This design comes from an exercise in tuning for small area on the open sky130 flow, not from production work. RTL that was checked went through simulation tests only; none was proved equivalent to the original. Some runs may be left out. An edit can pass the tests and still lose a function that they never use. No functional check of the RTL was part of runs 5 to 8. Power is estimated from default activity; no workload was simulated.

==> run_1/floorplan.png <==
(3 px per um) Pins as bars on the die edge. Tap cells in grey.
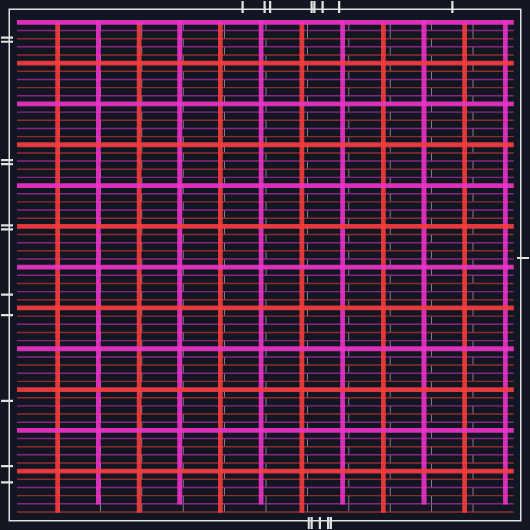
==> run_1/congestion_map.png <==
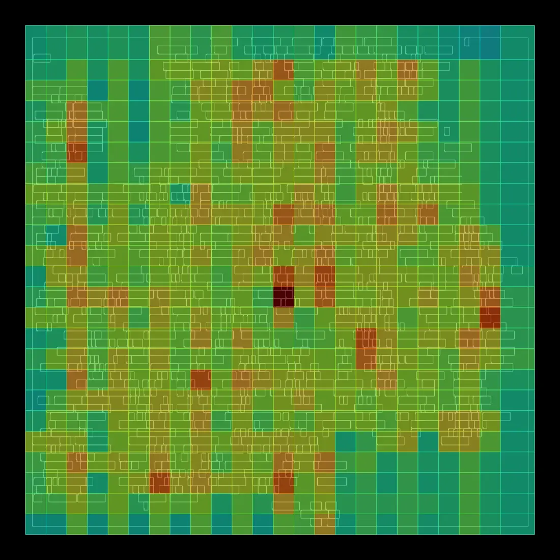
==> run_1/layers.png <==
(3 px per um)
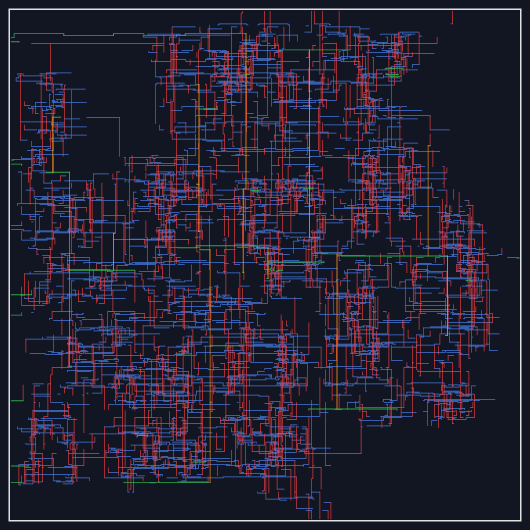
$ cat flow/run.sh
#!/bin/bash
# synth_recipe.tcl (not shown) runs the flow's synth.tcl, then flattens the netlist and writes it again
# the make line also repeats each setting of config.mk as NAME=value (left out here)
make -C /OpenROAD-flow-scripts/flow DESIGN_CONFIG=/design/flow/config.mk WORK_HOME=/design/flow/orfs CLKGATE_MAP_FILE= SYNTH_SCRIPT=/design/flow/synth_recipe.tcl finish
$ cat flow/config.mk
export PLATFORM = sky130hd
export DESIGN_NAME = UNIT_FINAL
export DESIGN_NICKNAME = UNIT_FINAL
export VERILOG_FILES = /design/flow/design.v
export SDC_FILE = /design/flow/constraint.sdc
export NUM_CORES = 4
export LEC_CHECK = 0
export CAP_MARGIN = 20
export CORE_MARGIN = 2
export CORE_UTILIZATION = 40
export SLEW_MARGIN = 20
$ cat flow/constraint.sdc
create_clock -name core_clock -period 25.0 [get_ports {clk}]
set_input_delay 5.0000 -clock core_clock [delete_from_list [all_inputs] [get_ports {clk}]]
set_output_delay 5.0000 -clock core_clock [all_outputs]
set_load 0.01 [all_outputs]
$ cat flow/design.v
module ad(clk, rst_n, t_data, ad_in, adclk, cs_n, volt);
    input	clk;
    input	rst_n;
    input	[15:0]t_data;  
    input	ad_in;
    output	adclk;
    output	cs_n;
    output	[15:0]volt;
    reg		cs_n;
    reg		adclk;
    reg		[15:0]volt;
    reg		[15:0]rsr;
    reg		[5:0]clk_div;
    reg		[4:0]ad_count;
    always@(posedge clk or negedge rst_n)
    begin
    if(!rst_n)
        cs_n <= 1'b1;
    else if(t_data >= 16'd1 && t_data <= 16'd700)
        cs_n <= 1'b0;
    else
        cs_n <= 1'b1;
    end
    always@(posedge clk or negedge rst_n)
    begin
    if(!rst_n)
        clk_div <= 6'b0;
    else if(cs_n)
        clk_div <= 6'b0;
    else
        begin
        if(clk_div < 6'd39) 
            clk_div <= clk_div + 1'b1;
        else
            clk_div <= 6'b0;
        end
    end
    always@(posedge clk or negedge rst_n) 
    begin
    if(!rst_n)
        adclk <= 1'b1;
    else if(cs_n)
		adclk <= 1'b1;
    else if(clk_div == 6'd19)
        adclk <= 1'b1;
    else if(clk_div == 6'd39)
        begin
        if(ad_count >= 6'd16)
            adclk <= 1'b1;
        else
            adclk <= 1'b0;
        end
    end
    always@(posedge clk or negedge rst_n)
    begin
    if(!rst_n)
        begin
        volt <= 16'b0;
        ad_count <= 5'b0;
        end
    else if(cs_n)
        begin
        volt <= rsr;
        ad_count <= 5'b0;
        end
    else if(clk_div == 6'd39)
        begin
        if(ad_count < 5'd16)
            ad_count <= ad_count + 1'b1;
        else
            ad_count <= 5'd16;
        end
    end
    always@(posedge clk or negedge rst_n)
    begin
    if(!rst_n)
        rsr <= 16'b0;
    else if(clk_div == 6'd19)
        begin
        if(ad_count < 5'd16)
            begin
            rsr[0] <= ad_in;
            rsr[15:1] <= rsr[14:0];
            end
        end
    end
endmodule
module DoublePulse (
  input enable,
  input clk,
  input rst_n,
  input TEM,
  output reg K1,
  output reg K2
);
parameter SHAKE_TIMES=2; 
parameter WORK_DELAY_TIMES=249; 
reg [1:0]sigin_syn;
reg [7:0]cnt_work_delay; 
reg [7:0]cnt_1us;
reg [7:0]cnt_shake; 
reg [7:0]cnt_lowshake; 
always@(posedge clk or negedge rst_n)
begin 
	if(!rst_n)
	sigin_syn<=2'b0;
	else
	sigin_syn<={sigin_syn[0],TEM};
end 
always@(posedge clk or negedge rst_n)
begin
	if(!rst_n)
	cnt_1us<=8'd0;
	else if(sigin_syn[0]!=sigin_syn[1])
	cnt_1us<=8'd0;
	else if(cnt_1us==8'd99)
	cnt_1us<=8'd0;
	else 
	cnt_1us<=cnt_1us+1'b1;
end 
always@(posedge clk or negedge rst_n)   
begin 
	if(!rst_n)
	cnt_shake<=8'd0;
	else if(~sigin_syn[1])
	cnt_shake<=8'd0;
	else if(cnt_shake<8'd250&&cnt_1us==8'd99)
	cnt_shake<=cnt_shake +1'b1;
end
always@(posedge clk or negedge rst_n)   
begin 
	if(!rst_n)
	cnt_lowshake<=8'd0;
	else if(sigin_syn[1])
	cnt_lowshake<=8'd0;
	else if(cnt_lowshake<8'd250&&cnt_1us==8'd99)
	cnt_lowshake<=cnt_lowshake +1'b1;
end
always@(posedge clk or negedge rst_n)
begin 
	if(!rst_n) begin
		K1<=1'b0;
		K2<=1'b0;
	end
	else if((cnt_shake>(SHAKE_TIMES))) begin
		K1<=1'b0;
		K2<=1'b0;	
	end
	else if((cnt_lowshake>(SHAKE_TIMES)))begin
		K1 <= 1'b1;
		K2 <= 1'b1;	
	end
end 
endmodule
 module err_high_detect (
						clk			,
						rst_n		,
						time_1us    ,
						reset_unit	,
						signal_in	,
						signal_out  ,
						delay_tims	
						);
input clk			;
input rst_n			;
input time_1us    	;
input reset_unit	;
input signal_in	;
output reg signal_out	;
input [13:0]delay_tims;
    parameter DEBOUNCE_TIME = 4; 
    reg [8:0] count;  
    reg signal_in_dly;  
    always @(posedge clk or negedge rst_n) begin
        if (!rst_n)
            signal_in_dly <= 0;
        else
            signal_in_dly <= signal_in;
    end
    always @(posedge clk or negedge rst_n) begin
            if (!rst_n) begin
                count <= 0;
                signal_out <= 0;
            end else if (signal_in == signal_in_dly) begin
                if (count < DEBOUNCE_TIME) begin
                    count <= count + 1;
                end else begin
                    signal_out <= signal_in_dly;  
                end
            end else begin
                count <= 0;  
                signal_out <= 0;  
            end
    end
endmodule 
`timescale  1ns/1ns
module  uart_rx
#(
    parameter   UART_BPS    =   'd9600,          
    parameter   CLK_FREQ    =   'd40_000_000     
)
(
    input   wire            sys_clk     ,    
    input   wire            sys_rst_n   ,    
    input   wire            rx          ,    
    output  reg     [7:0]   po_data     ,    
    output  reg             po_flag          
);
localparam  BAUD_CNT_MAX    =   CLK_FREQ/UART_BPS   ;
reg         rx_reg1     ;
reg         rx_reg2     ;
reg         rx_reg3     ;
reg         start_nedge ;
reg         work_en     ;
reg [12:0]  baud_cnt    ;
reg         bit_flag    ;
reg [3:0]   bit_cnt     ;
reg [7:0]   rx_data     ;
reg         rx_flag     ;
always@(posedge sys_clk or negedge sys_rst_n)
    if(sys_rst_n == 1'b0)
        rx_reg1 <= 1'b1;
    else
        rx_reg1 <= rx;
always@(posedge sys_clk or negedge sys_rst_n)
    if(sys_rst_n == 1'b0)
        rx_reg2 <= 1'b1;
    else
        rx_reg2 <= rx_reg1;
always@(posedge sys_clk or negedge sys_rst_n)
    if(sys_rst_n == 1'b0)
        rx_reg3 <= 1'b1;
    else
        rx_reg3 <= rx_reg2;
always@(posedge sys_clk or negedge sys_rst_n)
    if(sys_rst_n == 1'b0)
        start_nedge <= 1'b0;
    else    if((~rx_reg2) && (rx_reg3))
        start_nedge <= 1'b1;
    else
        start_nedge <= 1'b0;
always@(posedge sys_clk or negedge sys_rst_n)
    if(sys_rst_n == 1'b0)
        work_en <= 1'b0;
    else    if(start_nedge == 1'b1)
        work_en <= 1'b1;
    else    if((bit_cnt == 4'd8) && (bit_flag == 1'b1))
        work_en <= 1'b0;
always@(posedge sys_clk or negedge sys_rst_n)
    if(sys_rst_n == 1'b0)
        baud_cnt <= 13'b0;
    else    if((baud_cnt == BAUD_CNT_MAX - 1) || (work_en == 1'b0))
        baud_cnt <= 13'b0;
    else    if(work_en == 1'b1)
        baud_cnt <= baud_cnt + 1'b1;
always@(posedge sys_clk or negedge sys_rst_n)
    if(sys_rst_n == 1'b0)
        bit_flag <= 1'b0;
    else    if(baud_cnt == BAUD_CNT_MAX/2 - 1)
        bit_flag <= 1'b1;
    else
        bit_flag <= 1'b0;
always@(posedge sys_clk or negedge sys_rst_n)
    if(sys_rst_n == 1'b0)
        bit_cnt <= 4'b0;
    else    if((bit_cnt == 4'd8) && (bit_flag == 1'b1))
        bit_cnt <= 4'b0;
     else    if(bit_flag ==1'b1)
         bit_cnt <= bit_cnt + 1'b1;
always@(posedge sys_clk or negedge sys_rst_n)
    if(sys_rst_n == 1'b0)
        rx_data <= 8'b0;
    else    if((bit_cnt >= 4'd1)&&(bit_cnt <= 4'd8)&&(bit_flag == 1'b1))
        rx_data <= {rx_reg3, rx_data[7:1]};
always@(posedge sys_clk or negedge sys_rst_n)
    if(sys_rst_n == 1'b0)
        rx_flag <= 1'b0;
    else    if((bit_cnt == 4'd8) && (bit_flag == 1'b1))
        rx_flag <= 1'b1;
    else
        rx_flag <= 1'b0;
always@(posedge sys_clk or negedge sys_rst_n)
    if(sys_rst_n == 1'b0)
        po_data <= 8'b0;
    else    if(rx_flag == 1'b1)
        po_data <= rx_data;
always@(posedge sys_clk or negedge sys_rst_n)
    if(sys_rst_n == 1'b0)
        po_flag <= 1'b0;
    else
        po_flag <= rx_flag;
endmodule
`timescale  1ns/1ns
module  uart_tx
#(
    parameter   UART_BPS    =   'd9600,          
    parameter   CLK_FREQ    =   'd40_000_000     
)
(
     input   wire            sys_clk     ,    
     input   wire            sys_rst_n   ,    
     input   wire    [7:0]   pi_data     ,    
     input   wire            pi_flag     ,    
     output  reg             tx               
);
localparam  BAUD_CNT_MAX    =   CLK_FREQ/UART_BPS   ;
reg [12:0]  baud_cnt;
reg         bit_flag;
reg [3:0]   bit_cnt ;
reg         work_en ;
always@(posedge sys_clk or negedge sys_rst_n)
        if(sys_rst_n == 1'b0)
            work_en <= 1'b0;
        else    if(pi_flag == 1'b1)
            work_en <= 1'b1;
        else    if((bit_flag == 1'b1) && (bit_cnt == 4'd9))
            work_en <= 1'b0;
always@(posedge sys_clk or negedge sys_rst_n)
        if(sys_rst_n == 1'b0)
            baud_cnt <= 13'b0;
        else    if((baud_cnt == BAUD_CNT_MAX - 1) || (work_en == 1'b0))
            baud_cnt <= 13'b0;
        else    if(work_en == 1'b1)
            baud_cnt <= baud_cnt + 1'b1;
always@(posedge sys_clk or negedge sys_rst_n)
        if(sys_rst_n == 1'b0)
            bit_flag <= 1'b0;
        else    if(baud_cnt == 13'd1)
            bit_flag <= 1'b1;
        else
            bit_flag <= 1'b0;
always@(posedge sys_clk or negedge sys_rst_n)
    if(sys_rst_n == 1'b0)
        bit_cnt <= 4'b0;
    else    if((bit_flag == 1'b1) && (bit_cnt == 4'd9))
        bit_cnt <= 4'b0;
    else    if((bit_flag == 1'b1) && (work_en == 1'b1))
        bit_cnt <= bit_cnt + 1'b1;
always@(posedge sys_clk or negedge sys_rst_n)
        if(sys_rst_n == 1'b0)
            tx <= 1'b1;  
        else    if(bit_flag == 1'b1)
            case(bit_cnt)
                0       : tx <= 1'b0;
                1       : tx <= pi_data[0];
                2       : tx <= pi_data[1];
                3       : tx <= pi_data[2];
                4       : tx <= pi_data[3];
                5       : tx <= pi_data[4];
                6       : tx <= pi_data[5];
                7       : tx <= pi_data[6];
                8       : tx <= pi_data[7];
                9       : tx <= 1'b1;
                default : tx <= 1'b1;
            endcase
endmodule
`timescale  1ns/1ns
module  rs232
(
    input   wire    sys_clk     ,    
    input   wire    sys_rst_n   ,    
    input   wire    rx          ,    
    output  wire    tx               
);
parameter   UART_BPS    =   14'd9600        ,    
            CLK_FREQ    =   26'd40_000_000  ;    
wire    [7:0]   po_data;
wire            po_flag;
uart_rx
#(
    .UART_BPS    (UART_BPS  ),   
    .CLK_FREQ    (CLK_FREQ  )    
)
uart_rx_inst
(
    .sys_clk    (sys_clk    ),   
    .sys_rst_n  (sys_rst_n  ),   
    .rx         (rx         ),   
    .po_data    (po_data    ),   
    .po_flag    (po_flag    )    
);
uart_tx
#(
    .UART_BPS    (UART_BPS  ),   
    .CLK_FREQ    (CLK_FREQ  )    
)
uart_tx_inst
(
    .sys_clk    (sys_clk    ),   
    .sys_rst_n  (sys_rst_n  ),   
    .pi_data    (po_data    ),   
    .pi_flag    (po_flag    ),   
    .tx         (tx         )    
);
endmodule
module UNIT_FINAL(
               input	clk,
					input sys_rst_n,
					input	ad_in,
					output	adclk,
					input   TEM,
					input    rx,
					input [3:0]ERR, 
					output   tx,
					output   cs_n,
					output	K_1 ,
					output	K_2 ,
					output	K_3 ,
					output	K_4 ,
					output	LED1,
					output	LED2,
					output	LED3,
					output	LED4,
					output	LED5, 
					output	LED7, 
					output	LED8, 
					output	LED9, 
					output	LED10 
				);
	reg		LED1_reg,LED2_reg,LED3_reg,LED4_reg,LED5_reg;
	reg		[19:0]t;
	reg		[15:0]tri_200us;
    reg		[15:0]tri_20us;
	reg	 EnableOut;
	wire	[15:0]volt;
    assign LED1 = LED1_reg;
	assign LED2 = LED2_reg;
	assign LED3 = LED3_reg;
	assign LED4 = LED4_reg;
	assign LED5 = LED5_reg;
wire [3:0] igbt_err;
assign LED7=~igbt_err[3]; 
assign LED8=~igbt_err[2];
assign LED9=~igbt_err[1];	
assign LED10=~igbt_err[0];
always@(posedge clk or negedge sys_rst_n)
	begin
	if(!sys_rst_n)
		t <= 20'h0;
	else if(t < 20'hFFFFF)
		t <= t + 1'b1;
	else
		t <= 20'hFFFFF;
	end
always@(posedge clk or negedge sys_rst_n)
	begin
	  if(!sys_rst_n)
		tri_200us <= 16'b0;
	  else if(t < 20'h0FFF)
		tri_200us <= 16'b0;
	  else 
	   begin
	     if(tri_200us < 16'd7999) 
		 tri_200us <= tri_200us + 1'b1;   
	     else
		 begin
		 tri_200us <= 16'b0;
		 end
	   end
	end
	ad ad
	(   .clk      (clk     ),   
		.rst_n    (sys_rst_n),
		.t_data(tri_200us),
		.ad_in    (ad_in   ),
		.adclk    (adclk   ),
		.cs_n     (cs_n    ),
 		.volt     (volt    )
	);
		always@(posedge clk or negedge sys_rst_n)
	 begin
		 if(!sys_rst_n)
		   begin
			  LED1_reg <=1; 
			  LED2_reg <=1; 
			  LED3_reg <=1; 
			  LED4_reg <=1; 
			  LED5_reg <=1; 
			  EnableOut<=0;
		   end
		 else if(t>=20'hFFFF)
		    begin
		       if((volt > 16'h0000)&&(volt <=16'h0860))
			   begin
				  LED4_reg <=0; 
				  EnableOut<=0;
				 end		
			   else if((volt > 16'h800)&&(volt <=16'h8b0)) 
			   begin
			      LED1_reg <=1; 
				  LED2_reg <=1; 
				  LED4_reg <=1; 
				  LED5_reg <=1;
				  LED3_reg <=0; 
				  EnableOut<=0;
				 end
			   else if((volt > 16'h8b0)&&(volt <=16'hc0c)) 
			   begin
			      LED1_reg <=1; 
				  LED3_reg <=1; 
				  LED4_reg <=1; 
				  LED5_reg <=1;
				  LED2_reg <=0; 
				  EnableOut<=1;
				 end				 
			  else if(volt > 16'hc0c) 
			   begin
				  LED2_reg <=1; 
				  LED3_reg <=1; 
				  LED4_reg <=1; 
				  LED5_reg <=1;
				  LED1_reg <=0; 
				  EnableOut<=0;
				 end
			  else 
			   begin
			      LED1_reg <=1; 
				  LED2_reg <=1; 
				  LED3_reg <=1; 
				  LED4_reg <=1; 
				  LED5_reg <=1;  
				  EnableOut<=0;
			end   end
		 else 
		   begin
			  LED1_reg <=1; 
			  LED2_reg <=1; 
			  LED3_reg <=1; 
			  LED4_reg <=1; 
			  LED5_reg <=1; 
			  EnableOut<=0;
		  end
	end
DoublePulse DoublePulse1(
	    .enable ( 1'b1 ),
		.clk ( clk   ),
		.rst_n ( sys_rst_n ),
		.TEM ( TEM   ),
		.K1 ( K_1   ),
		.K2 ( K_2    )
	);
	DoublePulse DoublePulse4(
		.enable ( 1'b1 ),
		.clk ( clk   ),
		.rst_n ( sys_rst_n ),
		.TEM ( TEM   ),
		.K1 ( K_3   ),
		.K2 ( K_4   )
		);
   rs232  rs232
(
   . sys_clk   (clk  ) ,    
   . sys_rst_n (sys_rst_n) ,    
   . rx        (rx       ) ,    
   . tx        (tx       )      
);
wire time_1us;
wire time_1ms;	
wire time_100ns;
parameter COUNT_1US=39;
parameter COUNT_1MS=999;
parameter COUNT_100NS = 3;
reg [5:0]cnt_time;
reg	[10:0]cnt_time1ms;
reg [3:0] cnt_time100ns;
always@(posedge clk or negedge sys_rst_n)
begin 
	if(!sys_rst_n)
	cnt_time<=0;
	else if(cnt_time==COUNT_1US)
	cnt_time<=0;
	else 
	cnt_time<=cnt_time+1'b1;
end 
always@(posedge clk or negedge sys_rst_n)
begin 
	if(!sys_rst_n)
	cnt_time1ms<=0;
	else if(cnt_time1ms==COUNT_1MS)
	cnt_time1ms<=0;
	else if(cnt_time==COUNT_1US) 
	cnt_time1ms<=cnt_time1ms+1'b1;
end 
always @(posedge clk or negedge sys_rst_n)
begin
    if (!sys_rst_n)
        cnt_time100ns <= 0;
    else if (cnt_time100ns == COUNT_100NS)
        cnt_time100ns <= 0;
    else
        cnt_time100ns <= cnt_time100ns + 1'b1;
end
assign time_1us = (cnt_time>6'd19)?1'b1:1'b0;
assign time_1ms = (cnt_time1ms>11'd499)?1'b1:1'b0; 
assign time_100ns = (cnt_time100ns > 4'd3) ? 1'b1 : 1'b0;
err_high_detect err1(
						.clk(clk),
						.rst_n(sys_rst_n),
						.time_1us(time_100ns), 
						.reset_unit(1'b0),
						.signal_in(~ERR[0]),
						.signal_out(igbt_err[0]),
						.delay_tims(14'd1) 
						);
err_high_detect err2(
						.clk(clk),
						.rst_n(sys_rst_n),
						.time_1us(time_100ns), 
						.reset_unit(1'b0),
						.signal_in(~ERR[1]),
						.signal_out(igbt_err[1]),
						.delay_tims(14'd1) 
						);
err_high_detect err3(
						.clk(clk),
						.rst_n(sys_rst_n),
						.time_1us(time_100ns), 
						.reset_unit(1'b0),
						.signal_in(~ERR[2]),
						.signal_out(igbt_err[2]),
						.delay_tims(14'd1) 
						);
err_high_detect err4(
						.clk(clk),
						.rst_n(sys_rst_n),
						.time_1us(time_100ns), 
						.reset_unit(1'b0),
						.signal_in(~ERR[3]),
						.signal_out(igbt_err[3]),
						.delay_tims(14'd1) 
						);	
endmodule	
==> flow_metrics.py, run 1 <==
metrics = {
    "clocking": {
        "cts_tree": "done",
        "clkTransAtPathRegs_ps": 60,
        "clock-sinks": 242,
        "numCtsBuffers": 27,
        "cts_max_path_buffers": 3,
        "h-tree-depth": 1,
        "hold_buffers": 0,
        "worstSkewPairLatency_ps": 540,
        "post_cts_resized": 0,
        "cts_root_buf": "clkbuf_16",
    },
    "min_path": {
        "hold_path_depth": 0,
        "hold_class": "reg -> reg",
        "whs_endpoint": "rs232.uart_rx_inst.rx_reg2",
        "min_from": "rs232.uart_rx_inst.rx_reg1",
    },
    "synthesis": {
        "synth_ff_type": "dfrtp_1",
        "syn_area_per_cell_um2": 10.9,
        "syn_inst": 1010,
        "yosys.cell_count.top_type": "dfrtp_1",
        "synth.top_cell.area_share_pct": 52.6,
        "synthTopCellsByCount": "dfrtp_1 (232), nor2_1 (105), nand2_1 (70), mux2_2 (52), nand3_1 (44)",
        "synth-edff-count": 0,
        "synth.distinct_cells": 63,
        "netlist.top_cell.by_area": "dfrtp_1",
        "synthArstFlopShare_pct": 100,
        "synth-seq-cells": 242,
        "synth-seq-area-share_pct": 55.0,
        "yosys_warnings": 6,
        "synth_area_leaders": "dfrtp_1 (53%), mux2_2 (5.3%), ha_1 (4.2%)",
    },
    "final_layout": {
        "drive_above_1_share_pct": 12.0,
        "largest_reg_flops": 20,
        "num_antenna_cells": 0,
        "stdcell_count": 1396,
        "synthToLayoutAreaGrowth_pct": 14.2,
        "fill_cells": 2489,
        "num-nets-final": 1080,
        "top_register": "t",
    },
    "die": {
        "ios": 25,
        "die_width_um": 170,
        "initial_core_util_pct": 40.8,
        "coreArea_um2": 27000,
        "die_h_um": 170,
        "rows": 60,
        "fp.dieArea_um2": 28900,
    },
    "setup_path": {
        "crit_family": "flip-flops",
        "rrSetupSlack_ps": 22750,
        "cp-start-kind": "flip-flop",
        "endpoint_kind": "output pin",
        "rr_worst_depth": 5,
        "worst_ep_arrival_time_ps": 2050,
        "crit_slowest_cell": "dfstp_2",
        "critPathKind": "reg -> out",
        "startpoint": "ad.cs_n",
        "crit_buf_inv": 1,
        "r2r-start": "DoublePulse1.cnt_1us[0]",
        "slowest_delay_ps": 870,
        "path_max_fanout": 26,
        "reg2reg_to": "DoublePulse1.cnt_lowshake[5]",
        "path_cells": "clkdlybuf4s50_1",
    },
    "job": {
        "cap_violations": 0,
    },
    "run_status": {
        "status": "timing/DRC/antenna clean",
    },
    "timing": {
        "final.setup_skew_ps": 10.0,
        "drv_slew": 0,
        "grt_setup_unrepaired": "no",
        "fin_ws_ps": 17950,
        "setup_viol": 0,
        "maxSlewHeadroom_pct": 45.2,
        "fmax_ghz": 0.142,
        "period_share_pct": 28.2,
        "setup_tns_ps": 0,
        "hold_viol_final": 0,
        "fin_crit_ps": 7050,
        "worst_pin_slew_ps": 823,
        "whs_ps": 364,
    },
    "power": {
        "internal-power_mw": 0.701,
        "p_switching_mw": 0.213,
        "clkPwrFrac_pct": 47.7,
        "combPwrFrac_pct": 6.1,
        "switching_share_pct": 23.3,
        "powerDensity_nw_per_um2": 72.5,
        "power_mw": 0.913,
        "peakVddDrop_mv": 0.0586,
        "p_leak_nw": 5.65,
        "p_seq_share_pct": 46.3,
    },
    "grt": {
        "grt_pass1_wl_mm": 33.8,
        "grt_pass1_vias": 7212,
        "grt_max_degree": 113,
        "antenna_found_initial": 0,
        "gr-total-overflow": 0,
    },
    "detailed_routing": {
        "drtPass1Iterations": 5,
        "drtIter0Drc": 480,
        "ant_nets": 0,
        "viasPerCell": 5.22,
        "drc": 0,
    },
    "placed_design": {
        "hpwl_mm": 11.8,
        "dp_slack_ps": 18430,
        "place.gp.congestion": 0.765,
        "dp_cells": 1346,
        "io_buffers": 23,
    },
}
About floorplan.png:
VDD -> magenta
VSS -> red
rows = 60
signal pins = 25
met4 straps = 12
met5 straps = 12

About congestion_map.png:
GRT busiest layer: met2
grt met2 use: 21.9%

About layers.png:
M2 -> red  # wire length 8380 um
M4 -> orange  # wire length 490 um
M1 -> blue  # wire length 9270 um
M3 -> green  # wire length 428 um
GR Util All Layers: 13.7%
drt total wl: 18.6 mm
Vias: 7289
DR WL/cell: 13.3 um

[run 1: stage by stage]
step                area [um2]  util, %
floorplan                11000        -
global placement         11600     42.9
detailed placement       11600     42.9
CTS                      12600     46.6
global route             12600     46.6
finish                   12600     46.6
[run 1: power groups by stage]
stage          Combinational (mW)  Clock, mW  Sequential, mW
2_1_floorplan              0.0381          0           0.426
3_3_place_gp               0.0553          0           0.429
3_5_place_dp               0.0570          0           0.429
4_1_cts                    0.0571      0.449           0.423
5_1_grt                    0.0651      0.464           0.425
6_report                   0.0554      0.435           0.422
[run 1: layer usage]
metal,track usage [%],vias to the layer above,share of wire [%]
li1,-,3633,-
met4,4.12,0,2.6
met3,2.07,30,2.3
met5,0,-,0
met2,21.9,71,45
met1,19.2,3555,50
[run 1: cells by family (layout without fill, tap and decap cells)]
group           after synthesis  count (layout)  synth area share (%)
simple gates                397             397                  18.7
flops                       242             242                  55.0
compound gates              129             129                  7.70
buf+inv                      73             116                  2.68
xor+xnor                     70              70                  5.56
mux                          60              60                  6.04
fa+ha+maj                    37              37                  4.20
other cells                   2               4                0.0681
[run 1: layout by cell type (no fill, tap or decap), types with 3 or more instances in the layout]
cell	instances
a211oi_1	3
a21oi_1	34
a31oi_1	12
and2_1	10
and3_1	7
and4_1	11
buf_4	6
bufinv_16	6
clkbuf_16	27
clkdlybuf4s50_1	22
clkinv_2	4
clkinv_4	4
clkinvlp_4	4
conb_1	4
dfrtp_1	232
dfstp_2	10
ha_1	37
inv_1	37
mux2_2	52
mux2i_1	8
nand2_1	70
nand2b_1	7
nand3_1	44
nand4_1	22
nor2_1	105
nor2b_1	28
nor3_1	23
nor4_1	26
nor4b_1	3
o211a_1	5
o211ai_1	4
o21ai_0	28
o31ai_1	19
or3_1	9
or4_1	20
xnor2_1	37
xor2_1	33
[run 1: how the worst max path moves through the flow]
| stage | end | slack, ps | cells past startpoint |
|---|---|---|---|
| detailed placement | DoublePulse4.K1 | 18430 | 2 |
| floorplan | err1.signal_out | 19120 | 5 |
| global route | cs_n | 17850 | 1 |
| finish | cs_n | 17950 | 1 |
| global placement | DoublePulse4.K1 | 18450 | 2 |
| CTS | cs_n | 17900 | 1 |
[run 1: final cells by class]
cell class,count,area (um2),share of cell area (%)
clock buffers,30,707,5.61
clock inverters,20,297,2.35
inverters,37,139,1.10
multi-input cells,697,4680,37.1
flip-flops and latches,242,6070,48.2
well taps,341,427,3.39
repair buffers,29,280,2.23
==> run_1/m3.png <==
(2 px per um) Cells faint in the background.
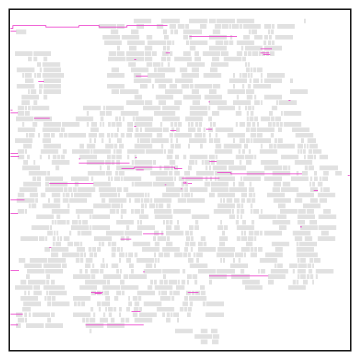

## Run 2: files that changed since run 1, shown whole
==> flow/design.v <==
module ad (
    input  clk,
    input  rst_n,
    input  ad_in,
    output adclk,
    output cs_n,
    output LED1,
    output LED2,
    output LED3,
    output LED4
);
    reg [5:0] l;    
    reg [7:0] h;    
    reg [3:0] w;    
    wire l_end = (l == 6'd39);
    wire t_ok  = w[3] & w[0];
    always @(posedge clk or negedge rst_n)
        if (!rst_n) begin
            l <= 6'd23;
            h <= 8'd97;
            w <= 4'd0;
        end else begin
            l <= l_end ? 6'd0 : l + 6'd1;
            if (l_end)
                h <= (h == 8'd199) ? 8'd0 : h + 8'd1;
            if (!t_ok && h == 8'd135 && l == 6'd37)
                w <= w + 4'd1;
        end
    wire l_lo = (l < 6'd20);
    assign cs_n  = ~((h < 8'd17) || (h == 8'd17 && l_lo));
    assign adclk = ~((h != 8'd0) && (h <= 8'd16) && l_lo);
    localparam Z = 3'b000, E86 = 3'b001, E8B = 3'b010, EC0 = 3'b011;
    localparam C4 = 3'b100, C1 = 3'b101, C2 = 3'b110, C3 = 3'b111;
    reg  [2:0] s;
    wire       samp = (l == 6'd19) && (h < 8'd16);
    wire [3:0] p    = h[3:0];
    wire [2:0] sp   = (p == 4'd0) ? Z : s;
    wire       b    = ad_in;
    wire [15:0] K860 = 16'h0860, K8B0 = 16'h08B0, KC0C = 16'h0C0C;
    wire c860 = K860[4'd15 - p];
    wire c8B0 = K8B0[4'd15 - p];
    wire cC0C = KC0C[4'd15 - p];
    reg [2:0] sn;
    always @(*) begin
        sn = sp;
        case (sp)
            Z:   if (b) sn = (p < 4'd4) ? C4 : (p == 4'd4) ? E86 : C1;
            E86: if (p <= 4'd8) begin
                     if (p == 4'd5)      sn = b ? EC0 : E86;
                     else if (p == 4'd8) sn = b ? E8B : E86;
                     else if (b)         sn = C3;
                 end else begin
                     if (b & ~c860)      sn = C2;
                     else if (~b & c860) sn = C1;
                 end
            E8B: if (b & ~c8B0)      sn = C3;
                 else if (~b & c8B0) sn = C2;
            EC0: if (b & ~cC0C)      sn = C4;
                 else if (~b & cC0C) sn = C3;
            default: sn = sp;
        endcase
    end
    always @(posedge clk)
        if (samp)
            s <= sn;
    wire win = (h > 8'd17) || (h == 8'd17 && l >= 6'd21);
    reg [4:1] led;
    always @(posedge clk or negedge rst_n)
        if (!rst_n)
            led <= 4'b1111;
        else if (!t_ok)
            led <= 4'b1111;
        else if (win)
            case (s[1:0])
                2'b01: led[4] <= 1'b0;
                2'b10: led <= 4'b1011;
                2'b11: led <= 4'b1101;
                2'b00: led <= s[2] ? 4'b1110 : 4'b1111;
            endcase
    assign LED1 = led[1];
    assign LED2 = led[2];
    assign LED3 = led[3];
    assign LED4 = led[4];
endmodule
module DoublePulse (
    input      clk,
    input      rst_n,
    input      TEM,
    output reg K
);
    reg       s0, s1;
    reg [6:0] cnt;
    reg [1:0] c;
    always @(posedge clk or negedge rst_n)
        if (!rst_n) begin
            s0  <= 1'b0;
            s1  <= 1'b0;
            cnt <= 7'd0;
            c   <= 2'd0;
            K   <= 1'b0;
        end else begin
            s0 <= TEM;
            s1 <= s0;
            if (s0 != s1 || cnt == 7'd99)
                cnt <= 7'd0;
            else
                cnt <= cnt + 7'd1;
            if (c == 2'd3) begin
                c <= 2'd0;
                K <= ~K;
            end else if (s1 != K)
                c <= 2'd0;
            else if (cnt == 7'd99)
                c <= c + 2'd1;
        end
endmodule
module err_high_detect (
    input  clk,
    input  rst_n,
    input  err,
    output led
);
    reg       e;     
    reg [2:0] st;
    always @(posedge clk or negedge rst_n)
        if (!rst_n) begin
            e  <= 1'b1;
            st <= 3'd0;
        end else begin
            e <= err;
            if (err != e)
                st <= 3'd0;
            else if (st != 3'd5)
                st <= st + 3'd1;
        end
    assign led = (st != 3'd5) | e;
endmodule
module uart_rx (
    input            sys_clk,
    input            sys_rst_n,
    input            rx,
    output reg [7:0] rx_data,
    output reg [3:0] bit_cnt,
    output reg       po_flag
);
    localparam IDLE = 4'd15;
    reg        rx_reg1, rx_reg2, rx_reg3;
    reg        start_nedge;
    reg [12:0] baud_cnt;
    wire work_en  = (bit_cnt != IDLE);
    wire bit_flag = (baud_cnt == 13'd2083);
    wire rx_flag  = (baud_cnt == 13'd2084) && (bit_cnt == 4'd0 || bit_cnt == IDLE);
    always @(posedge sys_clk or negedge sys_rst_n)
        if (!sys_rst_n) begin
            rx_reg1     <= 1'b1;
            rx_reg2     <= 1'b1;
            rx_reg3     <= 1'b1;
            start_nedge <= 1'b0;
            baud_cnt    <= 13'd0;
            bit_cnt     <= IDLE;
            po_flag     <= 1'b0;
        end else begin
            rx_reg1     <= rx;
            rx_reg2     <= rx_reg1;
            rx_reg3     <= rx_reg2;
            start_nedge <= ~rx_reg2 & rx_reg3;
            if (baud_cnt == 13'd4165 || !work_en)
                baud_cnt <= 13'd0;
            else
                baud_cnt <= baud_cnt + 13'd1;
            if (bit_flag && bit_cnt == 4'd8)
                bit_cnt <= start_nedge ? 4'd0 : IDLE;
            else if (bit_flag)
                bit_cnt <= bit_cnt + 4'd1;
            else if (start_nedge && !work_en)
                bit_cnt <= 4'd0;
            po_flag <= rx_flag;
        end
    always @(posedge sys_clk)
        if (bit_flag && bit_cnt != 4'd0)
            rx_data <= {rx_reg3, rx_data[7:1]};
endmodule
module uart_tx (
    input        sys_clk,
    input        sys_rst_n,
    input  [7:0] rx_data,
    input  [3:0] rx_cnt,
    input        pi_flag,
    output reg   tx
);
    localparam IDLE = 4'd15;
    reg [12:0] baud_cnt;
    reg [3:0]  bit_cnt;
    wire work_en  = (bit_cnt != IDLE);
    wire bit_flag = (baud_cnt == 13'd2);
    wire [2:0] shifted = (rx_cnt >= 4'd2 && rx_cnt <= 4'd8) ? rx_cnt[2:0] - 3'd1 : 3'd0;
    wire [2:0] idx     = bit_cnt[2:0] - 3'd1 - shifted;
    always @(posedge sys_clk or negedge sys_rst_n)
        if (!sys_rst_n) begin
            baud_cnt <= 13'd0;
            bit_cnt  <= IDLE;
            tx       <= 1'b1;
        end else begin
            if (baud_cnt == 13'd4165 || !work_en)
                baud_cnt <= 13'd0;
            else
                baud_cnt <= baud_cnt + 13'd1;
            if (bit_flag && bit_cnt == 4'd9)
                bit_cnt <= pi_flag ? 4'd0 : IDLE;
            else if (pi_flag && !work_en)
                bit_cnt <= 4'd0;
            else if (bit_flag)
                bit_cnt <= bit_cnt + 4'd1;
            if (bit_flag)
                case (bit_cnt)
                    4'd0:    tx <= 1'b0;
                    4'd9:    tx <= 1'b1;
                    default: tx <= rx_data[idx];
                endcase
        end
endmodule
module rs232 (
    input  sys_clk,
    input  sys_rst_n,
    input  rx,
    output tx
);
    wire [7:0] rx_data;
    wire [3:0] rx_cnt;
    wire       po_flag;
    uart_rx uart_rx_inst (
        .sys_clk   (sys_clk),
        .sys_rst_n (sys_rst_n),
        .rx        (rx),
        .rx_data   (rx_data),
        .bit_cnt   (rx_cnt),
        .po_flag   (po_flag)
    );
    uart_tx uart_tx_inst (
        .sys_clk   (sys_clk),
        .sys_rst_n (sys_rst_n),
        .rx_data   (rx_data),
        .rx_cnt    (rx_cnt),
        .pi_flag   (po_flag),
        .tx        (tx)
    );
endmodule
module UNIT_FINAL(
    input        clk,
    input        sys_rst_n,
    input        ad_in,
    output       adclk,
    input        TEM,
    input        rx,
    input  [3:0] ERR,
    output       tx,
    output       cs_n,
    output       K_1,
    output       K_2,
    output       K_3,
    output       K_4,
    output       LED1,
    output       LED2,
    output       LED3,
    output       LED4,
    output       LED5,
    output       LED7,
    output       LED8,
    output       LED9,
    output       LED10
);
    ad ad (
        .clk   (clk),
        .rst_n (sys_rst_n),
        .ad_in (ad_in),
        .adclk (adclk),
        .cs_n  (cs_n),
        .LED1  (LED1),
        .LED2  (LED2),
        .LED3  (LED3),
        .LED4  (LED4)
    );
    assign LED5 = 1'b1;
    wire k;
    DoublePulse DoublePulse1 (
        .clk   (clk),
        .rst_n (sys_rst_n),
        .TEM   (TEM),
        .K     (k)
    );
    assign K_1 = k;
    assign K_2 = k;
    assign K_3 = k;
    assign K_4 = k;
    err_high_detect err1 (.clk(clk), .rst_n(sys_rst_n), .err(ERR[0]), .led(LED10));
    err_high_detect err2 (.clk(clk), .rst_n(sys_rst_n), .err(ERR[1]), .led(LED9));
    err_high_detect err3 (.clk(clk), .rst_n(sys_rst_n), .err(ERR[2]), .led(LED8));
    err_high_detect err4 (.clk(clk), .rst_n(sys_rst_n), .err(ERR[3]), .led(LED7));
    rs232 rs232 (
        .sys_clk   (clk),
        .sys_rst_n (sys_rst_n),
        .rx        (rx),
        .tx        (tx)
    );
endmodule
==> flow/config.mk <==
export PLATFORM = sky130hd
export DESIGN_NAME = UNIT_FINAL
export DESIGN_NICKNAME = UNIT_FINAL
export VERILOG_FILES = /design/flow/design.v
export SDC_FILE = /design/flow/constraint.sdc
export NUM_CORES = 4
export LEC_CHECK = 0
export ABC_AREA = 1
export CAP_MARGIN = 20
export CORE_MARGIN = 2
export CORE_UTILIZATION = 40
export SLEW_MARGIN = 20
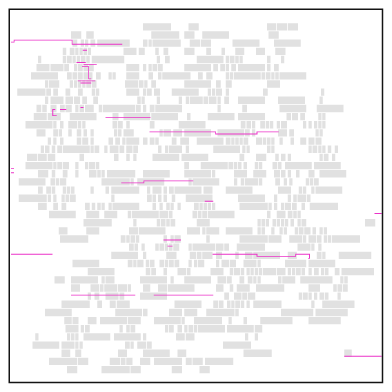
(run_2/m3.png)
(3 px per um) Cells faint in the background.
longest straight run = 21.9 um
main direction = horizontal

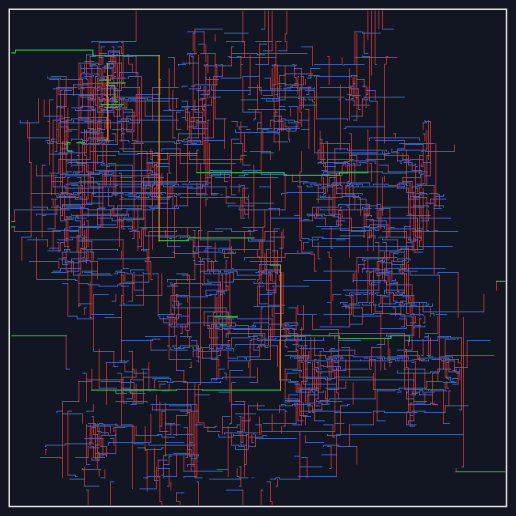
(run_2/layers.png)
(4 px per um)
M3 -> green  # wire length 267 um
M2 -> red  # wire length 5120 um
M1 -> blue  # wire length 5140 um
M4 -> orange  # wire length 96.6 um
drt total wl: 10.6 mm
GR Util All Layers: 15.0%
Vias: 4389
DR WL/cell: 11.8 um

==> run 2 against run 1 <==
- count of clock-buffer cells in the layout is 21 lower
- register-to-register slack got worse by 220 ps
- clock skew down 2.0 ps
- first-iteration DRC count is 47% lower
- synthesized cell count fell by 32%
- fmax shrank 1.6%
- critical path depth rose by 6
- sequential cell count shrank 141
- final area shrank 49%
- total power shrank 63%
- cell count is 36% lower
==> flow_metrics.py, run 2 <==
metrics = {
    "run_status": {
        "status": "timing/DRC/antenna clean",
    },
    "power": {
        "peakVddDrop_mv": 0.0392,
        "p_leak_nw": 2.88,
        "p_seq_share_pct": 53.0,
        "combPwrFrac_pct": 6.9,
        "p_switching_mw": 0.0835,
        "switching_share_pct": 24.8,
        "internal-power_mw": 0.253,
        "powerDensity_nw_per_um2": 52.2,
    },
    "detailed_routing": {
        "drtIter0Drc": 256,
        "ant_nets": 0,
        "drc": 0,
        "drtPass1Iterations": 4,
        "viasPerCell": 4.88,
    },
    "synthesis": {
        "netlist.top_cell.by_area": "dfrtp_1",
        "synth_area_leaders": "dfrtp_1 (27%), dfstp_2 (12%), nand2_1 (8.6%)",
        "synth.distinct_cells": 39,
        "synth-edff-count": 11,
        "synth-seq-cells": 101,
        "synth.top_cell.area_share_pct": 27.4,
        "synth_ff_type": "dfrtp_1",
        "yosys.cell_count.top_type": "nand2_1",
        "syn_inst": 689,
        "synthArstFlopShare_pct": 89.1,
        "yosys_warnings": 5,
        "syn_area_per_cell_um2": 8.35,
        "netlist_area_um2": 5750,
        "synth-seq-area-share_pct": 45.5,
        "synthTopCellsByCount": "nand2_1 (132), inv_1 (94), nor2_1 (71), dfrtp_1 (63), nand3_1 (63)",
    },
    "grt": {
        "antenna_found_initial": 0,
        "gr-total-overflow": 0,
        "grt_pass1_vias": 4138,
        "grt_max_degree": 76,
        "grt_pass1_wl_mm": 18.3,
    },
    "die": {
        "fp.dieArea_um2": 15400,
        "rows": 43,
        "initial_core_util_pct": 41.1,
        "die_width_um": 124,
        "coreArea_um2": 14000,
        "die_h_um": 124,
        "ios": 25,
    },
    "clocking": {
        "numCtsBuffers": 9,
        "hold_buffers": 0,
        "h-tree-depth": 3,
        "clkTransAtPathRegs_ps": 70,
        "post_cts_resized": 0,
        "cts_max_path_buffers": 2,
        "cts_root_buf": "clkbuf_16",
        "worstSkewPairLatency_ps": 350,
        "clock-sinks": 101,
        "cts_tree": "done",
    },
    "placed_design": {
        "dp_cells": 883,
        "place.gp.congestion": 0.916,
        "hpwl_mm": 7.78,
        "io_buffers": 23,
    },
    "final_layout": {
        "drive_above_1_share_pct": 9.60,
        "final_core_util_pct": 46.0,
        "final_cell_mix": "nand2_1 (132), inv_1 (94), nor2_1 (71)",
        "synthToLayoutAreaGrowth_pct": 11.8,
        "num-nets-final": 762,
        "final_common_cell": "nand2_1",
        "multi_input_area_um2": 2700,
        "fill_cells": 1390,
        "regArea_um2": 2620,
        "num_antenna_cells": 0,
        "stdcell_count": 899,
    },
    "setup_path": {
        "crit_slowest_cell": "dfstp_2",
        "endpoint_kind": "output pin",
        "path_cells": "inv_1 -> ha_1 -> nand2_1 -> nand2_1 -> nand2_1 -> nand3b_1 -> clkdlybuf4s50_1",
        "path_max_fanout": 6,
        "worst_ep_arrival_time_ps": 2170,
        "cp-start-kind": "flip-flop",
        "critPathKind": "reg -> out",
        "slowest_delay_ps": 560,
    },
    "timing": {
        "maxSlewHeadroom_pct": 36.2,
        "hold_viol_final": 0,
        "setup_viol": 0,
        "setup_tns_ps": 0,
        "fin_crit_ps": 7170,
        "fmax_ghz": 0.139,
        "grt_setup_unrepaired": "no",
        "period_share_pct": 28.7,
        "worst_pin_slew_ps": 952,
        "drv_slew": 0,
    },
    "min_path": {
        "hold_class": "reg -> reg",
    },
    "job": {
        "cap_violations": 0,
    },
}
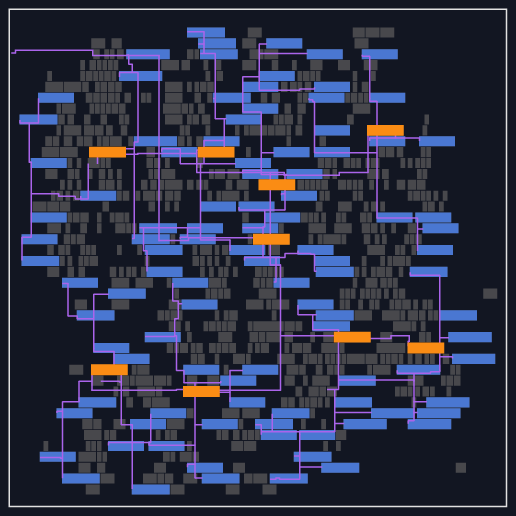
(run_2/clock_wires.png)
(4 px per um)
flip-flops -> blue  # count 101
clock-net drivers -> orange  # count 9
clock wires -> purple  # length 1340 um
routed clock nets = 10
flops lie = spread over the die
Post-Route Skew: 8.05 ps
Clk pwr share: 40.1%

-- run 2: cell types whose count changed after synthesis, moves of 20 or more --
cell      before  now
inv_1         37   94
nand2_1       70  132
mux2_2        52    0
or4_1         20    0
nor2_1       105   71
dfrtp_1      232   63
nor2b_1       28    0
clkbuf_1      30    0
nor4_1        26    4
xnor2_1       37   11
-- run 2: metal layers --
| metal | track usage, % | vias to the layer above | part of all wire (%) |
|---|---|---|---|
| met4 | 4.21 | 0 | 0.90 |
| met1 | 19.0 | 2057 | 48 |
| met5 | 0 | - | 0 |
| li1 | - | 2288 | - |
| met2 | 25.0 | 37 | 48 |
| met3 | 4.21 | 7 | 2.5 |
-- run 2: critical path, delay by kind of cell (launching register included) --
kind | cells | cell delay [ps]
buffers and inverters | 2 | 600
DFF | 1 | 560
and+or+nand+nor | 4 | 420
adders and majority gates | 1 | 250
-- run 2: path summary, 6_finish.rpt --
check	startpoint	end	slack (ps)	cells past startpoint
worst max-delay path	ad.h[0]	adclk	17830	7
worst min-delay path	rs232.uart_rx_inst.rx_reg1	rs232.uart_rx_inst.rx_reg2	360	0
worst max register to register	rs232.uart_rx_inst.bit_cnt[1]	rs232.uart_tx_inst.tx	22530	14
worst min register to register	rs232.uart_rx_inst.rx_reg1	rs232.uart_rx_inst.rx_reg2	360	0
max in group asynchronous	sys_rst_n	rs232.uart_rx_inst.po_flag	19330	2
min in group asynchronous	sys_rst_n	DoublePulse1.c[1]	4500	1
-- run 2: final cells by class --
cell class / count / area share [%]
Sequential cell: 101 / 40.7
Clock buffer: 9 / 3.50
Multi-Input combinational cell: 480 / 42.0
Timing Repair Buffer: 25 / 3.77
Tap cell: 180 / 3.50
Clock inverter: 7 / 0.895
Inverter: 97 / 5.66
-- run 2: through the flow --
step	power, mW	hold slack, ps	setup slack (ps)	area, um2
2_1_floorplan	0.196	345	18790	5750
3_3_place_gp	0.203	348	18260	6150
3_5_place_dp	0.205	349	18230	6150
4_1_cts	0.342	360	17820	6430
5_1_grt	0.354	365	17700	6430
6_report	0.336	358	17830	6430
-- run 2: power groups by stage --
stage	sequential (mW)	combinational [mW]	clock, mW
finish	0.178	0.0232	0.135
global placement	0.181	0.0221	0
global route	0.179	0.0267	0.148
floorplan	0.180	0.0155	0
CTS	0.178	0.0239	0.140
detailed placement	0.181	0.0239	0
-- run 2: kinds of logic after synthesis --
family / Yosys count / synth area share [%]
other: 1 / 0.0652
AOI/OAI and AO/OA: 66 / 6.59
xor gates and xnor gates: 30 / 4.57
adders and majority gates: 39 / 8.61
and+or+nand+nor: 344 / 27.1
buffers and inverters: 108 / 7.59
DFF: 101 / 45.5
==> run_2/congestion_map.png <==
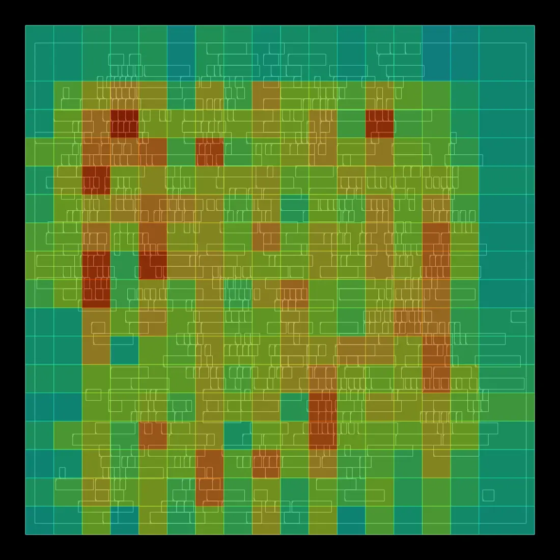

==> inputs of run 3 (changes only) <==
--- a/flow/config.mk
+++ b/flow/config.mk
@@ -5,7 +5,6 @@
 export SDC_FILE = /design/flow/constraint.sdc
 export NUM_CORES = 4
 export LEC_CHECK = 0
-export ABC_AREA = 1
 export CAP_MARGIN = 20
 export CORE_MARGIN = 2
 export CORE_UTILIZATION = 40
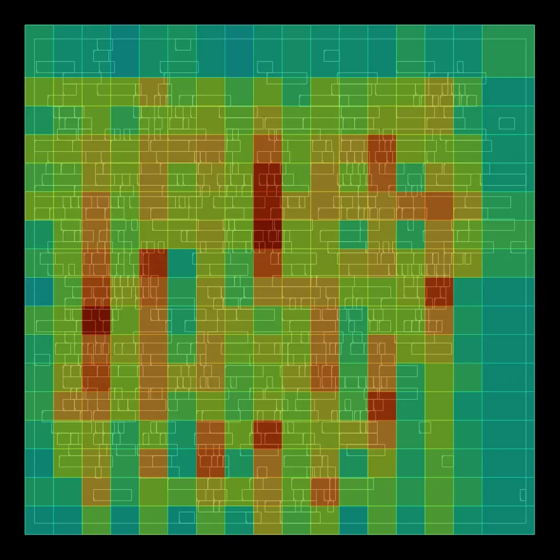
(run_3/congestion_map.png)
utilization after layout: 45.3%
met3 Use GR: 3.87%

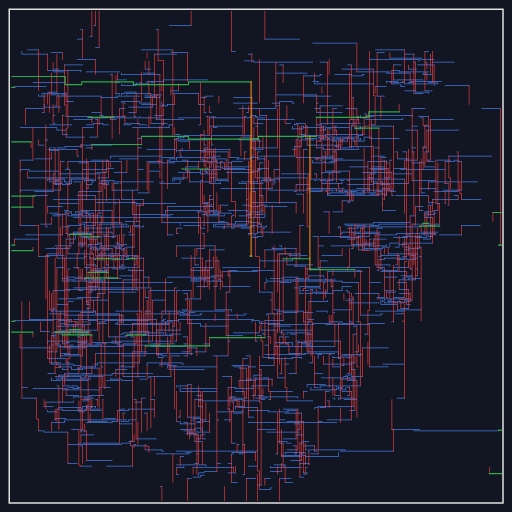
(run_3/layers.png)
(4 px per um)
M1 -> blue  # wire length 4870 um
M4 -> orange  # wire length 76.8 um
M2 -> red  # wire length 5020 um
M3 -> green  # wire length 305 um
DR WL/cell: 13.6 um
Vias: 3997
GR Util All Layers: 15.1%
drt total wl: 10.3 mm

==> run 3 against run 2 <==
- register-to-register slack lost 640 ps
- clock power about the same
- combinational power fell by about 20%
- cell count is 16% lower
- final area is 2.2% lower
- count of clock-buffer cells in the layout increased by 1
- hold slack got worse by 0.67 ps
- critical path depth decreased by 1
- still clean
- die area decreased by 1.4%
- core utilization is 0.65 points lower
==> flow_metrics.py, run 3 <==
metrics = {
    "detailed_routing": {
        "viasPerCell": 5.28,
        "drtIter0Drc": 294,
        "ant_nets": 0,
        "drc": 0,
        "drtPass1Iterations": 4,
    },
    "power": {
        "internal-power_mw": 0.257,
        "combPwrFrac_pct": 5.6,
        "peakVddDrop_mv": 0.0391,
        "p_switching_mw": 0.0745,
        "switching_share_pct": 22.4,
        "powerDensity_nw_per_um2": 52.8,
        "p_leak_nw": 2.55,
        "p_seq_share_pct": 53.2,
    },
    "synthesis": {
        "synth-compound-area-share_pct": 10.8,
        "synth_top_family_by_area": "simple AND/OR/NAND/NOR gates",
        "synth_ff_type": "dfrtp_1",
        "synth-edff-count": 11,
        "synthTopCellsByCount": "nor2_1 (70), dfrtp_1 (63), nand2_1 (44), ha_1 (38), inv_1 (33)",
        "synthMuxAreaShare_pct": 1.90,
        "yosys.cell_count.top_type": "nor2_1",
        "synth_area_leaders": "dfrtp_1 (28%), dfstp_2 (13%), ha_1 (8.4%)",
        "netlist.top_cell.by_area": "dfrtp_1",
        "synth.top_cell.area_share_pct": 27.8,
        "yosys_warnings": 5,
        "syn_inst": 555,
        "synth-seq-area-share_pct": 46.1,
        "yosys.area_share.xor_xnor_pct": 7.26,
        "synthAdderAreaFrac_pct": 8.74,
        "synth_simple_gate_area_share_pct": 20.5,
        "synth.distinct_cells": 76,
        "synth-seq-cells": 101,
    },
    "setup_path": {
        "rrSetupSlack_ps": 21890,
        "crit_buf_inv": 3,
        "path_cells": "inv_1 -> ha_1 -> inv_1 -> o31ai_1 -> o21ai_0 -> clkdlybuf4s50_1",
        "crit_slowest_cell": "dfstp_2",
        "critPathKind": "reg -> out",
        "slowest_delay_ps": 600,
        "endpoint_kind": "output pin",
        "worst_ep_arrival_time_ps": 2190,
        "cp-start-kind": "flip-flop",
        "path_max_fanout": 7,
        "crit_family": "buffers and inverters",
    },
    "die": {
        "ios": 25,
        "die_width_um": 123,
        "initial_core_util_pct": 40.8,
        "die_h_um": 123,
        "fp.dieArea_um2": 15100,
        "rows": 43,
        "coreArea_um2": 13900,
    },
    "timing": {
        "drv_slew": 0,
        "worst_pin_slew_ps": 959,
        "setup_tns_ps": 0,
        "setup_viol": 0,
        "fin_crit_ps": 7190,
        "period_share_pct": 28.7,
        "whs_ps": 357,
        "grt_setup_unrepaired": "no",
        "maxSlewHeadroom_pct": 36.0,
        "fmax_ghz": 0.139,
        "hold_viol_final": 0,
    },
    "final_layout": {
        "final_cell_mix": "nor2_1 (70), dfrtp_1 (63), nand2_1 (44)",
        "final_common_cell": "nor2_1",
        "drive_above_1_share_pct": 12.0,
        "num_antenna_cells": 0,
        "num-nets-final": 620,
        "synthToLayoutAreaGrowth_pct": 11.0,
        "stdcell_count": 757,
    },
    "grt": {
        "grt_pass1_wl_mm": 18.5,
        "grt_pass1_vias": 4008,
        "antenna_found_initial": 0,
        "grt_max_degree": 76,
    },
    "placed_design": {
        "dp_cells": 741,
        "io_buffers": 23,
        "hpwl_mm": 7.21,
        "place.gp.congestion": 0.896,
        "dp_slack_ps": 18230,
    },
    "clocking": {
        "hold_buffers": 0,
        "numCtsBuffers": 9,
        "post_cts_resized": 0,
        "h-tree-depth": 3,
        "clkTransAtPathRegs_ps": 70,
        "cts_tree": "done",
        "cts_max_path_buffers": 2,
        "cts_root_buf": "clkbuf_16",
        "clock-sinks": 101,
    },
    "min_path": {
        "hold_class": "reg -> reg",
    },
    "run_status": {
        "status": "timing/DRC/antenna clean",
    },
}
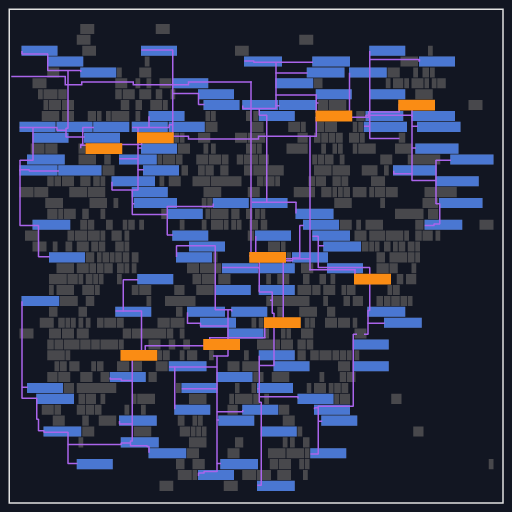
(run_3/clock_wires.png)
(4 px per um)
clock wires -> purple  # length 1290 um
flip-flops -> blue  # count 101
clock-net drivers -> orange  # count 9
routed clock nets = 10
Post-Route Skew: 5.71 ps
clock latency (worst-skew pair): 340 ps
P_clk: 0.137 mW

run 3: cell count changes after synthesis, sizes merged, moves of 8 or more:
cell | before | now
a21oi | 29 | 18
xnor2 | 11 | 25
inv | 96 | 33
nand4 | 16 | 8
nand3 | 65 | 30
nor3 | 34 | 17
nand2 | 132 | 44
run 3: routing by layer:
metal | wire [um] | GRT usage, % | vias up | part of all wire (%)
li1 | - | - | 1974 | -
met1 | 4870 | 19.9 | 1960 | 47
met2 | 5020 | 25.0 | 58 | 49
met3 | 304 | 3.87 | 5 | 3.0
met4 | 76 | 3.91 | 0 | 0.74
met5 | 0 | 0 | - | 0
run 3: per-stage QoR:
step	instance area, um2	power [mW]
after global routing	6290	0.350
after CTS	6290	0.338
after detailed placement	6000	0.199
after floorplan	5670	0.190
final	6290	0.332
after global placement	6000	0.197
run 3: worst reg2reg max path, cell delays in order (launching register included):
cell and delay (ps):
dfstp_2 610, ha_1 190, nor3_1 60, nor2_1 120, o21ai_0 140, ha_1 250
fa_1 450, or4b_1 540, o311ai_1 100, a311oi_1 100, mux2_1 320, a31oi_1 170
run 3: area by class of cell:
class | instances | area [um2]
Inverter | 33 | 124
Clock buffer | 10 | 229
Clock inverter | 6 | 63.8
Sequential cell | 101 | 2620
Tap cell | 180 | 225
Multi-Input combinational cell | 402 | 2790
Fill cell | 1315 | 7590
Timing Repair Buffer | 25 | 243
run 3: cells by family (layout without fill, tap and decap cells):
family | Yosys count | count (layout)
buffers and inverters | 52 | 74
XOR/XNOR | 47 | 47
flip-flops | 101 | 101
adder cells (fa/ha/maj) | 39 | 39
AO/OA/AOI/OAI | 90 | 90
multiplexers | 7 | 7
other | 1 | 1
AND/OR/NAND/NOR | 218 | 218
run 3: power groups by stage:
stage	clock (mW)	sequential [mW]	combinational (mW)
after global placement	0	0.179	0.0176
after CTS	0.143	0.177	0.0191
after detailed placement	0	0.180	0.0190
final	0.137	0.177	0.0186
after floorplan	0	0.178	0.0117
after global routing	0.151	0.177	0.0223
run 3: final timing paths:
path / startpoint / to / depth (start not counted)
worst max-delay path: ad.h[0] / cs_n / 6
worst max register to register: rs232.uart_rx_inst.bit_cnt[1] / rs232.uart_tx_inst.tx / 11
min in group asynchronous: sys_rst_n / ad.l[3] / 1
worst min-delay path: rs232.uart_rx_inst.rx_reg1 / rs232.uart_rx_inst.rx_reg2 / 0
max in group asynchronous: sys_rst_n / DoublePulse1.cnt[0] / 2
worst min register to register: rs232.uart_rx_inst.rx_reg1 / rs232.uart_rx_inst.rx_reg2 / 0
==> run_3/m3.png <==
(3 px per um) Cells faint in the background.
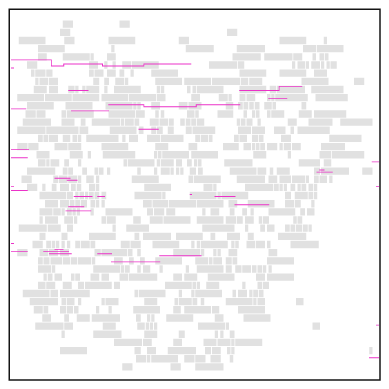

==> inputs of run 4 (changes only) <==
--- a/flow/design.v
+++ b/flow/design.v
@@ -139,14 +139,15 @@
     input            sys_clk,
     input            sys_rst_n,
     input            rx,
-    output reg [7:0] rx_data,
-    output reg [3:0] bit_cnt,
+    output reg [7:0] po_data,
     output reg       po_flag
 );
     localparam IDLE = 4'd15;
     reg        rx_reg1, rx_reg2, rx_reg3;
     reg        start_nedge;
     reg [12:0] baud_cnt;
+    reg [3:0]  bit_cnt;
+    reg [7:0]  rx_data;
     wire work_en  = (bit_cnt != IDLE);
     wire bit_flag = (baud_cnt == 13'd2083);
     wire rx_flag  = (baud_cnt == 13'd2084) && (bit_cnt == 4'd0 || bit_cnt == IDLE);
@@ -179,12 +180,14 @@
     always @(posedge sys_clk)
         if (bit_flag && bit_cnt != 4'd0)
             rx_data <= {rx_reg3, rx_data[7:1]};
+    always @(posedge sys_clk)
+        if (rx_flag)
+            po_data <= rx_data;
 endmodule
 module uart_tx (
     input        sys_clk,
     input        sys_rst_n,
-    input  [7:0] rx_data,
-    input  [3:0] rx_cnt,
+    input  [7:0] pi_data,
     input        pi_flag,
     output reg   tx
 );
@@ -193,8 +196,6 @@
     reg [3:0]  bit_cnt;
     wire work_en  = (bit_cnt != IDLE);
     wire bit_flag = (baud_cnt == 13'd2);
-    wire [2:0] shifted = (rx_cnt >= 4'd2 && rx_cnt <= 4'd8) ? rx_cnt[2:0] - 3'd1 : 3'd0;
-    wire [2:0] idx     = bit_cnt[2:0] - 3'd1 - shifted;
     always @(posedge sys_clk or negedge sys_rst_n)
         if (!sys_rst_n) begin
             baud_cnt <= 13'd0;
@@ -215,7 +216,7 @@
                 case (bit_cnt)
                     4'd0:    tx <= 1'b0;
                     4'd9:    tx <= 1'b1;
-                    default: tx <= rx_data[idx];
+                    default: tx <= pi_data[bit_cnt[2:0] - 3'd1];
                 endcase
         end
 endmodule
@@ -225,22 +226,19 @@
     input  rx,
     output tx
 );
-    wire [7:0] rx_data;
-    wire [3:0] rx_cnt;
+    wire [7:0] po_data;
     wire       po_flag;
     uart_rx uart_rx_inst (
         .sys_clk   (sys_clk),
         .sys_rst_n (sys_rst_n),
         .rx        (rx),
-        .rx_data   (rx_data),
-        .bit_cnt   (rx_cnt),
+        .po_data   (po_data),
         .po_flag   (po_flag)
     );
     uart_tx uart_tx_inst (
         .sys_clk   (sys_clk),
         .sys_rst_n (sys_rst_n),
-        .rx_data   (rx_data),
-        .rx_cnt    (rx_cnt),
+        .pi_data   (po_data),
         .pi_flag   (po_flag),
         .tx        (tx)
     );
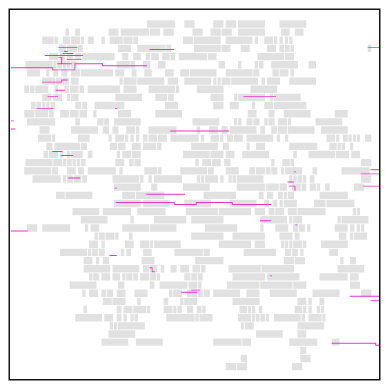
(run_4/m3.png)
(3 px per um) Cells faint in the background.
longest straight run = 19.3 um
nets with wire on the layer = 29
main direction = horizontal
wire length on this layer = 292 um
share of all routed wire = 2.9%

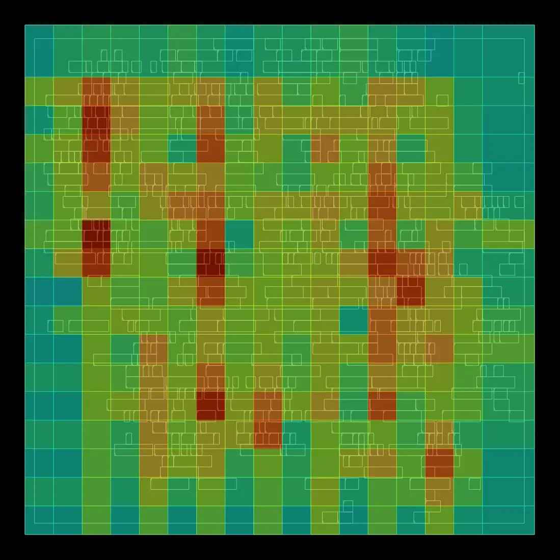
(run_4/congestion_map.png)
met3 Use GR: 2.44%
GR Util All Layers: 14.3%
GR Util met1: 19.0%

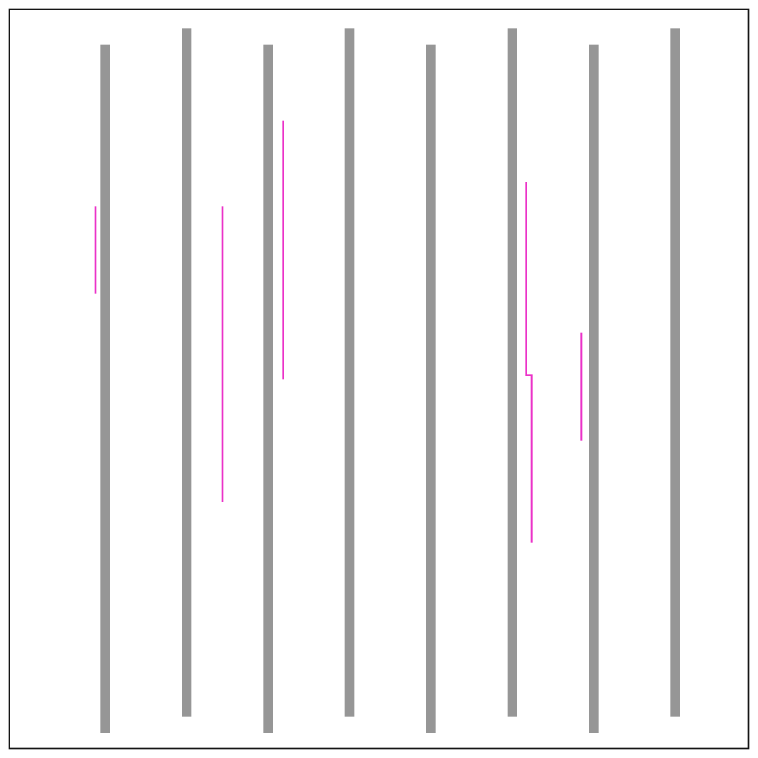
(run_4/m4.png)
(6 px per um) Supply wires on this layer in grey.
nets with wire on the layer = 4
longest straight run = 49.0 um
wire length on this layer = 185 um
drt total wl: 9.97 mm
Vias: 3886

==> run 4 against run 3 <==
- setup slack got worse by 150 ps
- routed wire length fell by 2.9%
- sequential cell count rose by 8
- critical path type unchanged
- critical endpoint unchanged
- largest cell class is now registers
==> flow_metrics.py, run 4 <==
metrics = {
    "run_status": {
        "status": "timing/DRC/antenna clean",
    },
    "detailed_routing": {
        "drtIter0Drc": 205,
        "ant_nets": 0,
        "post_drt_wl_per_cell_um": 13.4,
        "viasPerCell": 5.24,
        "drtPass1Iterations": 4,
        "drc": 0,
    },
    "setup_path": {
        "crit_family": "simple AND/OR/NAND/NOR gates",
        "rr_worst_depth": 7,
        "crit_slowest_cell": "clkdlybuf4s50_1",
        "reg2reg_to": "rs232.uart_tx_inst.tx",
        "path_max_fanout": 5,
        "path_cells": "or3_4 -> or2_2 -> a21oi_1 -> a41oi_1 -> clkdlybuf4s50_1",
        "critPathKind": "reg -> out",
        "required_ps": 20000,
        "r2r-start": "rs232.uart_tx_inst.bit_cnt[0]",
        "rrSetupSlack_ps": 22710,
        "endpoint_kind": "output pin",
        "cp-start-kind": "flip-flop",
        "slowest_delay_ps": 520,
        "worst_ep_arrival_time_ps": 2340,
        "crit_buf_inv": 1,
    },
    "clocking": {
        "cts_max_path_buffers": 2,
        "cts_tree": "done",
        "worstSkewPairLatency_ps": 340,
        "post_cts_buffers": 0,
        "clkTransAtPathRegs_ps": 70,
        "clock-sinks": 109,
        "cts_root_buf": "clkbuf_16",
        "hold_buffers": 0,
        "numCtsBuffers": 9,
        "post_cts_resized": 0,
        "h-tree-depth": 3,
    },
    "timing": {
        "final.setup_skew_ps": 6.43,
        "hold_viol_final": 0,
        "grt_setup_unrepaired": "no",
        "setup_viol": 0,
        "whs_ps": 364,
        "maxSlewHeadroom_pct": 43.0,
        "period_share_pct": 29.4,
        "setup_tns_ps": 0,
        "fmax_ghz": 0.136,
        "drv_slew": 0,
        "worst_pin_slew_ps": 855,
        "fin_crit_ps": 7340,
    },
    "final_layout": {
        "final_cell_mix": "nor2_1 (67), dfrtp_1 (63), nand2_1 (42)",
        "num_antenna_cells": 0,
        "fin_area_um2": 6330,
        "synthToLayoutAreaGrowth_pct": 11.8,
        "fill_cells": 1269,
        "final_common_cell": "nor2_1",
        "num-nets-final": 602,
        "drive_above_1_share_pct": 11.0,
    },
    "die": {
        "rows": 43,
        "die_h_um": 123,
        "die_width_um": 123,
        "initial_core_util_pct": 40.9,
        "coreArea_um2": 13800,
        "ios": 25,
        "fp.dieArea_um2": 15100,
    },
    "job": {
        "cap_violations": 0,
    },
    "min_path": {
        "hold_path_depth": 0,
        "whs_endpoint": "rs232.uart_rx_inst.rx_reg2",
        "min_from": "rs232.uart_rx_inst.rx_reg1",
        "hold_class": "reg -> reg",
    },
    "placed_design": {
        "hpwl_mm": 6.93,
        "place.gp.congestion": 0.829,
        "placed_area_um2": 6040,
        "io_buffers": 23,
    },
    "synthesis": {
        "syn_area_per_cell_um2": 10.5,
        "synthArstFlopShare_pct": 82.6,
        "synth.top_cell.area_share_pct": 27.8,
        "synth_area_leaders": "dfrtp_1 (28%), dfstp_2 (13%), edfxtp_1 (10%)",
        "netlist.top_cell.by_area": "dfrtp_1",
        "netlist_area_um2": 5660,
        "syn_inst": 538,
        "synth-edff-count": 19,
        "yosys.cell_count.top_type": "nor2_1",
        "yosys_warnings": 5,
        "synth-seq-area-share_pct": 50.5,
        "synthTopCellsByCount": "nor2_1 (67), dfrtp_1 (63), nand2_1 (42), ha_1 (36), dfstp_2 (27)",
        "synth.distinct_cells": 65,
        "synth_ff_type": "dfrtp_1",
        "synth-seq-cells": 109,
    },
    "grt": {
        "grt_pass1_wl_mm": 17.5,
        "use_met2_pct": 23.2,
        "top_usage_layer": "met2",
        "antenna_found_initial": 0,
        "gr-total-overflow": 0,
        "grt_max_degree": 52,
        "grt_pass1_vias": 3825,
    },
    "power": {
        "powerDensity_nw_per_um2": 55.1,
        "p_switching_mw": 0.0764,
        "internal-power_mw": 0.272,
        "combPwrFrac_pct": 5.3,
        "peakVddDrop_mv": 0.0421,
        "p_leak_nw": 2.63,
        "switching_share_pct": 21.9,
        "power_mw": 0.349,
        "p_seq_share_pct": 54.8,
        "clkPwrFrac_pct": 40.0,
    },
}
==> run 4: through the flow <==
step	worst slack [ps]	util [%]	std cells
2_1_floorplan	18600	-	538
3_3_place_gp	18060	43.7	726
3_5_place_dp	18050	43.7	726
4_1_cts	17660	45.8	742
5_1_grt	17570	45.8	742
6_report	17660	45.8	742
==> run 4: worst max path at each step <==
stage | to | depth (start not counted) | startpoint | slack (ps)
after detailed placement | cs_n | 5 | ad.h[5] | 18050
after global routing | cs_n | 6 | ad.h[1] | 17570
after global placement | cs_n | 5 | ad.h[5] | 18060
after floorplan | cs_n | 4 | ad.h[5] | 18600
final | cs_n | 5 | ad.h[5] | 17660
after CTS | cs_n | 5 | ad.h[5] | 17660
==> run 4: layer usage <==
layer,wire [um],up-vias,share of wire (%)
met3,291,14,2.9
met5,0,-,0
met1,4840,1882,49
met4,184,0,1.8
li1,-,1927,-
met2,4650,63,47
==> run 4: cell type report <==
class                      instances  area, um2  area share (%)
sequential                       109       2860            45.1
multi-input combinational        387       2630            41.5
clock buffer                      12        236            3.74
timing repair buffer              24        235            3.72
tap                              180        225            3.56
inverter                          26       97.6            1.54
clock inverter                     4       50.0           0.791
==> run 4: power by group through the flow <==
| stage | logic, mW | registers [mW] | clock network (mW) |
|---|---|---|---|
| final | 0.0183 | 0.191 | 0.139 |
| after CTS | 0.0189 | 0.191 | 0.145 |
| after global placement | 0.0176 | 0.194 | 0 |
| after global routing | 0.0220 | 0.192 | 0.152 |
| after detailed placement | 0.0187 | 0.194 | 0 |
| after floorplan | 0.0116 | 0.193 | 0 |
==> run 4: kinds of logic after synthesis <==
kind of cell / synth area share [%]
compound gates: 9.92
xor+xnor: 7.43
fa+ha+maj: 7.96
buf+inv: 3.29
flops: 50.5
mux: 1.48
other cells: 0.0662
simple gates: 19.4
==> run_4/floorplan.png <==
(4 px per um) Pins as bars on the die edge. Tap cells in grey.
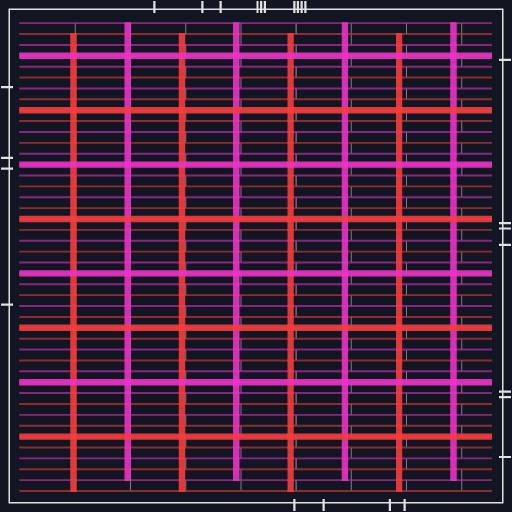

--- run 5 (changed files replaced; the others as in run 4) ---
==> flow/design.v <==
module ad (
    input  clk,
    input  rst_n,
    input  ad_in,
    output adclk,
    output cs_n,
    output LED1,
    output LED2,
    output LED3,
    output LED4
);
    reg [5:0] l;    
    reg [7:0] h;    
    reg [3:0] w;    
    wire l_end = (l == 6'd39);
    wire t_ok  = w[3] & w[0];
    always @(posedge clk or negedge rst_n)
        if (!rst_n) begin
            l <= 6'd23;
            h <= 8'd97;
            w <= 4'd0;
        end else begin
            l <= l_end ? 6'd0 : l + 6'd1;
            if (l_end)
                h <= (h == 8'd199) ? 8'd0 : h + 8'd1;
            if (!t_ok && h == 8'd135 && l == 6'd37)
                w <= w + 4'd1;
        end
    wire l_lo = (l < 6'd20);
    assign cs_n  = ~((h < 8'd17) || (h == 8'd17 && l_lo));
    assign adclk = ~((h != 8'd0) && (h <= 8'd16) && l_lo);
    wire       samp = (l == 6'd19) && (h < 8'd16);
    wire [3:0] p    = h[3:0];
    wire       b    = ad_in;
    wire       first = (p == 4'd0);
    wire [15:0] K1 = 16'h0860, K2 = 16'h08B0, K3 = 16'h0C0C;
    wire [2:0] c = {K3[4'd15 - p], K2[4'd15 - p], K1[4'd15 - p]};
    reg  [2:0] gt, eq;
    reg        nz;
    wire [2:0] eq_i = eq | {3{first}};
    wire [2:0] gt_i = gt & ~{3{first}};
    always @(posedge clk)
        if (samp) begin
            eq <= eq_i & ~({3{b}} ^ c);
            gt <= gt_i | (eq_i & {3{b}} & ~c);
            nz <= (nz & ~first) | b;
        end
    wire win = (h > 8'd17) || (h == 8'd17 && l >= 6'd21);
    reg [4:1] led;
    always @(posedge clk or negedge rst_n)
        if (!rst_n)
            led <= 4'b1111;
        else if (!t_ok)
            led <= 4'b1111;
        else if (win) begin
            if (!nz)
                led <= 4'b1111;            
            else if (!gt[0])
                led[4] <= 1'b0;            
            else if (!gt[1])
                led <= 4'b1011;            
            else if (!gt[2])
                led <= 4'b1101;            
            else
                led <= 4'b1110;            
        end
    assign LED1 = led[1];
    assign LED2 = led[2];
    assign LED3 = led[3];
    assign LED4 = led[4];
endmodule
module DoublePulse (
    input      clk,
    input      rst_n,
    input      TEM,
    output reg K
);
    reg       s0, s1;
    reg [6:0] cnt;
    reg [1:0] c;
    localparam [6:0] C_99 = 7'd75;
    wire tick = (cnt == C_99);
    always @(posedge clk or negedge rst_n)
        if (!rst_n) begin
            s0  <= 1'b0;
            s1  <= 1'b0;
            cnt <= 7'd0;
            c   <= 2'd0;
            K   <= 1'b0;
        end else begin
            s0 <= TEM;
            s1 <= s0;
            if (s0 != s1 || tick)
                cnt <= 7'd0;
            else
                cnt <= {cnt[5:0], ~(cnt[6] ^ cnt[5])};
            if (c == 2'd3) begin
                c <= 2'd0;
                K <= ~K;
            end else if (s1 != K)
                c <= 2'd0;
            else if (tick)
                c <= c + 2'd1;
        end
endmodule
module err_high_detect (
    input  clk,
    input  rst_n,
    input  err,
    output led
);
    reg       e;     
    reg [2:0] st;
    always @(posedge clk or negedge rst_n)
        if (!rst_n) begin
            e  <= 1'b1;
            st <= 3'd0;
        end else begin
            e <= err;
            if (err != e)
                st <= 3'd0;
            else if (st != 3'd5)
                st <= st + 3'd1;
        end
    assign led = (st != 3'd5) | e;
endmodule
module uart_rx (
    input            sys_clk,
    input            sys_rst_n,
    input            rx,
    output reg [7:0] po_data,
    output reg       po_flag
);
    localparam IDLE = 4'd15;
    localparam [12:0] MASK = 13'b1010101010101;
    localparam [12:0] Q_2083 = 13'd1989, Q_4165 = 13'd6425;
    reg        rx_reg1, rx_reg2, rx_reg3;
    reg        start_nedge;
    reg [12:0] baud_reg;
    reg [3:0]  bit_cnt;
    reg [7:0]  rx_data;
    reg        rx_flag;
    wire [12:0] q        = baud_reg ^ MASK;
    wire        work_en  = (bit_cnt != IDLE);
    wire        bit_flag = work_en && (q == Q_2083);
    wire        load     = !work_en || (q == Q_4165);
    wire [12:0] q_next   = load ? 13'd0 : {q[11:0], ~(q[12] ^ q[11])};
    always @(posedge sys_clk)
        baud_reg <= q_next ^ MASK;
    always @(posedge sys_clk or negedge sys_rst_n)
        if (!sys_rst_n) begin
            rx_reg1     <= 1'b1;
            rx_reg2     <= 1'b1;
            rx_reg3     <= 1'b1;
            start_nedge <= 1'b0;
            bit_cnt     <= IDLE;
            rx_flag     <= 1'b0;
            po_flag     <= 1'b0;
        end else begin
            rx_reg1     <= rx;
            rx_reg2     <= rx_reg1;
            rx_reg3     <= rx_reg2;
            start_nedge <= ~rx_reg2 & rx_reg3;
            if (bit_flag && bit_cnt == 4'd8)
                bit_cnt <= start_nedge ? 4'd0 : IDLE;
            else if (bit_flag)
                bit_cnt <= bit_cnt + 4'd1;
            else if (start_nedge && !work_en)
                bit_cnt <= 4'd0;
            rx_flag <= bit_flag && bit_cnt == 4'd8;
            po_flag <= rx_flag;
        end
    always @(posedge sys_clk)
        if (bit_flag && bit_cnt != 4'd0)
            rx_data <= {rx_reg3, rx_data[7:1]};
    always @(posedge sys_clk)
        if (rx_flag)
            po_data <= rx_data;
endmodule
module uart_tx (
    input        sys_clk,
    input        sys_rst_n,
    input  [7:0] pi_data,
    input        pi_flag,
    output reg   tx
);
    localparam IDLE = 4'd15;
    localparam [12:0] MASK = 13'b1010101010101;
    localparam [12:0] Q_2 = 13'd3, Q_4165 = 13'd6425;
    reg [12:0] baud_reg;
    reg [3:0]  bit_cnt;
    wire [12:0] q        = baud_reg ^ MASK;
    wire        work_en  = (bit_cnt != IDLE);
    wire        bit_flag = work_en && (q == Q_2);
    wire        load     = !work_en || (q == Q_4165);
    wire [12:0] q_next   = load ? 13'd0 : {q[11:0], ~(q[12] ^ q[11])};
    always @(posedge sys_clk)
        baud_reg <= q_next ^ MASK;
    always @(posedge sys_clk or negedge sys_rst_n)
        if (!sys_rst_n) begin
            bit_cnt <= IDLE;
            tx      <= 1'b1;
        end else begin
            if (bit_flag && bit_cnt == 4'd9)
                bit_cnt <= pi_flag ? 4'd0 : IDLE;
            else if (pi_flag && !work_en)
                bit_cnt <= 4'd0;
            else if (bit_flag)
                bit_cnt <= bit_cnt + 4'd1;
            if (bit_flag)
                case (bit_cnt)
                    4'd0:    tx <= 1'b0;
                    4'd9:    tx <= 1'b1;
                    default: tx <= pi_data[bit_cnt[2:0] - 3'd1];
                endcase
        end
endmodule
module rs232 (
    input  sys_clk,
    input  sys_rst_n,
    input  rx,
    output tx
);
    wire [7:0] po_data;
    wire       po_flag;
    uart_rx uart_rx_inst (
        .sys_clk   (sys_clk),
        .sys_rst_n (sys_rst_n),
        .rx        (rx),
        .po_data   (po_data),
        .po_flag   (po_flag)
    );
    uart_tx uart_tx_inst (
        .sys_clk   (sys_clk),
        .sys_rst_n (sys_rst_n),
        .pi_data   (po_data),
        .pi_flag   (po_flag),
        .tx        (tx)
    );
endmodule
module UNIT_FINAL(
    input        clk,
    input        sys_rst_n,
    input        ad_in,
    output       adclk,
    input        TEM,
    input        rx,
    input  [3:0] ERR,
    output       tx,
    output       cs_n,
    output       K_1,
    output       K_2,
    output       K_3,
    output       K_4,
    output       LED1,
    output       LED2,
    output       LED3,
    output       LED4,
    output       LED5,
    output       LED7,
    output       LED8,
    output       LED9,
    output       LED10
);
    ad ad (
        .clk   (clk),
        .rst_n (sys_rst_n),
        .ad_in (ad_in),
        .adclk (adclk),
        .cs_n  (cs_n),
        .LED1  (LED1),
        .LED2  (LED2),
        .LED3  (LED3),
        .LED4  (LED4)
    );
    assign LED5 = 1'b1;
    wire k;
    DoublePulse DoublePulse1 (
        .clk   (clk),
        .rst_n (sys_rst_n),
        .TEM   (TEM),
        .K     (k)
    );
    assign K_1 = k;
    assign K_2 = k;
    assign K_3 = k;
    assign K_4 = k;
    err_high_detect err1 (.clk(clk), .rst_n(sys_rst_n), .err(ERR[0]), .led(LED10));
    err_high_detect err2 (.clk(clk), .rst_n(sys_rst_n), .err(ERR[1]), .led(LED9));
    err_high_detect err3 (.clk(clk), .rst_n(sys_rst_n), .err(ERR[2]), .led(LED8));
    err_high_detect err4 (.clk(clk), .rst_n(sys_rst_n), .err(ERR[3]), .led(LED7));
    rs232 rs232 (
        .sys_clk   (clk),
        .sys_rst_n (sys_rst_n),
        .rx        (rx),
        .tx        (tx)
    );
endmodule
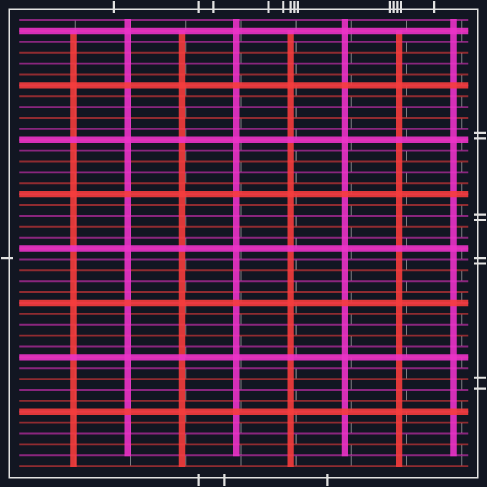
(run_5/floorplan.png)
(4 px per um) Pins as bars on the die edge. Tap cells in grey.
VDD -> magenta
VSS -> red
met5 straps = 8
tap cells = 172

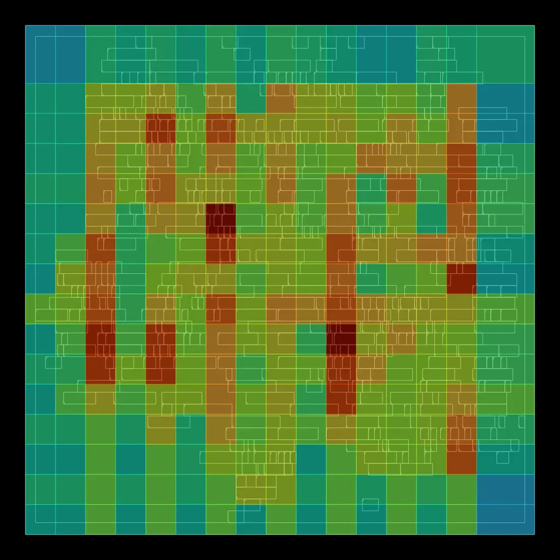
(run_5/congestion_map.png)
GR Util met1: 18.0%
grt met2 use: 22.9%
met3 Use GR: 3.74%
GR Util All Layers: 14.4%

==> run 5 against run 4 <==
- core utilization increased by 3.0 points
- clock skew about the same
- setup slack better by 40 ps
- register-to-register slack got worse by 210 ps
- via count down 12%
- combinational power down 6%
- count of clock-buffer cells in the layout increased by 11
- non-clock buffer count did not move
- highest routed layer unchanged
==> flow_metrics.py, run 5 <==
metrics = {
    "timing": {
        "maxSlewHeadroom_pct": 31.9,
        "hold_viol_final": 0,
        "period_share_pct": 29.2,
        "whs_ps": 354,
        "setup_tns_ps": 0,
        "drv_slew": 0,
        "grt_setup_unrepaired": "no",
        "worst_pin_slew_ps": 1010,
        "fmax_ghz": 0.137,
        "setup_viol": 0,
        "fin_crit_ps": 7300,
        "final.setup_skew_ps": 6.77,
    },
    "synthesis": {
        "synth.distinct_cells": 56,
        "syn_area_per_cell_um2": 10.6,
        "synthTopCellsByCount": "nor2_1 (57), nand2_1 (56), dfrtp_1 (38), dfstp_2 (27), dfxtp_1 (26)",
        "netlist_area_um2": 5090,
        "synth.top_cell.area_share_pct": 18.7,
        "syn_inst": 478,
        "synth-edff-count": 23,
        "synth_area_leaders": "dfrtp_1 (19%), dfstp_2 (14%), edfxtp_1 (14%)",
        "synthArstFlopShare_pct": 57.0,
        "synth-seq-area-share_pct": 56.5,
        "yosys_warnings": 5,
        "netlist.top_cell.by_area": "dfrtp_1",
        "synth-seq-cells": 114,
        "synth_ff_type": "dfrtp_1",
        "yosys.cell_count.top_type": "nor2_1",
    },
    "die": {
        "die_h_um": 117,
        "coreArea_um2": 12500,
        "rows": 41,
        "die_width_um": 117,
        "fp.dieArea_um2": 13600,
        "initial_core_util_pct": 40.6,
        "ios": 25,
    },
    "grt": {
        "grt_max_degree": 66,
        "grt_pass1_wl_mm": 15.2,
        "antenna_found_initial": 0,
        "gr-total-overflow": 0,
        "grt_pass1_vias": 3335,
    },
    "setup_path": {
        "endpoint_kind": "output pin",
        "path_max_fanout": 7,
        "required_ps": 20000,
        "cp-start-kind": "flip-flop",
        "worst_ep_arrival_time_ps": 2300,
        "critPathKind": "reg -> out",
    },
    "final_layout": {
        "drive_above_1_share_pct": 14.1,
        "final_common_cell": "nor2_1",
        "num-nets-final": 536,
        "num_antenna_cells": 0,
        "stdcell_count": 689,
        "final_cell_mix": "nor2_1 (57), nand2_1 (56), dfrtp_1 (38)",
        "synthToLayoutAreaGrowth_pct": 20.1,
        "fill_cells": 1152,
    },
    "detailed_routing": {
        "drtPass1Iterations": 5,
        "drc": 0,
        "post_drt_wl_per_cell_um": 12.8,
        "drtIter0Drc": 175,
        "viasPerCell": 4.96,
        "ant_nets": 0,
    },
    "clocking": {
        "worstSkewPairLatency_ps": 410,
        "numCtsBuffers": 17,
        "hold_buffers": 0,
        "post_cts_resized": 0,
        "cts_max_path_buffers": 2,
        "h-tree-depth": 4,
        "post_cts_buffers": 0,
        "cts_root_buf": "clkbuf_16",
        "clock-sinks": 114,
        "clkTransAtPathRegs_ps": 50,
        "cts_tree": "done",
    },
    "power": {
        "p_leak_nw": 2.56,
        "powerDensity_nw_per_um2": 78.7,
        "peakVddDrop_mv": 0.0473,
        "power_mw": 0.481,
    },
    "job": {
        "cap_violations": 0,
    },
    "placed_design": {
        "dp_cells": 657,
        "io_buffers": 23,
        "place.gp.congestion": 0.813,
        "hpwl_mm": 5.86,
    },
    "min_path": {
        "hold_class": "reg -> reg",
    },
    "run_status": {
        "status": "timing/DRC/antenna clean",
    },
}
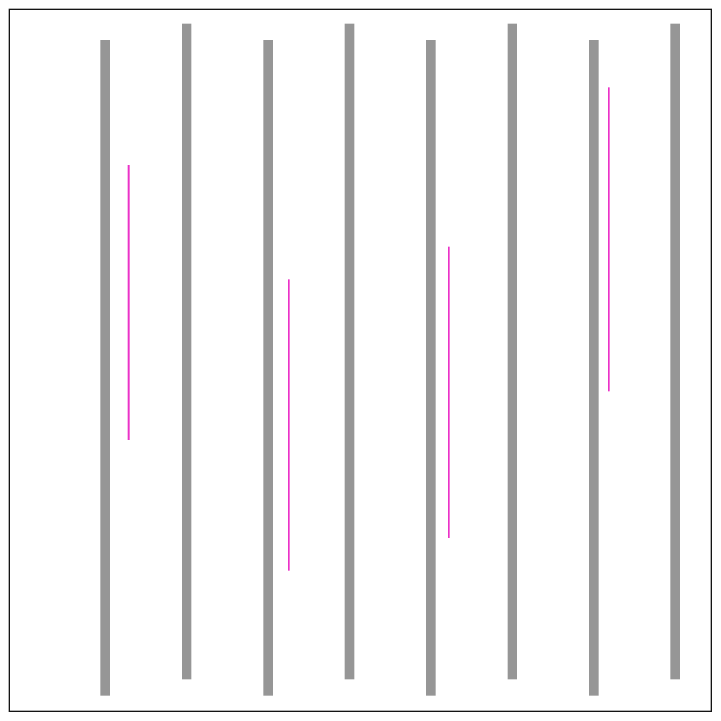
(run_5/m4.png)
(6 px per um) Supply wires on this layer in grey.
nets with wire on the layer = 2
longest straight run = 50.3 um
share of all routed wire = 2.2%
wire length on this layer = 192 um
Vias: 3419
drt total wl: 8.84 mm

-- run 5: changes by cell type after synthesis, moves of 12 or more --
cell and delta:
nand2_1 +14, dfrtp_1 -25, ha_1 -13, and3_1 -14, dfxtp_1 +26, xor2_1 -12
-- run 5: layer usage --
layer / track usage, % / part of all wire [%] / vias to the layer above
li1: - / - / 1715
met1: 18.0 / 47 / 1642
met2: 22.9 / 48 / 47
met3: 3.74 / 2.8 / 15
met4: 7.61 / 2.2 / 0
met5: 0 / 0 / -
-- run 5: logic make-up after synthesis --
family	after synthesis	share of synthesized area, %
other	1	0.0737
xor gates and xnor gates	28	4.82
and+or+nand+nor	196	19.1
AOI/OAI and AO/OA	71	8.78
buffers and inverters	34	2.85
DFF	114	56.5
muxes	11	2.26
adders and majority gates	23	5.66
-- run 5: report_power, final --
part           internal (mW)  total, mW  switching (mW)  leakage (nW)
clock                  0.183      0.264          0.0815         0.324
combinational        0.00793     0.0172         0.00926          1.02
sequential             0.195      0.200         0.00477          1.21
-- run 5: path summary, 6_finish.rpt --
| kind | startpoint | end | slack (ps) | depth (start not counted) |
|---|---|---|---|---|
| min | rs232.uart_rx_inst.rx_reg1 | rs232.uart_rx_inst.rx_reg2 | 350 | 0 |
| min reg2reg | rs232.uart_rx_inst.rx_reg1 | rs232.uart_rx_inst.rx_reg2 | 350 | 0 |
| max in group asynchronous | sys_rst_n | rs232.uart_rx_inst.start_nedge | 19670 | 2 |
| max | ad.h[0] | adclk | 17700 | 7 |
| min in group asynchronous | sys_rst_n | err2.st[2] | 4770 | 2 |
| max reg2reg | ad.l[0] | ad.eq[2] | 22500 | 4 |
-- run 5: critical path: stages, from the launching register on --
cell	delay, ps
dfstp_2	550
inv_1	80
ha_1	260
nand2_1	200
xnor2_1	140
nor3_1	60
nand2_1	70
clkdlybuf4s50_1	530
-- run 5: stage by stage --
stage	util, %	setup slack, ps	cell area, um2
floorplan	-	18690	5090
CTS	48.8	17670	6110
detailed placement	43.6	18110	5450
finish	48.8	17700	6110
global placement	43.6	18130	5450
global route	48.8	17540	6110
-- run 5: area by class of cell --
type | count | area, um2 | area share (%)
clock buffer | 23 | 509 | 8.34
tap | 172 | 215 | 3.52
sequential | 114 | 2870 | 47.0
timing repair buffer | 24 | 233 | 3.81
inverter | 17 | 63.8 | 1.04
clock inverter | 9 | 148 | 2.42
multi-input combinational | 330 | 2070 | 33.9
==> run_5/layers.png <==
(4 px per um)
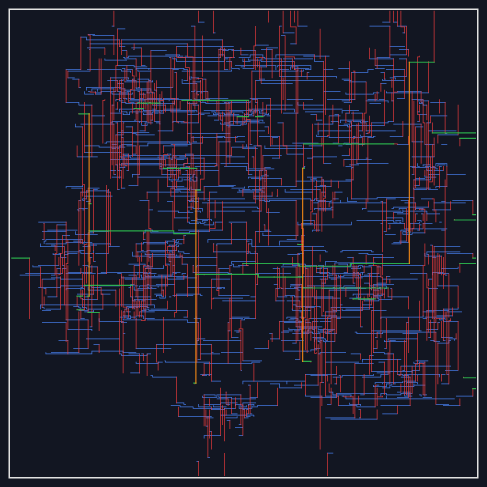

==> inputs of run 6 (changes only) <==
--- a/flow/config.mk
+++ b/flow/config.mk
@@ -8,4 +8,7 @@
 export CAP_MARGIN = 20
 export CORE_MARGIN = 2
 export CORE_UTILIZATION = 40
+export CTS_BUF_LIST = sky130_fd_sc_hd__clkbuf_4
+export CTS_CLUSTER_DIAMETER = 100
+export CTS_CLUSTER_SIZE = 50
 export SLEW_MARGIN = 20
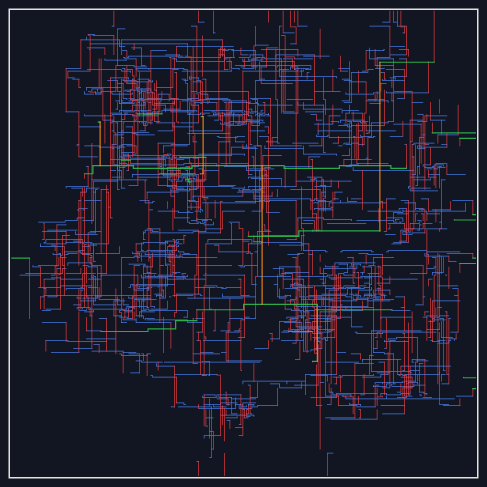
(run_6/layers.png)
(4 px per um)
M4 -> orange  # wire length 115 um
M2 -> red  # wire length 4050 um
M1 -> blue  # wire length 4150 um
M3 -> green  # wire length 281 um

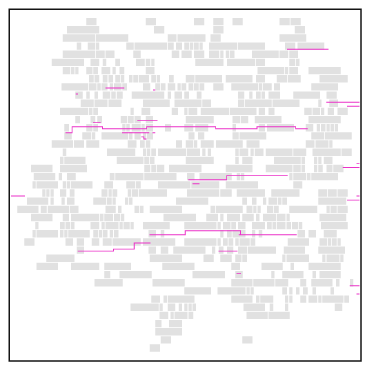
(run_6/m3.png)
(3 px per um) Cells faint in the background.
share of all routed wire = 3.3%
wire length on this layer = 281 um
main direction = horizontal

==> run 6 against run 5 <==
- final area fell by 5.4%
- largest cell class unchanged
- clock skew rose by 9.4 ps
- register-to-register slack barely moved
- first-iteration DRC count rose by 19%
- critical endpoint unchanged
- routed wire length fell by 2.7%
==> flow_metrics.py, run 6 <==
metrics = {
    "die": {
        "ios": 25,
        "fp.dieArea_um2": 13600,
        "die_width_um": 117,
        "rows": 41,
        "die_h_um": 117,
        "initial_core_util_pct": 40.6,
        "coreArea_um2": 12500,
    },
    "setup_path": {
        "crit_top_cell": "nand2_1",
        "crit_slowest_cell": "dfstp_2",
        "crit_buf_inv": 2,
        "required_ps": 20000,
        "endpoint_kind": "output pin",
        "r2r-start": "ad.l[0]",
        "startpoint": "ad.h[0]",
        "path_max_fanout": 7,
        "slowest_delay_ps": 570,
        "worst_ep_arrival_time_ps": 2400,
        "cp-start-kind": "flip-flop",
        "crit_family": "buffers and inverters",
        "critPathKind": "reg -> out",
        "path_cells": "inv_1 -> ha_1 -> nand2_1 -> xnor2_1 -> nor3_1 -> nand2_1 -> clkdlybuf4s50_1",
    },
    "synthesis": {
        "yosys_warnings": 5,
        "synth-seq-area-share_pct": 56.5,
        "synth-seq-cells": 114,
        "synth.top_cell.area_share_pct": 18.7,
        "netlist_area_um2": 5090,
        "yosys.cell_count.top_type": "nor2_1",
        "syn_inst": 478,
        "synth_area_leaders": "dfrtp_1 (19%), dfstp_2 (14%), edfxtp_1 (14%)",
        "synth_ff_type": "dfrtp_1",
        "synthTopCellsByCount": "nor2_1 (57), nand2_1 (56), dfrtp_1 (38), dfstp_2 (27), dfxtp_1 (26)",
        "synthArstFlopShare_pct": 57.0,
        "netlist.top_cell.by_area": "dfrtp_1",
        "synth.distinct_cells": 56,
        "synth-edff-count": 23,
        "syn_area_per_cell_um2": 10.6,
    },
    "power": {
        "clkPwrFrac_pct": 41.9,
        "internal-power_mw": 0.291,
        "combPwrFrac_pct": 4.5,
        "powerDensity_nw_per_um2": 64.2,
        "power_mw": 0.371,
        "peakVddDrop_mv": 0.0292,
        "p_seq_share_pct": 53.6,
        "p_switching_mw": 0.0806,
        "switching_share_pct": 21.7,
        "p_leak_nw": 2.41,
    },
    "clocking": {
        "clock-sinks": 114,
        "hold_buffers": 0,
        "cts_max_path_buffers": 2,
        "h-tree-depth": 4,
        "cts_root_buf": "clkbuf_4",
        "numCtsBuffers": 17,
        "post_cts_resized": 0,
        "cts_tree": "done",
        "post_cts_buffers": 0,
        "clkTransAtPathRegs_ps": 90,
        "worstSkewPairLatency_ps": 500,
    },
    "detailed_routing": {
        "drtPass1Iterations": 4,
        "num_vias": 3392,
        "wl_mm": 8.60,
        "drc": 0,
        "drtIter0Drc": 209,
        "viasPerCell": 4.92,
        "ant_nets": 0,
        "post_drt_wl_per_cell_um": 12.5,
    },
    "timing": {
        "setup_tns_ps": 0,
        "hold_viol_final": 0,
        "worst_pin_slew_ps": 1000,
        "fmax_ghz": 0.135,
        "final.setup_skew_ps": 16.2,
        "period_share_pct": 29.6,
        "drv_slew": 0,
        "fin_crit_ps": 7400,
        "maxSlewHeadroom_pct": 32.5,
        "setup_viol": 0,
        "grt_setup_unrepaired": "no",
    },
    "placed_design": {
        "place.gp.congestion": 0.813,
        "io_buffers": 23,
        "hpwl_mm": 5.86,
    },
    "run_status": {
        "status": "timing/DRC/antenna clean",
    },
    "job": {
        "cap_violations": 0,
    },
    "final_layout": {
        "fill_cells": 1195,
        "synthToLayoutAreaGrowth_pct": 13.7,
        "num-nets-final": 536,
        "final_cell_mix": "nor2_1 (57), nand2_1 (56), dfrtp_1 (38)",
        "final_core_util_pct": 46.2,
        "final_common_cell": "nor2_1",
        "drive_above_1_share_pct": 13.5,
        "num_antenna_cells": 0,
    },
    "grt": {
        "grt_max_degree": 66,
        "antenna_found_initial": 0,
        "grtUsageTotal_pct": 14.1,
        "grt_pass1_wl_mm": 15.0,
        "grt_pass1_vias": 3318,
        "gr-total-overflow": 0,
    },
    "min_path": {
        "min_from": "rs232.uart_rx_inst.rx_reg1",
        "hold_class": "reg -> reg",
    },
}
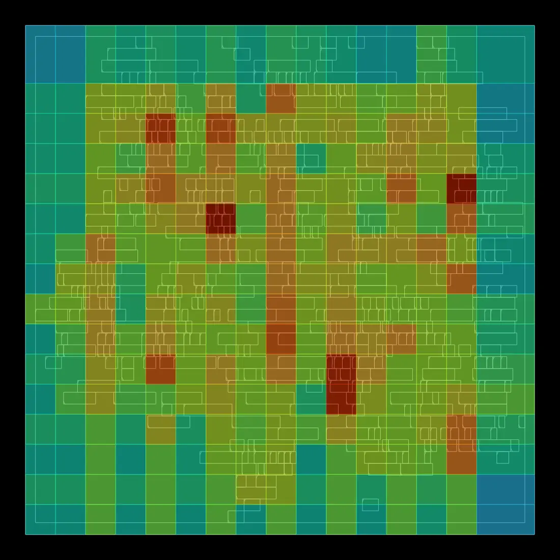
(run_6/congestion_map.png)
grt met2 use: 22.5%
GR Util met1: 17.8%

-- run 6: metrics by stage --
stage	hold WS (ps)	setup slack, ps	std cells	area [um2]
final	359	17600	689	5780
after CTS	361	17540	689	5780
after global placement	347	18130	657	5450
after detailed placement	348	18110	657	5450
after floorplan	345	18690	478	5090
after global routing	365	17390	689	5780
-- run 6: power groups by stage --
stage | clock network (mW) | registers (mW) | logic [mW]
6_report | 0.156 | 0.199 | 0.0168
3_3_place_gp | 0 | 0.202 | 0.0162
3_5_place_dp | 0 | 0.203 | 0.0172
5_1_grt | 0.169 | 0.200 | 0.0200
4_1_cts | 0.160 | 0.199 | 0.0174
2_1_floorplan | 0 | 0.202 | 0.0112
-- run 6: metal layers --
metal	up-vias	wire, um	part of all wire, %	GRT usage [%]
li1	1713	-	-	-
met5	-	0	0	0
met2	39	4050	47	22.5
met3	11	281	3.3	4.83
met4	0	114	1.3	4.78
met1	1629	4150	48	17.8
-- run 6: cell type report --
cell class	count	area, um2	area share [%]
multi-input combinational	330	2070	35.8
timing repair buffer	24	233	4.03
inverter	17	63.8	1.10
clock inverter	14	193	3.33
clock buffer	18	135	2.34
tap	172	215	3.72
sequential	114	2870	49.7
-- run 6: cells by family after synthesis --
kind of cell,share of synthesized area (%)
compound gates,8.78
other cells,0.0737
flops,56.5
simple gates,19.1
buf+inv,2.85
mux,2.26
fa+ha+maj,5.66
xor+xnor,4.82
-- run 6: worst paths after layout --
path	endpoint	slack, ps	cells after the start
min reg2reg	rs232.uart_rx_inst.rx_reg2	360	0
min in group asynchronous	err2.st[2]	4670	2
max in group asynchronous	rs232.uart_rx_inst.start_nedge	19770	2
min	rs232.uart_rx_inst.rx_reg2	360	0
max	adclk	17600	7
max reg2reg	ad.eq[2]	22490	4
-- run 6: worst reg2reg max path: stages (launching register included) --
cell and delay [ps]:
dfstp_2 580, ha_1 290, nand2_1 70, or4_1 410
nor3_1 780
==> inputs of run 7 (changes only) <==
--- a/flow/config.mk
+++ b/flow/config.mk
@@ -9,6 +9,6 @@
 export CORE_MARGIN = 2
 export CORE_UTILIZATION = 40
 export CTS_BUF_LIST = sky130_fd_sc_hd__clkbuf_4
-export CTS_CLUSTER_DIAMETER = 100
-export CTS_CLUSTER_SIZE = 50
+export CTS_CLUSTER_DIAMETER = 500
+export CTS_CLUSTER_SIZE = 100
 export SLEW_MARGIN = 20
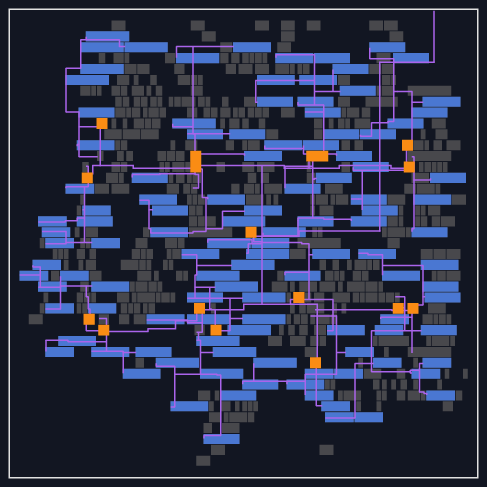
(run_7/clock_wires.png)
(4 px per um)
clock wires -> purple  # length 1430 um
clock-net drivers -> orange  # count 17
flip-flops -> blue  # count 114
routed clock nets = 18

==> run 7 against run 6 <==
- final area is the same
- sequential cell count is the same
- critical endpoint unchanged
- critical path type unchanged
- cell count stayed put
- largest cell class unchanged
- still clean
- sequential power barely moved
- count of clock-buffer cells in the layout unchanged
- synthesized cell count unchanged
- first-iteration DRC count is the same
- routed wire length did not move
- clock skew stayed put
==> flow_metrics.py, run 7 <==
metrics = {
    "timing": {
        "grt_setup_unrepaired": "no",
        "final.setup_skew_ps": 16.2,
        "fmax_ghz": 0.135,
        "worst_pin_slew_ps": 1000,
        "fin_crit_ps": 7400,
        "setup_viol": 0,
        "maxSlewHeadroom_pct": 32.5,
        "setup_tns_ps": 0,
        "drv_slew": 0,
        "period_share_pct": 29.6,
    },
    "detailed_routing": {
        "ant_nets": 0,
        "drc": 0,
        "wl_mm": 8.60,
        "viasPerCell": 4.92,
        "post_drt_wl_per_cell_um": 12.5,
        "drtIter0Drc": 209,
        "drtPass1Iterations": 4,
    },
    "synthesis": {
        "synthArstFlopShare_pct": 57.0,
        "synth-seq-area-share_pct": 56.5,
        "synth_area_leaders": "dfrtp_1 (19%), dfstp_2 (14%), edfxtp_1 (14%)",
        "synth.distinct_cells": 56,
        "synth_ff_type": "dfrtp_1",
        "yosys_warnings": 5,
        "syn_area_per_cell_um2": 10.6,
        "netlist.top_cell.by_area": "dfrtp_1",
        "syn_inst": 478,
        "synthTopCellsByCount": "nor2_1 (57), nand2_1 (56), dfrtp_1 (38), dfstp_2 (27), dfxtp_1 (26)",
        "synth-edff-count": 23,
        "synth.top_cell.area_share_pct": 18.7,
        "netlist_area_um2": 5090,
        "yosys.cell_count.top_type": "nor2_1",
    },
    "setup_path": {
        "rr_worst_depth": 4,
        "crit_top_cell": "nand2_1",
        "crit_slowest_cell": "dfstp_2",
        "path_cells": "inv_1 -> ha_1 -> nand2_1 -> xnor2_1 -> nor3_1 -> nand2_1 -> clkdlybuf4s50_1",
        "slowest_delay_ps": 570,
        "required_ps": 20000,
        "endpoint_kind": "output pin",
        "cp-start-kind": "flip-flop",
        "path_max_fanout": 7,
    },
    "grt": {
        "grt_max_degree": 66,
        "grtUsageTotal_pct": 14.1,
        "grt_pass1_wl_mm": 15.0,
        "grt_pass1_vias": 3318,
        "antenna_found_initial": 0,
    },
    "final_layout": {
        "final_cell_mix": "nor2_1 (57), nand2_1 (56), dfrtp_1 (38)",
        "final_common_cell": "nor2_1",
        "num-nets-final": 536,
        "drive_above_1_share_pct": 13.5,
        "synthToLayoutAreaGrowth_pct": 13.7,
    },
    "die": {
        "initial_core_util_pct": 40.6,
        "rows": 41,
        "die_h_um": 117,
        "ios": 25,
        "die_width_um": 117,
        "fp.dieArea_um2": 13600,
    },
    "power": {
        "p_switching_mw": 0.0806,
        "peakVddDrop_mv": 0.0292,
        "clkPwrFrac_pct": 41.9,
        "power_mw": 0.371,
        "combPwrFrac_pct": 4.5,
        "p_leak_nw": 2.41,
        "powerDensity_nw_per_um2": 64.2,
    },
    "run_status": {
        "status": "timing/DRC/antenna clean",
    },
    "placed_design": {
        "hpwl_mm": 5.86,
        "io_buffers": 23,
        "place.gp.congestion": 0.813,
    },
    "min_path": {
        "hold_class": "reg -> reg",
        "hold_path_depth": 0,
    },
    "clocking": {
        "post_cts_resized": 0,
        "post_cts_buffers": 0,
        "clock-sinks": 114,
        "cts_tree": "done",
        "numCtsBuffers": 17,
        "clkTransAtPathRegs_ps": 90,
        "worstSkewPairLatency_ps": 500,
        "cts_max_path_buffers": 2,
    },
    "job": {
        "cap_violations": 0,
    },
}
[run 7: cells by family (layout without fill, tap and decap cells)]
| group | after synthesis | in the layout | share of synthesized area [%] |
|---|---|---|---|
| and+or+nand+nor | 196 | 196 | 19.1 |
| DFF | 114 | 114 | 56.5 |
| AOI/OAI and AO/OA | 71 | 71 | 8.78 |
| buffers and inverters | 34 | 73 | 2.85 |
| xor gates and xnor gates | 28 | 28 | 4.82 |
| adders and majority gates | 23 | 23 | 5.66 |
| muxes | 11 | 11 | 2.26 |
| other | 1 | 1 | 0.0737 |
[run 7: path summary, 6_finish.rpt]
path	slack, ps	start	to
min reg2reg	360	rs232.uart_rx_inst.rx_reg1	rs232.uart_rx_inst.rx_reg2
max reg2reg	22490	ad.l[0]	ad.eq[2]
min	360	rs232.uart_rx_inst.rx_reg1	rs232.uart_rx_inst.rx_reg2
max	17600	ad.h[0]	adclk
max in group asynchronous	19770	sys_rst_n	rs232.uart_rx_inst.start_nedge
min in group asynchronous	4670	sys_rst_n	err2.st[2]
[run 7: per-layer routing]
| metal | vias up | wire length (um) | GRT usage [%] | part of all wire [%] |
|---|---|---|---|---|
| met1 | 1629 | 4150 | 17.8 | 48 |
| met5 | - | 0 | 0 | 0 |
| met4 | 0 | 114 | 4.78 | 1.3 |
| met3 | 11 | 281 | 4.83 | 3.3 |
| met2 | 39 | 4050 | 22.5 | 47 |
| li1 | 1713 | - | - | - |
[run 7: area by class of cell]
cell class | count | area (um2)
Clock buffer | 18 | 135
Timing Repair Buffer | 24 | 233
Fill cell | 1195 | 6740
Tap cell | 172 | 215
Clock inverter | 14 | 193
Sequential cell | 114 | 2870
Inverter | 17 | 63.8
Multi-Input combinational cell | 330 | 2070
[run 7: critical path, delay by kind of cell, from the launching register on]
kind                     cells  cell delay, ps
flip-flops                   1             570
adder cells (fa/ha/maj)      1             260
XOR/XNOR                     1             140
buffers and inverters        2             610
AND/OR/NAND/NOR              3             330
[run 7: power by group through the flow]
stage / Sequential, mW / Combinational (mW) / Clock [mW]
after floorplan: 0.202 / 0.0112 / 0
after global placement: 0.202 / 0.0162 / 0
after detailed placement: 0.203 / 0.0172 / 0
after CTS: 0.199 / 0.0174 / 0.160
after global routing: 0.200 / 0.0200 / 0.169
final: 0.199 / 0.0168 / 0.156
[run 7: metrics by stage]
step | utilization [%] | hold slack, ps | instance area, um2 | cells | worst slack, ps
floorplan | - | 345 | 5090 | 478 | 18690
global placement | 43.6 | 347 | 5450 | 657 | 18130
detailed placement | 43.6 | 348 | 5450 | 657 | 18110
CTS | 46.2 | 361 | 5780 | 689 | 17540
global route | 46.2 | 365 | 5780 | 689 | 17390
finish | 46.2 | 359 | 5780 | 689 | 17600
==> inputs of run 8 (changes only) <==
--- a/flow/config.mk
+++ b/flow/config.mk
@@ -8,7 +8,7 @@
 export CAP_MARGIN = 20
 export CORE_MARGIN = 2
 export CORE_UTILIZATION = 40
-export CTS_BUF_LIST = sky130_fd_sc_hd__clkbuf_4
+export CTS_BUF_LIST = sky130_fd_sc_hd__clkbuf_8
 export CTS_CLUSTER_DIAMETER = 500
 export CTS_CLUSTER_SIZE = 100
 export SLEW_MARGIN = 20
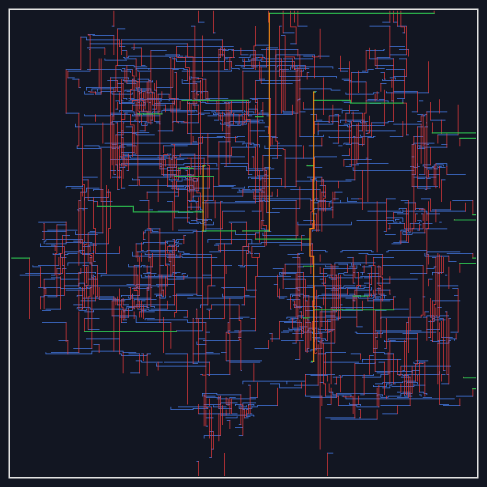
(run_8/layers.png)
(4 px per um)
M4 -> orange  # wire length 140 um
M2 -> red  # wire length 4090 um
M3 -> green  # wire length 245 um
M1 -> blue  # wire length 4120 um
drt total wl: 8.60 mm
Vias: 3384

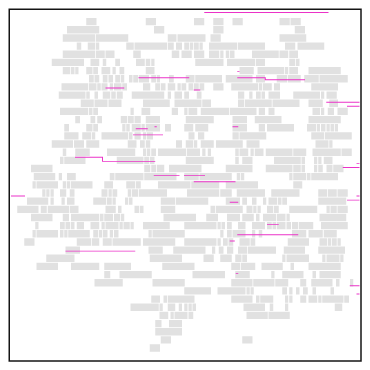
(run_8/m3.png)
(3 px per um) Cells faint in the background.
wire length on this layer = 245 um
longest straight run = 41.2 um
share of all routed wire = 2.8%
nets with wire on the layer = 18

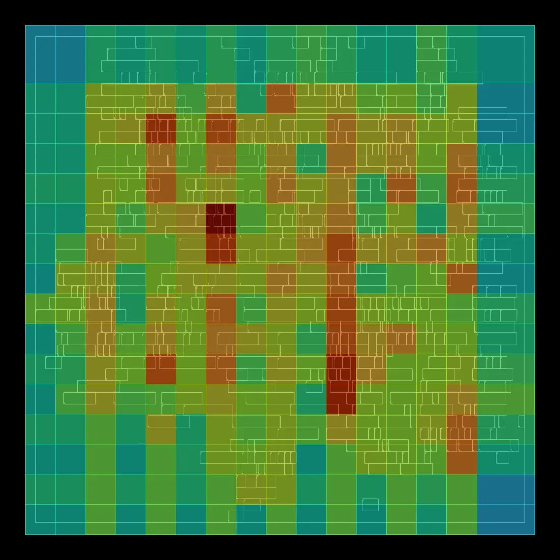
(run_8/congestion_map.png)
GR Util met1: 17.9%
met3 Use GR: 4.20%
DR WL/cell: 12.5 um

==> run 8 against run 7 <==
- largest cell class unchanged
- critical endpoint unchanged
- sequential cell count is the same
- core utilization rose by 1.1 points
- critical path depth is the same
- sequential share of layout area down 1.2 points
- register-to-register slack is essentially flat
- combinational power barely moved
- clock power is 29% higher
- area after synthesis did not move
- count of clock-buffer cells in the layout up 3
==> flow_metrics.py, run 8 <==
metrics = {
    "setup_path": {
        "slowest_delay_ps": 560,
        "required_ps": 20000,
        "cp-start-kind": "flip-flop",
        "crit_top_cell": "nand2_1",
        "path_cells": "inv_1 -> ha_1 -> nand2_1 -> xnor2_1 -> nor3_1 -> nand2_1 -> clkdlybuf4s50_1",
        "endpoint_kind": "output pin",
        "path_max_fanout": 7,
        "crit_slowest_cell": "dfstp_2",
    },
    "clocking": {
        "post_cts_resized": 0,
        "cts_max_path_buffers": 2,
        "cts_tree": "done",
        "numCtsBuffers": 17,
        "post_cts_buffers": 0,
        "clock-sinks": 114,
        "worstSkewPairLatency_ps": 420,
    },
    "die": {
        "initial_core_util_pct": 40.6,
        "die_width_um": 117,
        "rows": 41,
        "fp.dieArea_um2": 13600,
        "ios": 25,
        "die_h_um": 117,
    },
    "timing": {
        "setup_tns_ps": 0,
        "maxSlewHeadroom_pct": 31.8,
        "fmax_ghz": 0.137,
        "setup_viol": 0,
        "worst_pin_slew_ps": 1010,
        "fin_ws_ps": 17680,
        "period_share_pct": 29.3,
        "drv_slew": 0,
        "final.setup_skew_ps": 9.33,
        "grt_setup_unrepaired": "no",
    },
    "detailed_routing": {
        "drc": 0,
        "drtPass1Iterations": 5,
    },
    "synthesis": {
        "synthMuxAreaShare_pct": 2.26,
        "syn_area_per_cell_um2": 10.6,
        "syn_inst": 478,
        "synth-edff-count": 23,
        "synthTopCellsByCount": "nor2_1 (57), nand2_1 (56), dfrtp_1 (38), dfstp_2 (27), dfxtp_1 (26)",
        "netlist.top_cell.by_area": "dfrtp_1",
        "synthArstFlopShare_pct": 57.0,
        "synth_top_family_by_area": "simple AND/OR/NAND/NOR gates",
        "synth-seq-area-share_pct": 56.5,
        "yosys.area_share.xor_xnor_pct": 4.82,
        "synth.distinct_cells": 56,
        "synth_area_leaders": "dfrtp_1 (19%), dfstp_2 (14%), edfxtp_1 (14%)",
        "yosys.cell_count.top_type": "nor2_1",
        "netlist_area_um2": 5090,
        "yosys_warnings": 5,
        "synth_ff_type": "dfrtp_1",
        "synth.top_cell.area_share_pct": 18.7,
    },
    "placed_design": {
        "place.gp.congestion": 0.813,
        "placed_area_um2": 5450,
        "hpwl_mm": 5.86,
        "dp_slack_ps": 18110,
    },
    "grt": {
        "grt_pass1_wl_mm": 15.0,
        "grt_max_degree": 66,
        "grtUsageTotal_pct": 14.1,
        "antenna_found_initial": 0,
        "grt_pass1_vias": 3311,
    },
    "final_layout": {
        "num-nets-final": 536,
        "fill_cells": 1171,
        "multi_input_area_um2": 2070,
        "synthToLayoutAreaGrowth_pct": 16.5,
        "drive_above_1_share_pct": 14.1,
        "regArea_um2": 2870,
        "final_cell_mix": "nor2_1 (57), nand2_1 (56), dfrtp_1 (38)",
    },
    "power": {
        "powerDensity_nw_per_um2": 70.4,
        "p_leak_nw": 2.47,
        "peakVddDrop_mv": 0.0359,
        "power_mw": 0.417,
    },
    "run_status": {
        "status": "timing/DRC/antenna clean",
    },
    "job": {
        "cap_violations": 0,
    },
    "min_path": {
        "hold_class": "reg -> reg",
    },
}
==> run 8: cell types whose count changed in the layout (fill, tap and decap cells not counted), sizes merged <==
cell,previous run,this run
clkinv,8,4
clkbuf,18,21
inv,17,18
==> run 8: cell type report <==
type,count,share of cell area (%)
Multi-Input combinational cell,330,34.9
Inverter,17,1.08
Sequential cell,114,48.5
Clock buffer,21,4.88
Timing Repair Buffer,24,3.93
Tap cell,172,3.63
Clock inverter,11,3.06
==> run 8: kinds of logic (layout without fill, tap and decap cells) <==
group / count (synthesis) / in the layout
other: 1 / 1
adders and majority gates: 23 / 23
buffers and inverters: 34 / 73
and+or+nand+nor: 196 / 196
DFF: 114 / 114
muxes: 11 / 11
xor gates and xnor gates: 28 / 28
AOI/OAI and AO/OA: 71 / 71
==> run 8: metal layers <==
layer | vias to the layer above | GRT usage [%] | share of wire (%) | wire, um
met5 | - | 0 | 0 | 0
met1 | 1621 | 17.9 | 48 | 4120
met3 | 12 | 4.20 | 2.8 | 244
li1 | 1712 | - | - | -
met4 | 0 | 5.88 | 1.6 | 139
met2 | 39 | 22.6 | 48 | 4090
==> run 8: path summary, 6_finish.rpt <==
| kind | slack (ps) | start | to | cells past startpoint |
|---|---|---|---|---|
| setup / recovery | 17680 | ad.h[0] | adclk | 7 |
| hold / removal | 360 | rs232.uart_rx_inst.rx_reg1 | rs232.uart_rx_inst.rx_reg2 | 0 |
| setup reg to reg | 22500 | ad.l[0] | ad.eq[2] | 4 |
| hold reg to reg | 360 | rs232.uart_rx_inst.rx_reg1 | rs232.uart_rx_inst.rx_reg2 | 0 |
| max in group asynchronous | 19700 | sys_rst_n | DoublePulse1.c[0] | 2 |
| min in group asynchronous | 4750 | sys_rst_n | err2.st[2] | 2 |
==> run 8: critical path, delay by kind of cell (launching register included) <==
kind                     cells  cell delay [ps]
buffers and inverters        2              610
AND/OR/NAND/NOR              3              330
adder cells (fa/ha/maj)      1              260
flip-flops                   1              560
XOR/XNOR                     1              140
==> run 8: per-stage QoR <==
stage	hold WS [ps]	utilization, %	std cells
final	356	47.3	689
after detailed placement	348	43.6	657
after CTS	357	47.3	689
after global placement	347	43.6	657
after floorplan	345	-	478
after global routing	360	47.3	689
==> run 8: where the power goes <==
part	switching (mW)	internal, mW
registers	0.00467	0.195
clock network	0.0722	0.128
logic	0.00902	0.00782
total	0.0859	0.331
==> inputs of run 9 (changes only) <==
--- a/flow/design.v
+++ b/flow/design.v
@@ -111,18 +111,19 @@
 );
     reg       e;     
     reg [2:0] st;
+    wire chg  = err ^ e;
+    wire full = st[2] & ~st[1];
     always @(posedge clk or negedge rst_n)
         if (!rst_n) begin
             e  <= 1'b1;
-            st <= 3'd0;
-        end else begin
-            e <= err;
-            if (err != e)
-                st <= 3'd0;
-            else if (st != 3'd5)
-                st <= st + 3'd1;
-        end
-    assign led = (st != 3'd5) | e;
+            st <= 3'b000;
+        end else begin
+            e     <= err;
+            st[2] <= ~chg & (st[2] | st[1]);
+            st[1] <= ~chg & st[0];
+            st[0] <= ~chg & ~st[2];
+        end
+    assign led = ~full | e;
 endmodule
 module uart_rx (
     input            sys_clk,
--- a/flow/config.mk
+++ b/flow/config.mk
@@ -8,7 +8,7 @@
 export CAP_MARGIN = 20
 export CORE_MARGIN = 2
 export CORE_UTILIZATION = 40
-export CTS_BUF_LIST = sky130_fd_sc_hd__clkbuf_8
-export CTS_CLUSTER_DIAMETER = 500
-export CTS_CLUSTER_SIZE = 100
+export CTS_BUF_LIST = sky130_fd_sc_hd__clkbuf_4
+export CTS_CLUSTER_DIAMETER = 100
+export CTS_CLUSTER_SIZE = 50
 export SLEW_MARGIN = 20
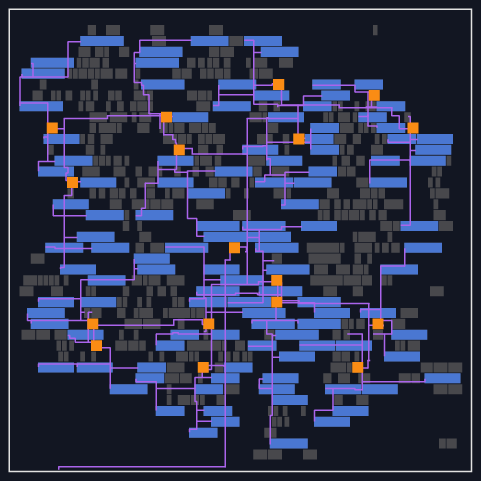
(run_9/clock_wires.png)
(4 px per um)
clock wires -> purple  # length 1380 um
flip-flops -> blue  # count 114
clock-net drivers -> orange  # count 17
routed clock nets = 18

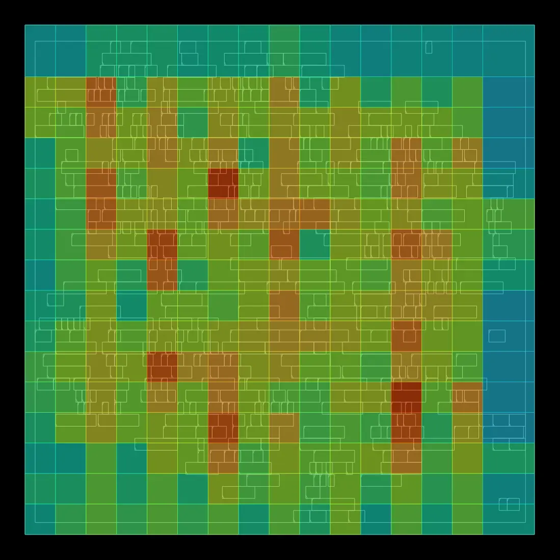
(run_9/congestion_map.png)
met3 Use GR: 4.90%
grt met2 use: 20.4%
utilization after layout: 45.7%
GR Util met1: 17.7%

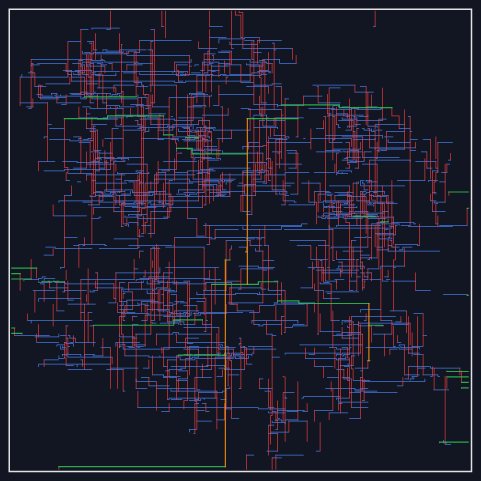
(run_9/layers.png)
(4 px per um)
M2 -> red  # wire length 3580 um
M1 -> blue  # wire length 4030 um
M3 -> green  # wire length 287 um
M4 -> orange  # wire length 107 um

==> run 9 against run 8 <==
- still clean on timing, DRC and antenna
- area after synthesis decreased by 2.8%
- count of clock-buffer cells in the layout decreased by 2
- hold slack improved by 3.0 ps
==> flow_metrics.py, run 9 <==
metrics = {
    "timing": {
        "fin_ws_ps": 17590,
        "worst_pin_slew_ps": 837,
        "maxSlewHeadroom_pct": 44.2,
        "fmax_ghz": 0.135,
        "hold_viol_final": 0,
        "setup_tns_ps": 0,
        "fin_crit_ps": 7410,
        "period_share_pct": 29.6,
        "grt_setup_unrepaired": "no",
        "setup_viol": 0,
        "final.setup_skew_ps": 19.8,
        "drv_slew": 0,
    },
    "die": {
        "fp.dieArea_um2": 13300,
        "initial_core_util_pct": 41.0,
        "coreArea_um2": 12100,
        "die_h_um": 115,
        "ios": 25,
        "die_width_um": 115,
        "rows": 40,
    },
    "min_path": {
        "hold_class": "reg -> reg",
        "whs_endpoint": "rs232.uart_rx_inst.rx_reg2",
        "min_from": "rs232.uart_rx_inst.rx_reg1",
        "hold_path_depth": 0,
    },
    "detailed_routing": {
        "num_vias": 3205,
        "wl_mm": 8.01,
        "drtPass1Iterations": 4,
        "viasPerCell": 4.90,
        "post_drt_wl_per_cell_um": 12.2,
        "ant_nets": 0,
        "drtIter0Drc": 241,
        "drc": 0,
    },
    "synthesis": {
        "netlist_area_um2": 4950,
        "synth.top_cell.area_share_pct": 19.2,
        "yosys_warnings": 5,
        "netlist.top_cell.by_area": "dfrtp_1",
        "synthArstFlopShare_pct": 57.0,
        "syn_area_per_cell_um2": 11.0,
        "yosys.cell_count.top_type": "nor2_1",
        "synth_ff_type": "dfrtp_1",
        "synth-seq-area-share_pct": 58.1,
        "synth_area_leaders": "dfrtp_1 (19%), dfstp_2 (14%), edfxtp_1 (14%)",
        "syn_inst": 448,
        "synth.distinct_cells": 62,
        "synth-seq-cells": 114,
        "synthTopCellsByCount": "nor2_1 (56), nand2_1 (44), dfrtp_1 (38), dfstp_2 (27), dfxtp_1 (26)",
        "synth-edff-count": 23,
    },
    "grt": {
        "grtUsageTotal_pct": 13.6,
        "gr-total-overflow": 0,
        "grt_pass1_wl_mm": 14.1,
        "grt_pass1_vias": 3137,
        "grt_max_degree": 66,
        "antenna_found_initial": 1,
    },
    "clocking": {
        "clkTransAtPathRegs_ps": 90,
        "cts_tree": "done",
        "h-tree-depth": 4,
        "numCtsBuffers": 17,
        "post_cts_resized": 0,
        "hold_buffers": 0,
        "clock-sinks": 114,
        "cts_max_path_buffers": 2,
        "worstSkewPairLatency_ps": 520,
        "cts_root_buf": "clkbuf_4",
        "post_cts_buffers": 0,
    },
    "final_layout": {
        "multi_input_area_um2": 1910,
        "drive_above_1_share_pct": 15.3,
        "num-nets-final": 495,
        "stdcell_count": 654,
        "fill_cells": 1159,
        "synthToLayoutAreaGrowth_pct": 11.4,
        "regArea_um2": 2870,
        "final_cell_mix": "nor2_1 (56), nand2_1 (44), dfrtp_1 (38)",
        "final_common_cell": "nor2_1",
    },
    "run_status": {
        "status": "timing/DRC/antenna clean",
    },
    "setup_path": {
        "rrSetupSlack_ps": 22780,
        "endpoint_kind": "output pin",
        "r2r-start": "rs232.uart_tx_inst.bit_cnt[0]",
        "required_ps": 20000,
        "rr_worst_depth": 7,
        "slowest_delay_ps": 580,
        "path_cells": "inv_1 -> ha_1 -> nand2_1 -> xor2_1 -> nand3_1 -> clkdlybuf4s50_1",
        "reg2reg_to": "rs232.uart_tx_inst.tx",
        "crit_slowest_cell": "dfstp_2",
        "critPathKind": "reg -> out",
        "worst_ep_arrival_time_ps": 2410,
        "cp-start-kind": "flip-flop",
        "path_max_fanout": 7,
    },
    "power": {
        "switching_share_pct": 23.9,
        "combPwrFrac_pct": 3.2,
        "peakVddDrop_mv": 0.0327,
        "p_seq_share_pct": 62.8,
        "powerDensity_nw_per_um2": 56.4,
        "clkPwrFrac_pct": 34.0,
        "p_leak_nw": 2.29,
        "internal-power_mw": 0.237,
        "p_switching_mw": 0.0743,
    },
    "job": {
        "cap_violations": 0,
    },
    "placed_design": {
        "place.gp.congestion": 0.765,
        "dp_slack_ps": 18120,
        "io_buffers": 23,
        "dp_cells": 621,
        "hpwl_mm": 5.52,
    },
}
[run 9: changes by cell type after synthesis, sizes merged, moves of 4 or more]
cell,before,now
ha,23,14
nand2,56,44
nor2b,4,8
o21ai,23,15
o31ai,0,7
or2,5,0
xnor2,16,12
[run 9: logic make-up after synthesis]
kind of cell	count (synthesis)	synth area share, %
flip-flops	114	58.1
AO/OA/AOI/OAI	66	8.85
multiplexers	9	2.61
XOR/XNOR	23	4.07
buffers and inverters	38	3.44
adder cells (fa/ha/maj)	14	3.54
AND/OR/NAND/NOR	183	19.4
other	1	0.0758
[run 9: critical path, delay by kind of cell (launching register included)]
family | cells | cell delay, ps
xor gates and xnor gates | 1 | 170
adders and majority gates | 1 | 260
buffers and inverters | 2 | 570
DFF | 1 | 580
and+or+nand+nor | 2 | 320
[run 9: cell type report]
type | count | area share, %
repair buffers | 24 | 4.22
multi-input cells | 296 | 34.6
diodes | 1 | 0.0454
inverters | 19 | 1.29
clock buffers | 19 | 2.59
flip-flops and latches | 114 | 52.1
well taps | 168 | 3.81
clock inverters | 13 | 1.29
[run 9: per-layer routing]
layer / global-route usage, % / vias to the layer above / wire length [um] / part of all wire (%)
met3: 4.90 / 9 / 287 / 3.6
met2: 20.4 / 46 / 3580 / 45
met1: 17.7 / 1541 / 4030 / 50
li1: - / 1609 / - / -
met5: 0 / - / 0 / 0
met4: 6.51 / 0 / 107 / 1.3
[run 9: power groups by stage]
| stage | combinational [mW] | clock (mW) | sequential, mW |
|---|---|---|---|
| final | 0.0101 | 0.106 | 0.195 |
| after global routing | 0.0117 | 0.119 | 0.196 |
| after CTS | 0.0104 | 0.111 | 0.195 |
| after detailed placement | 0.0104 | 0 | 0.199 |
| after global placement | 0.0101 | 0 | 0.199 |
| after floorplan | 0.00522 | 0 | 0.198 |
[run 9: how the worst max path moves through the flow]
stage	from	end	slack (ps)	depth (start not counted)
6_report	ad.h[0]	adclk	17590	6
3_3_place_gp	ad.h[0]	adclk	18140	6
3_5_place_dp	ad.h[0]	adclk	18120	6
4_1_cts	ad.h[0]	adclk	17520	6
2_1_floorplan	ad.h[0]	adclk	18710	5
5_1_grt	ad.h[0]	adclk	17420	6
[run 9: through the flow]
step | hold slack (ps) | util [%] | instance area, um2 | total power [mW]
after detailed placement | 347 | 43.9 | 5290 | 0.209
after floorplan | 345 | - | 4950 | 0.204
after global placement | 346 | 43.9 | 5290 | 0.209
after CTS | 361 | 45.6 | 5500 | 0.317
final | 359 | 45.7 | 5510 | 0.311
after global routing | 367 | 45.7 | 5510 | 0.327

port drivers added, routing unchanged:
The flow's constraints put no driver on any port. The routed layouts listed below were extracted and timed again, unchanged, in two steps.
Step 1 assumes that a clkbuf_16 drives the clock port and a buf_2 every other input.
Step 2 also shifts input and output timing later by t, the mid clock arrival at the registers, as if the neighbouring blocks saw the same clock.
Three values: no drivers, after step 1, after step 2; two values: the first two.
| run | t (ns) | slack for setup (ns) | worst setup path at the end | worst register clock-pin slew, ns | cell pins on the clock port's net |
|---|---|---|---|---|---|
| run 1 | 0.584 | 17.948 / 17.901 / 18.485 | register to output | 0.06 / 0.06 | 1 |
| run 2 | 0.388 | 17.831 / 17.791 / 18.179 | register to output | 0.08 / 0.08 | 1 |
| run 3 | 0.379 | 17.814 / 17.774 / 18.152 | register to output | 0.07 / 0.07 | 1 |
| run 4 | 0.381 | 17.662 / 17.621 / 18.002 | register to output | 0.07 / 0.07 | 1 |
| run 5 | 0.447 | 17.701 / 17.660 / 18.107 | register to output | 0.05 / 0.05 | 1 |
| run 6 | 0.524 | 17.603 / 17.571 / 18.095 | register to output | 0.11 / 0.11 | 1 |
| run 7 | 0.524 | 17.603 / 17.571 / 18.095 | register to output | 0.11 / 0.11 | 1 |
| run 8 | 0.450 | 17.682 / 17.650 / 18.100 | register to output | 0.07 / 0.07 | 1 |
| run 9 | 0.538 | 17.588 / 17.558 / 18.097 | register to output | 0.11 / 0.11 | 1 |
After both steps setup and hold are still met in every run listed.
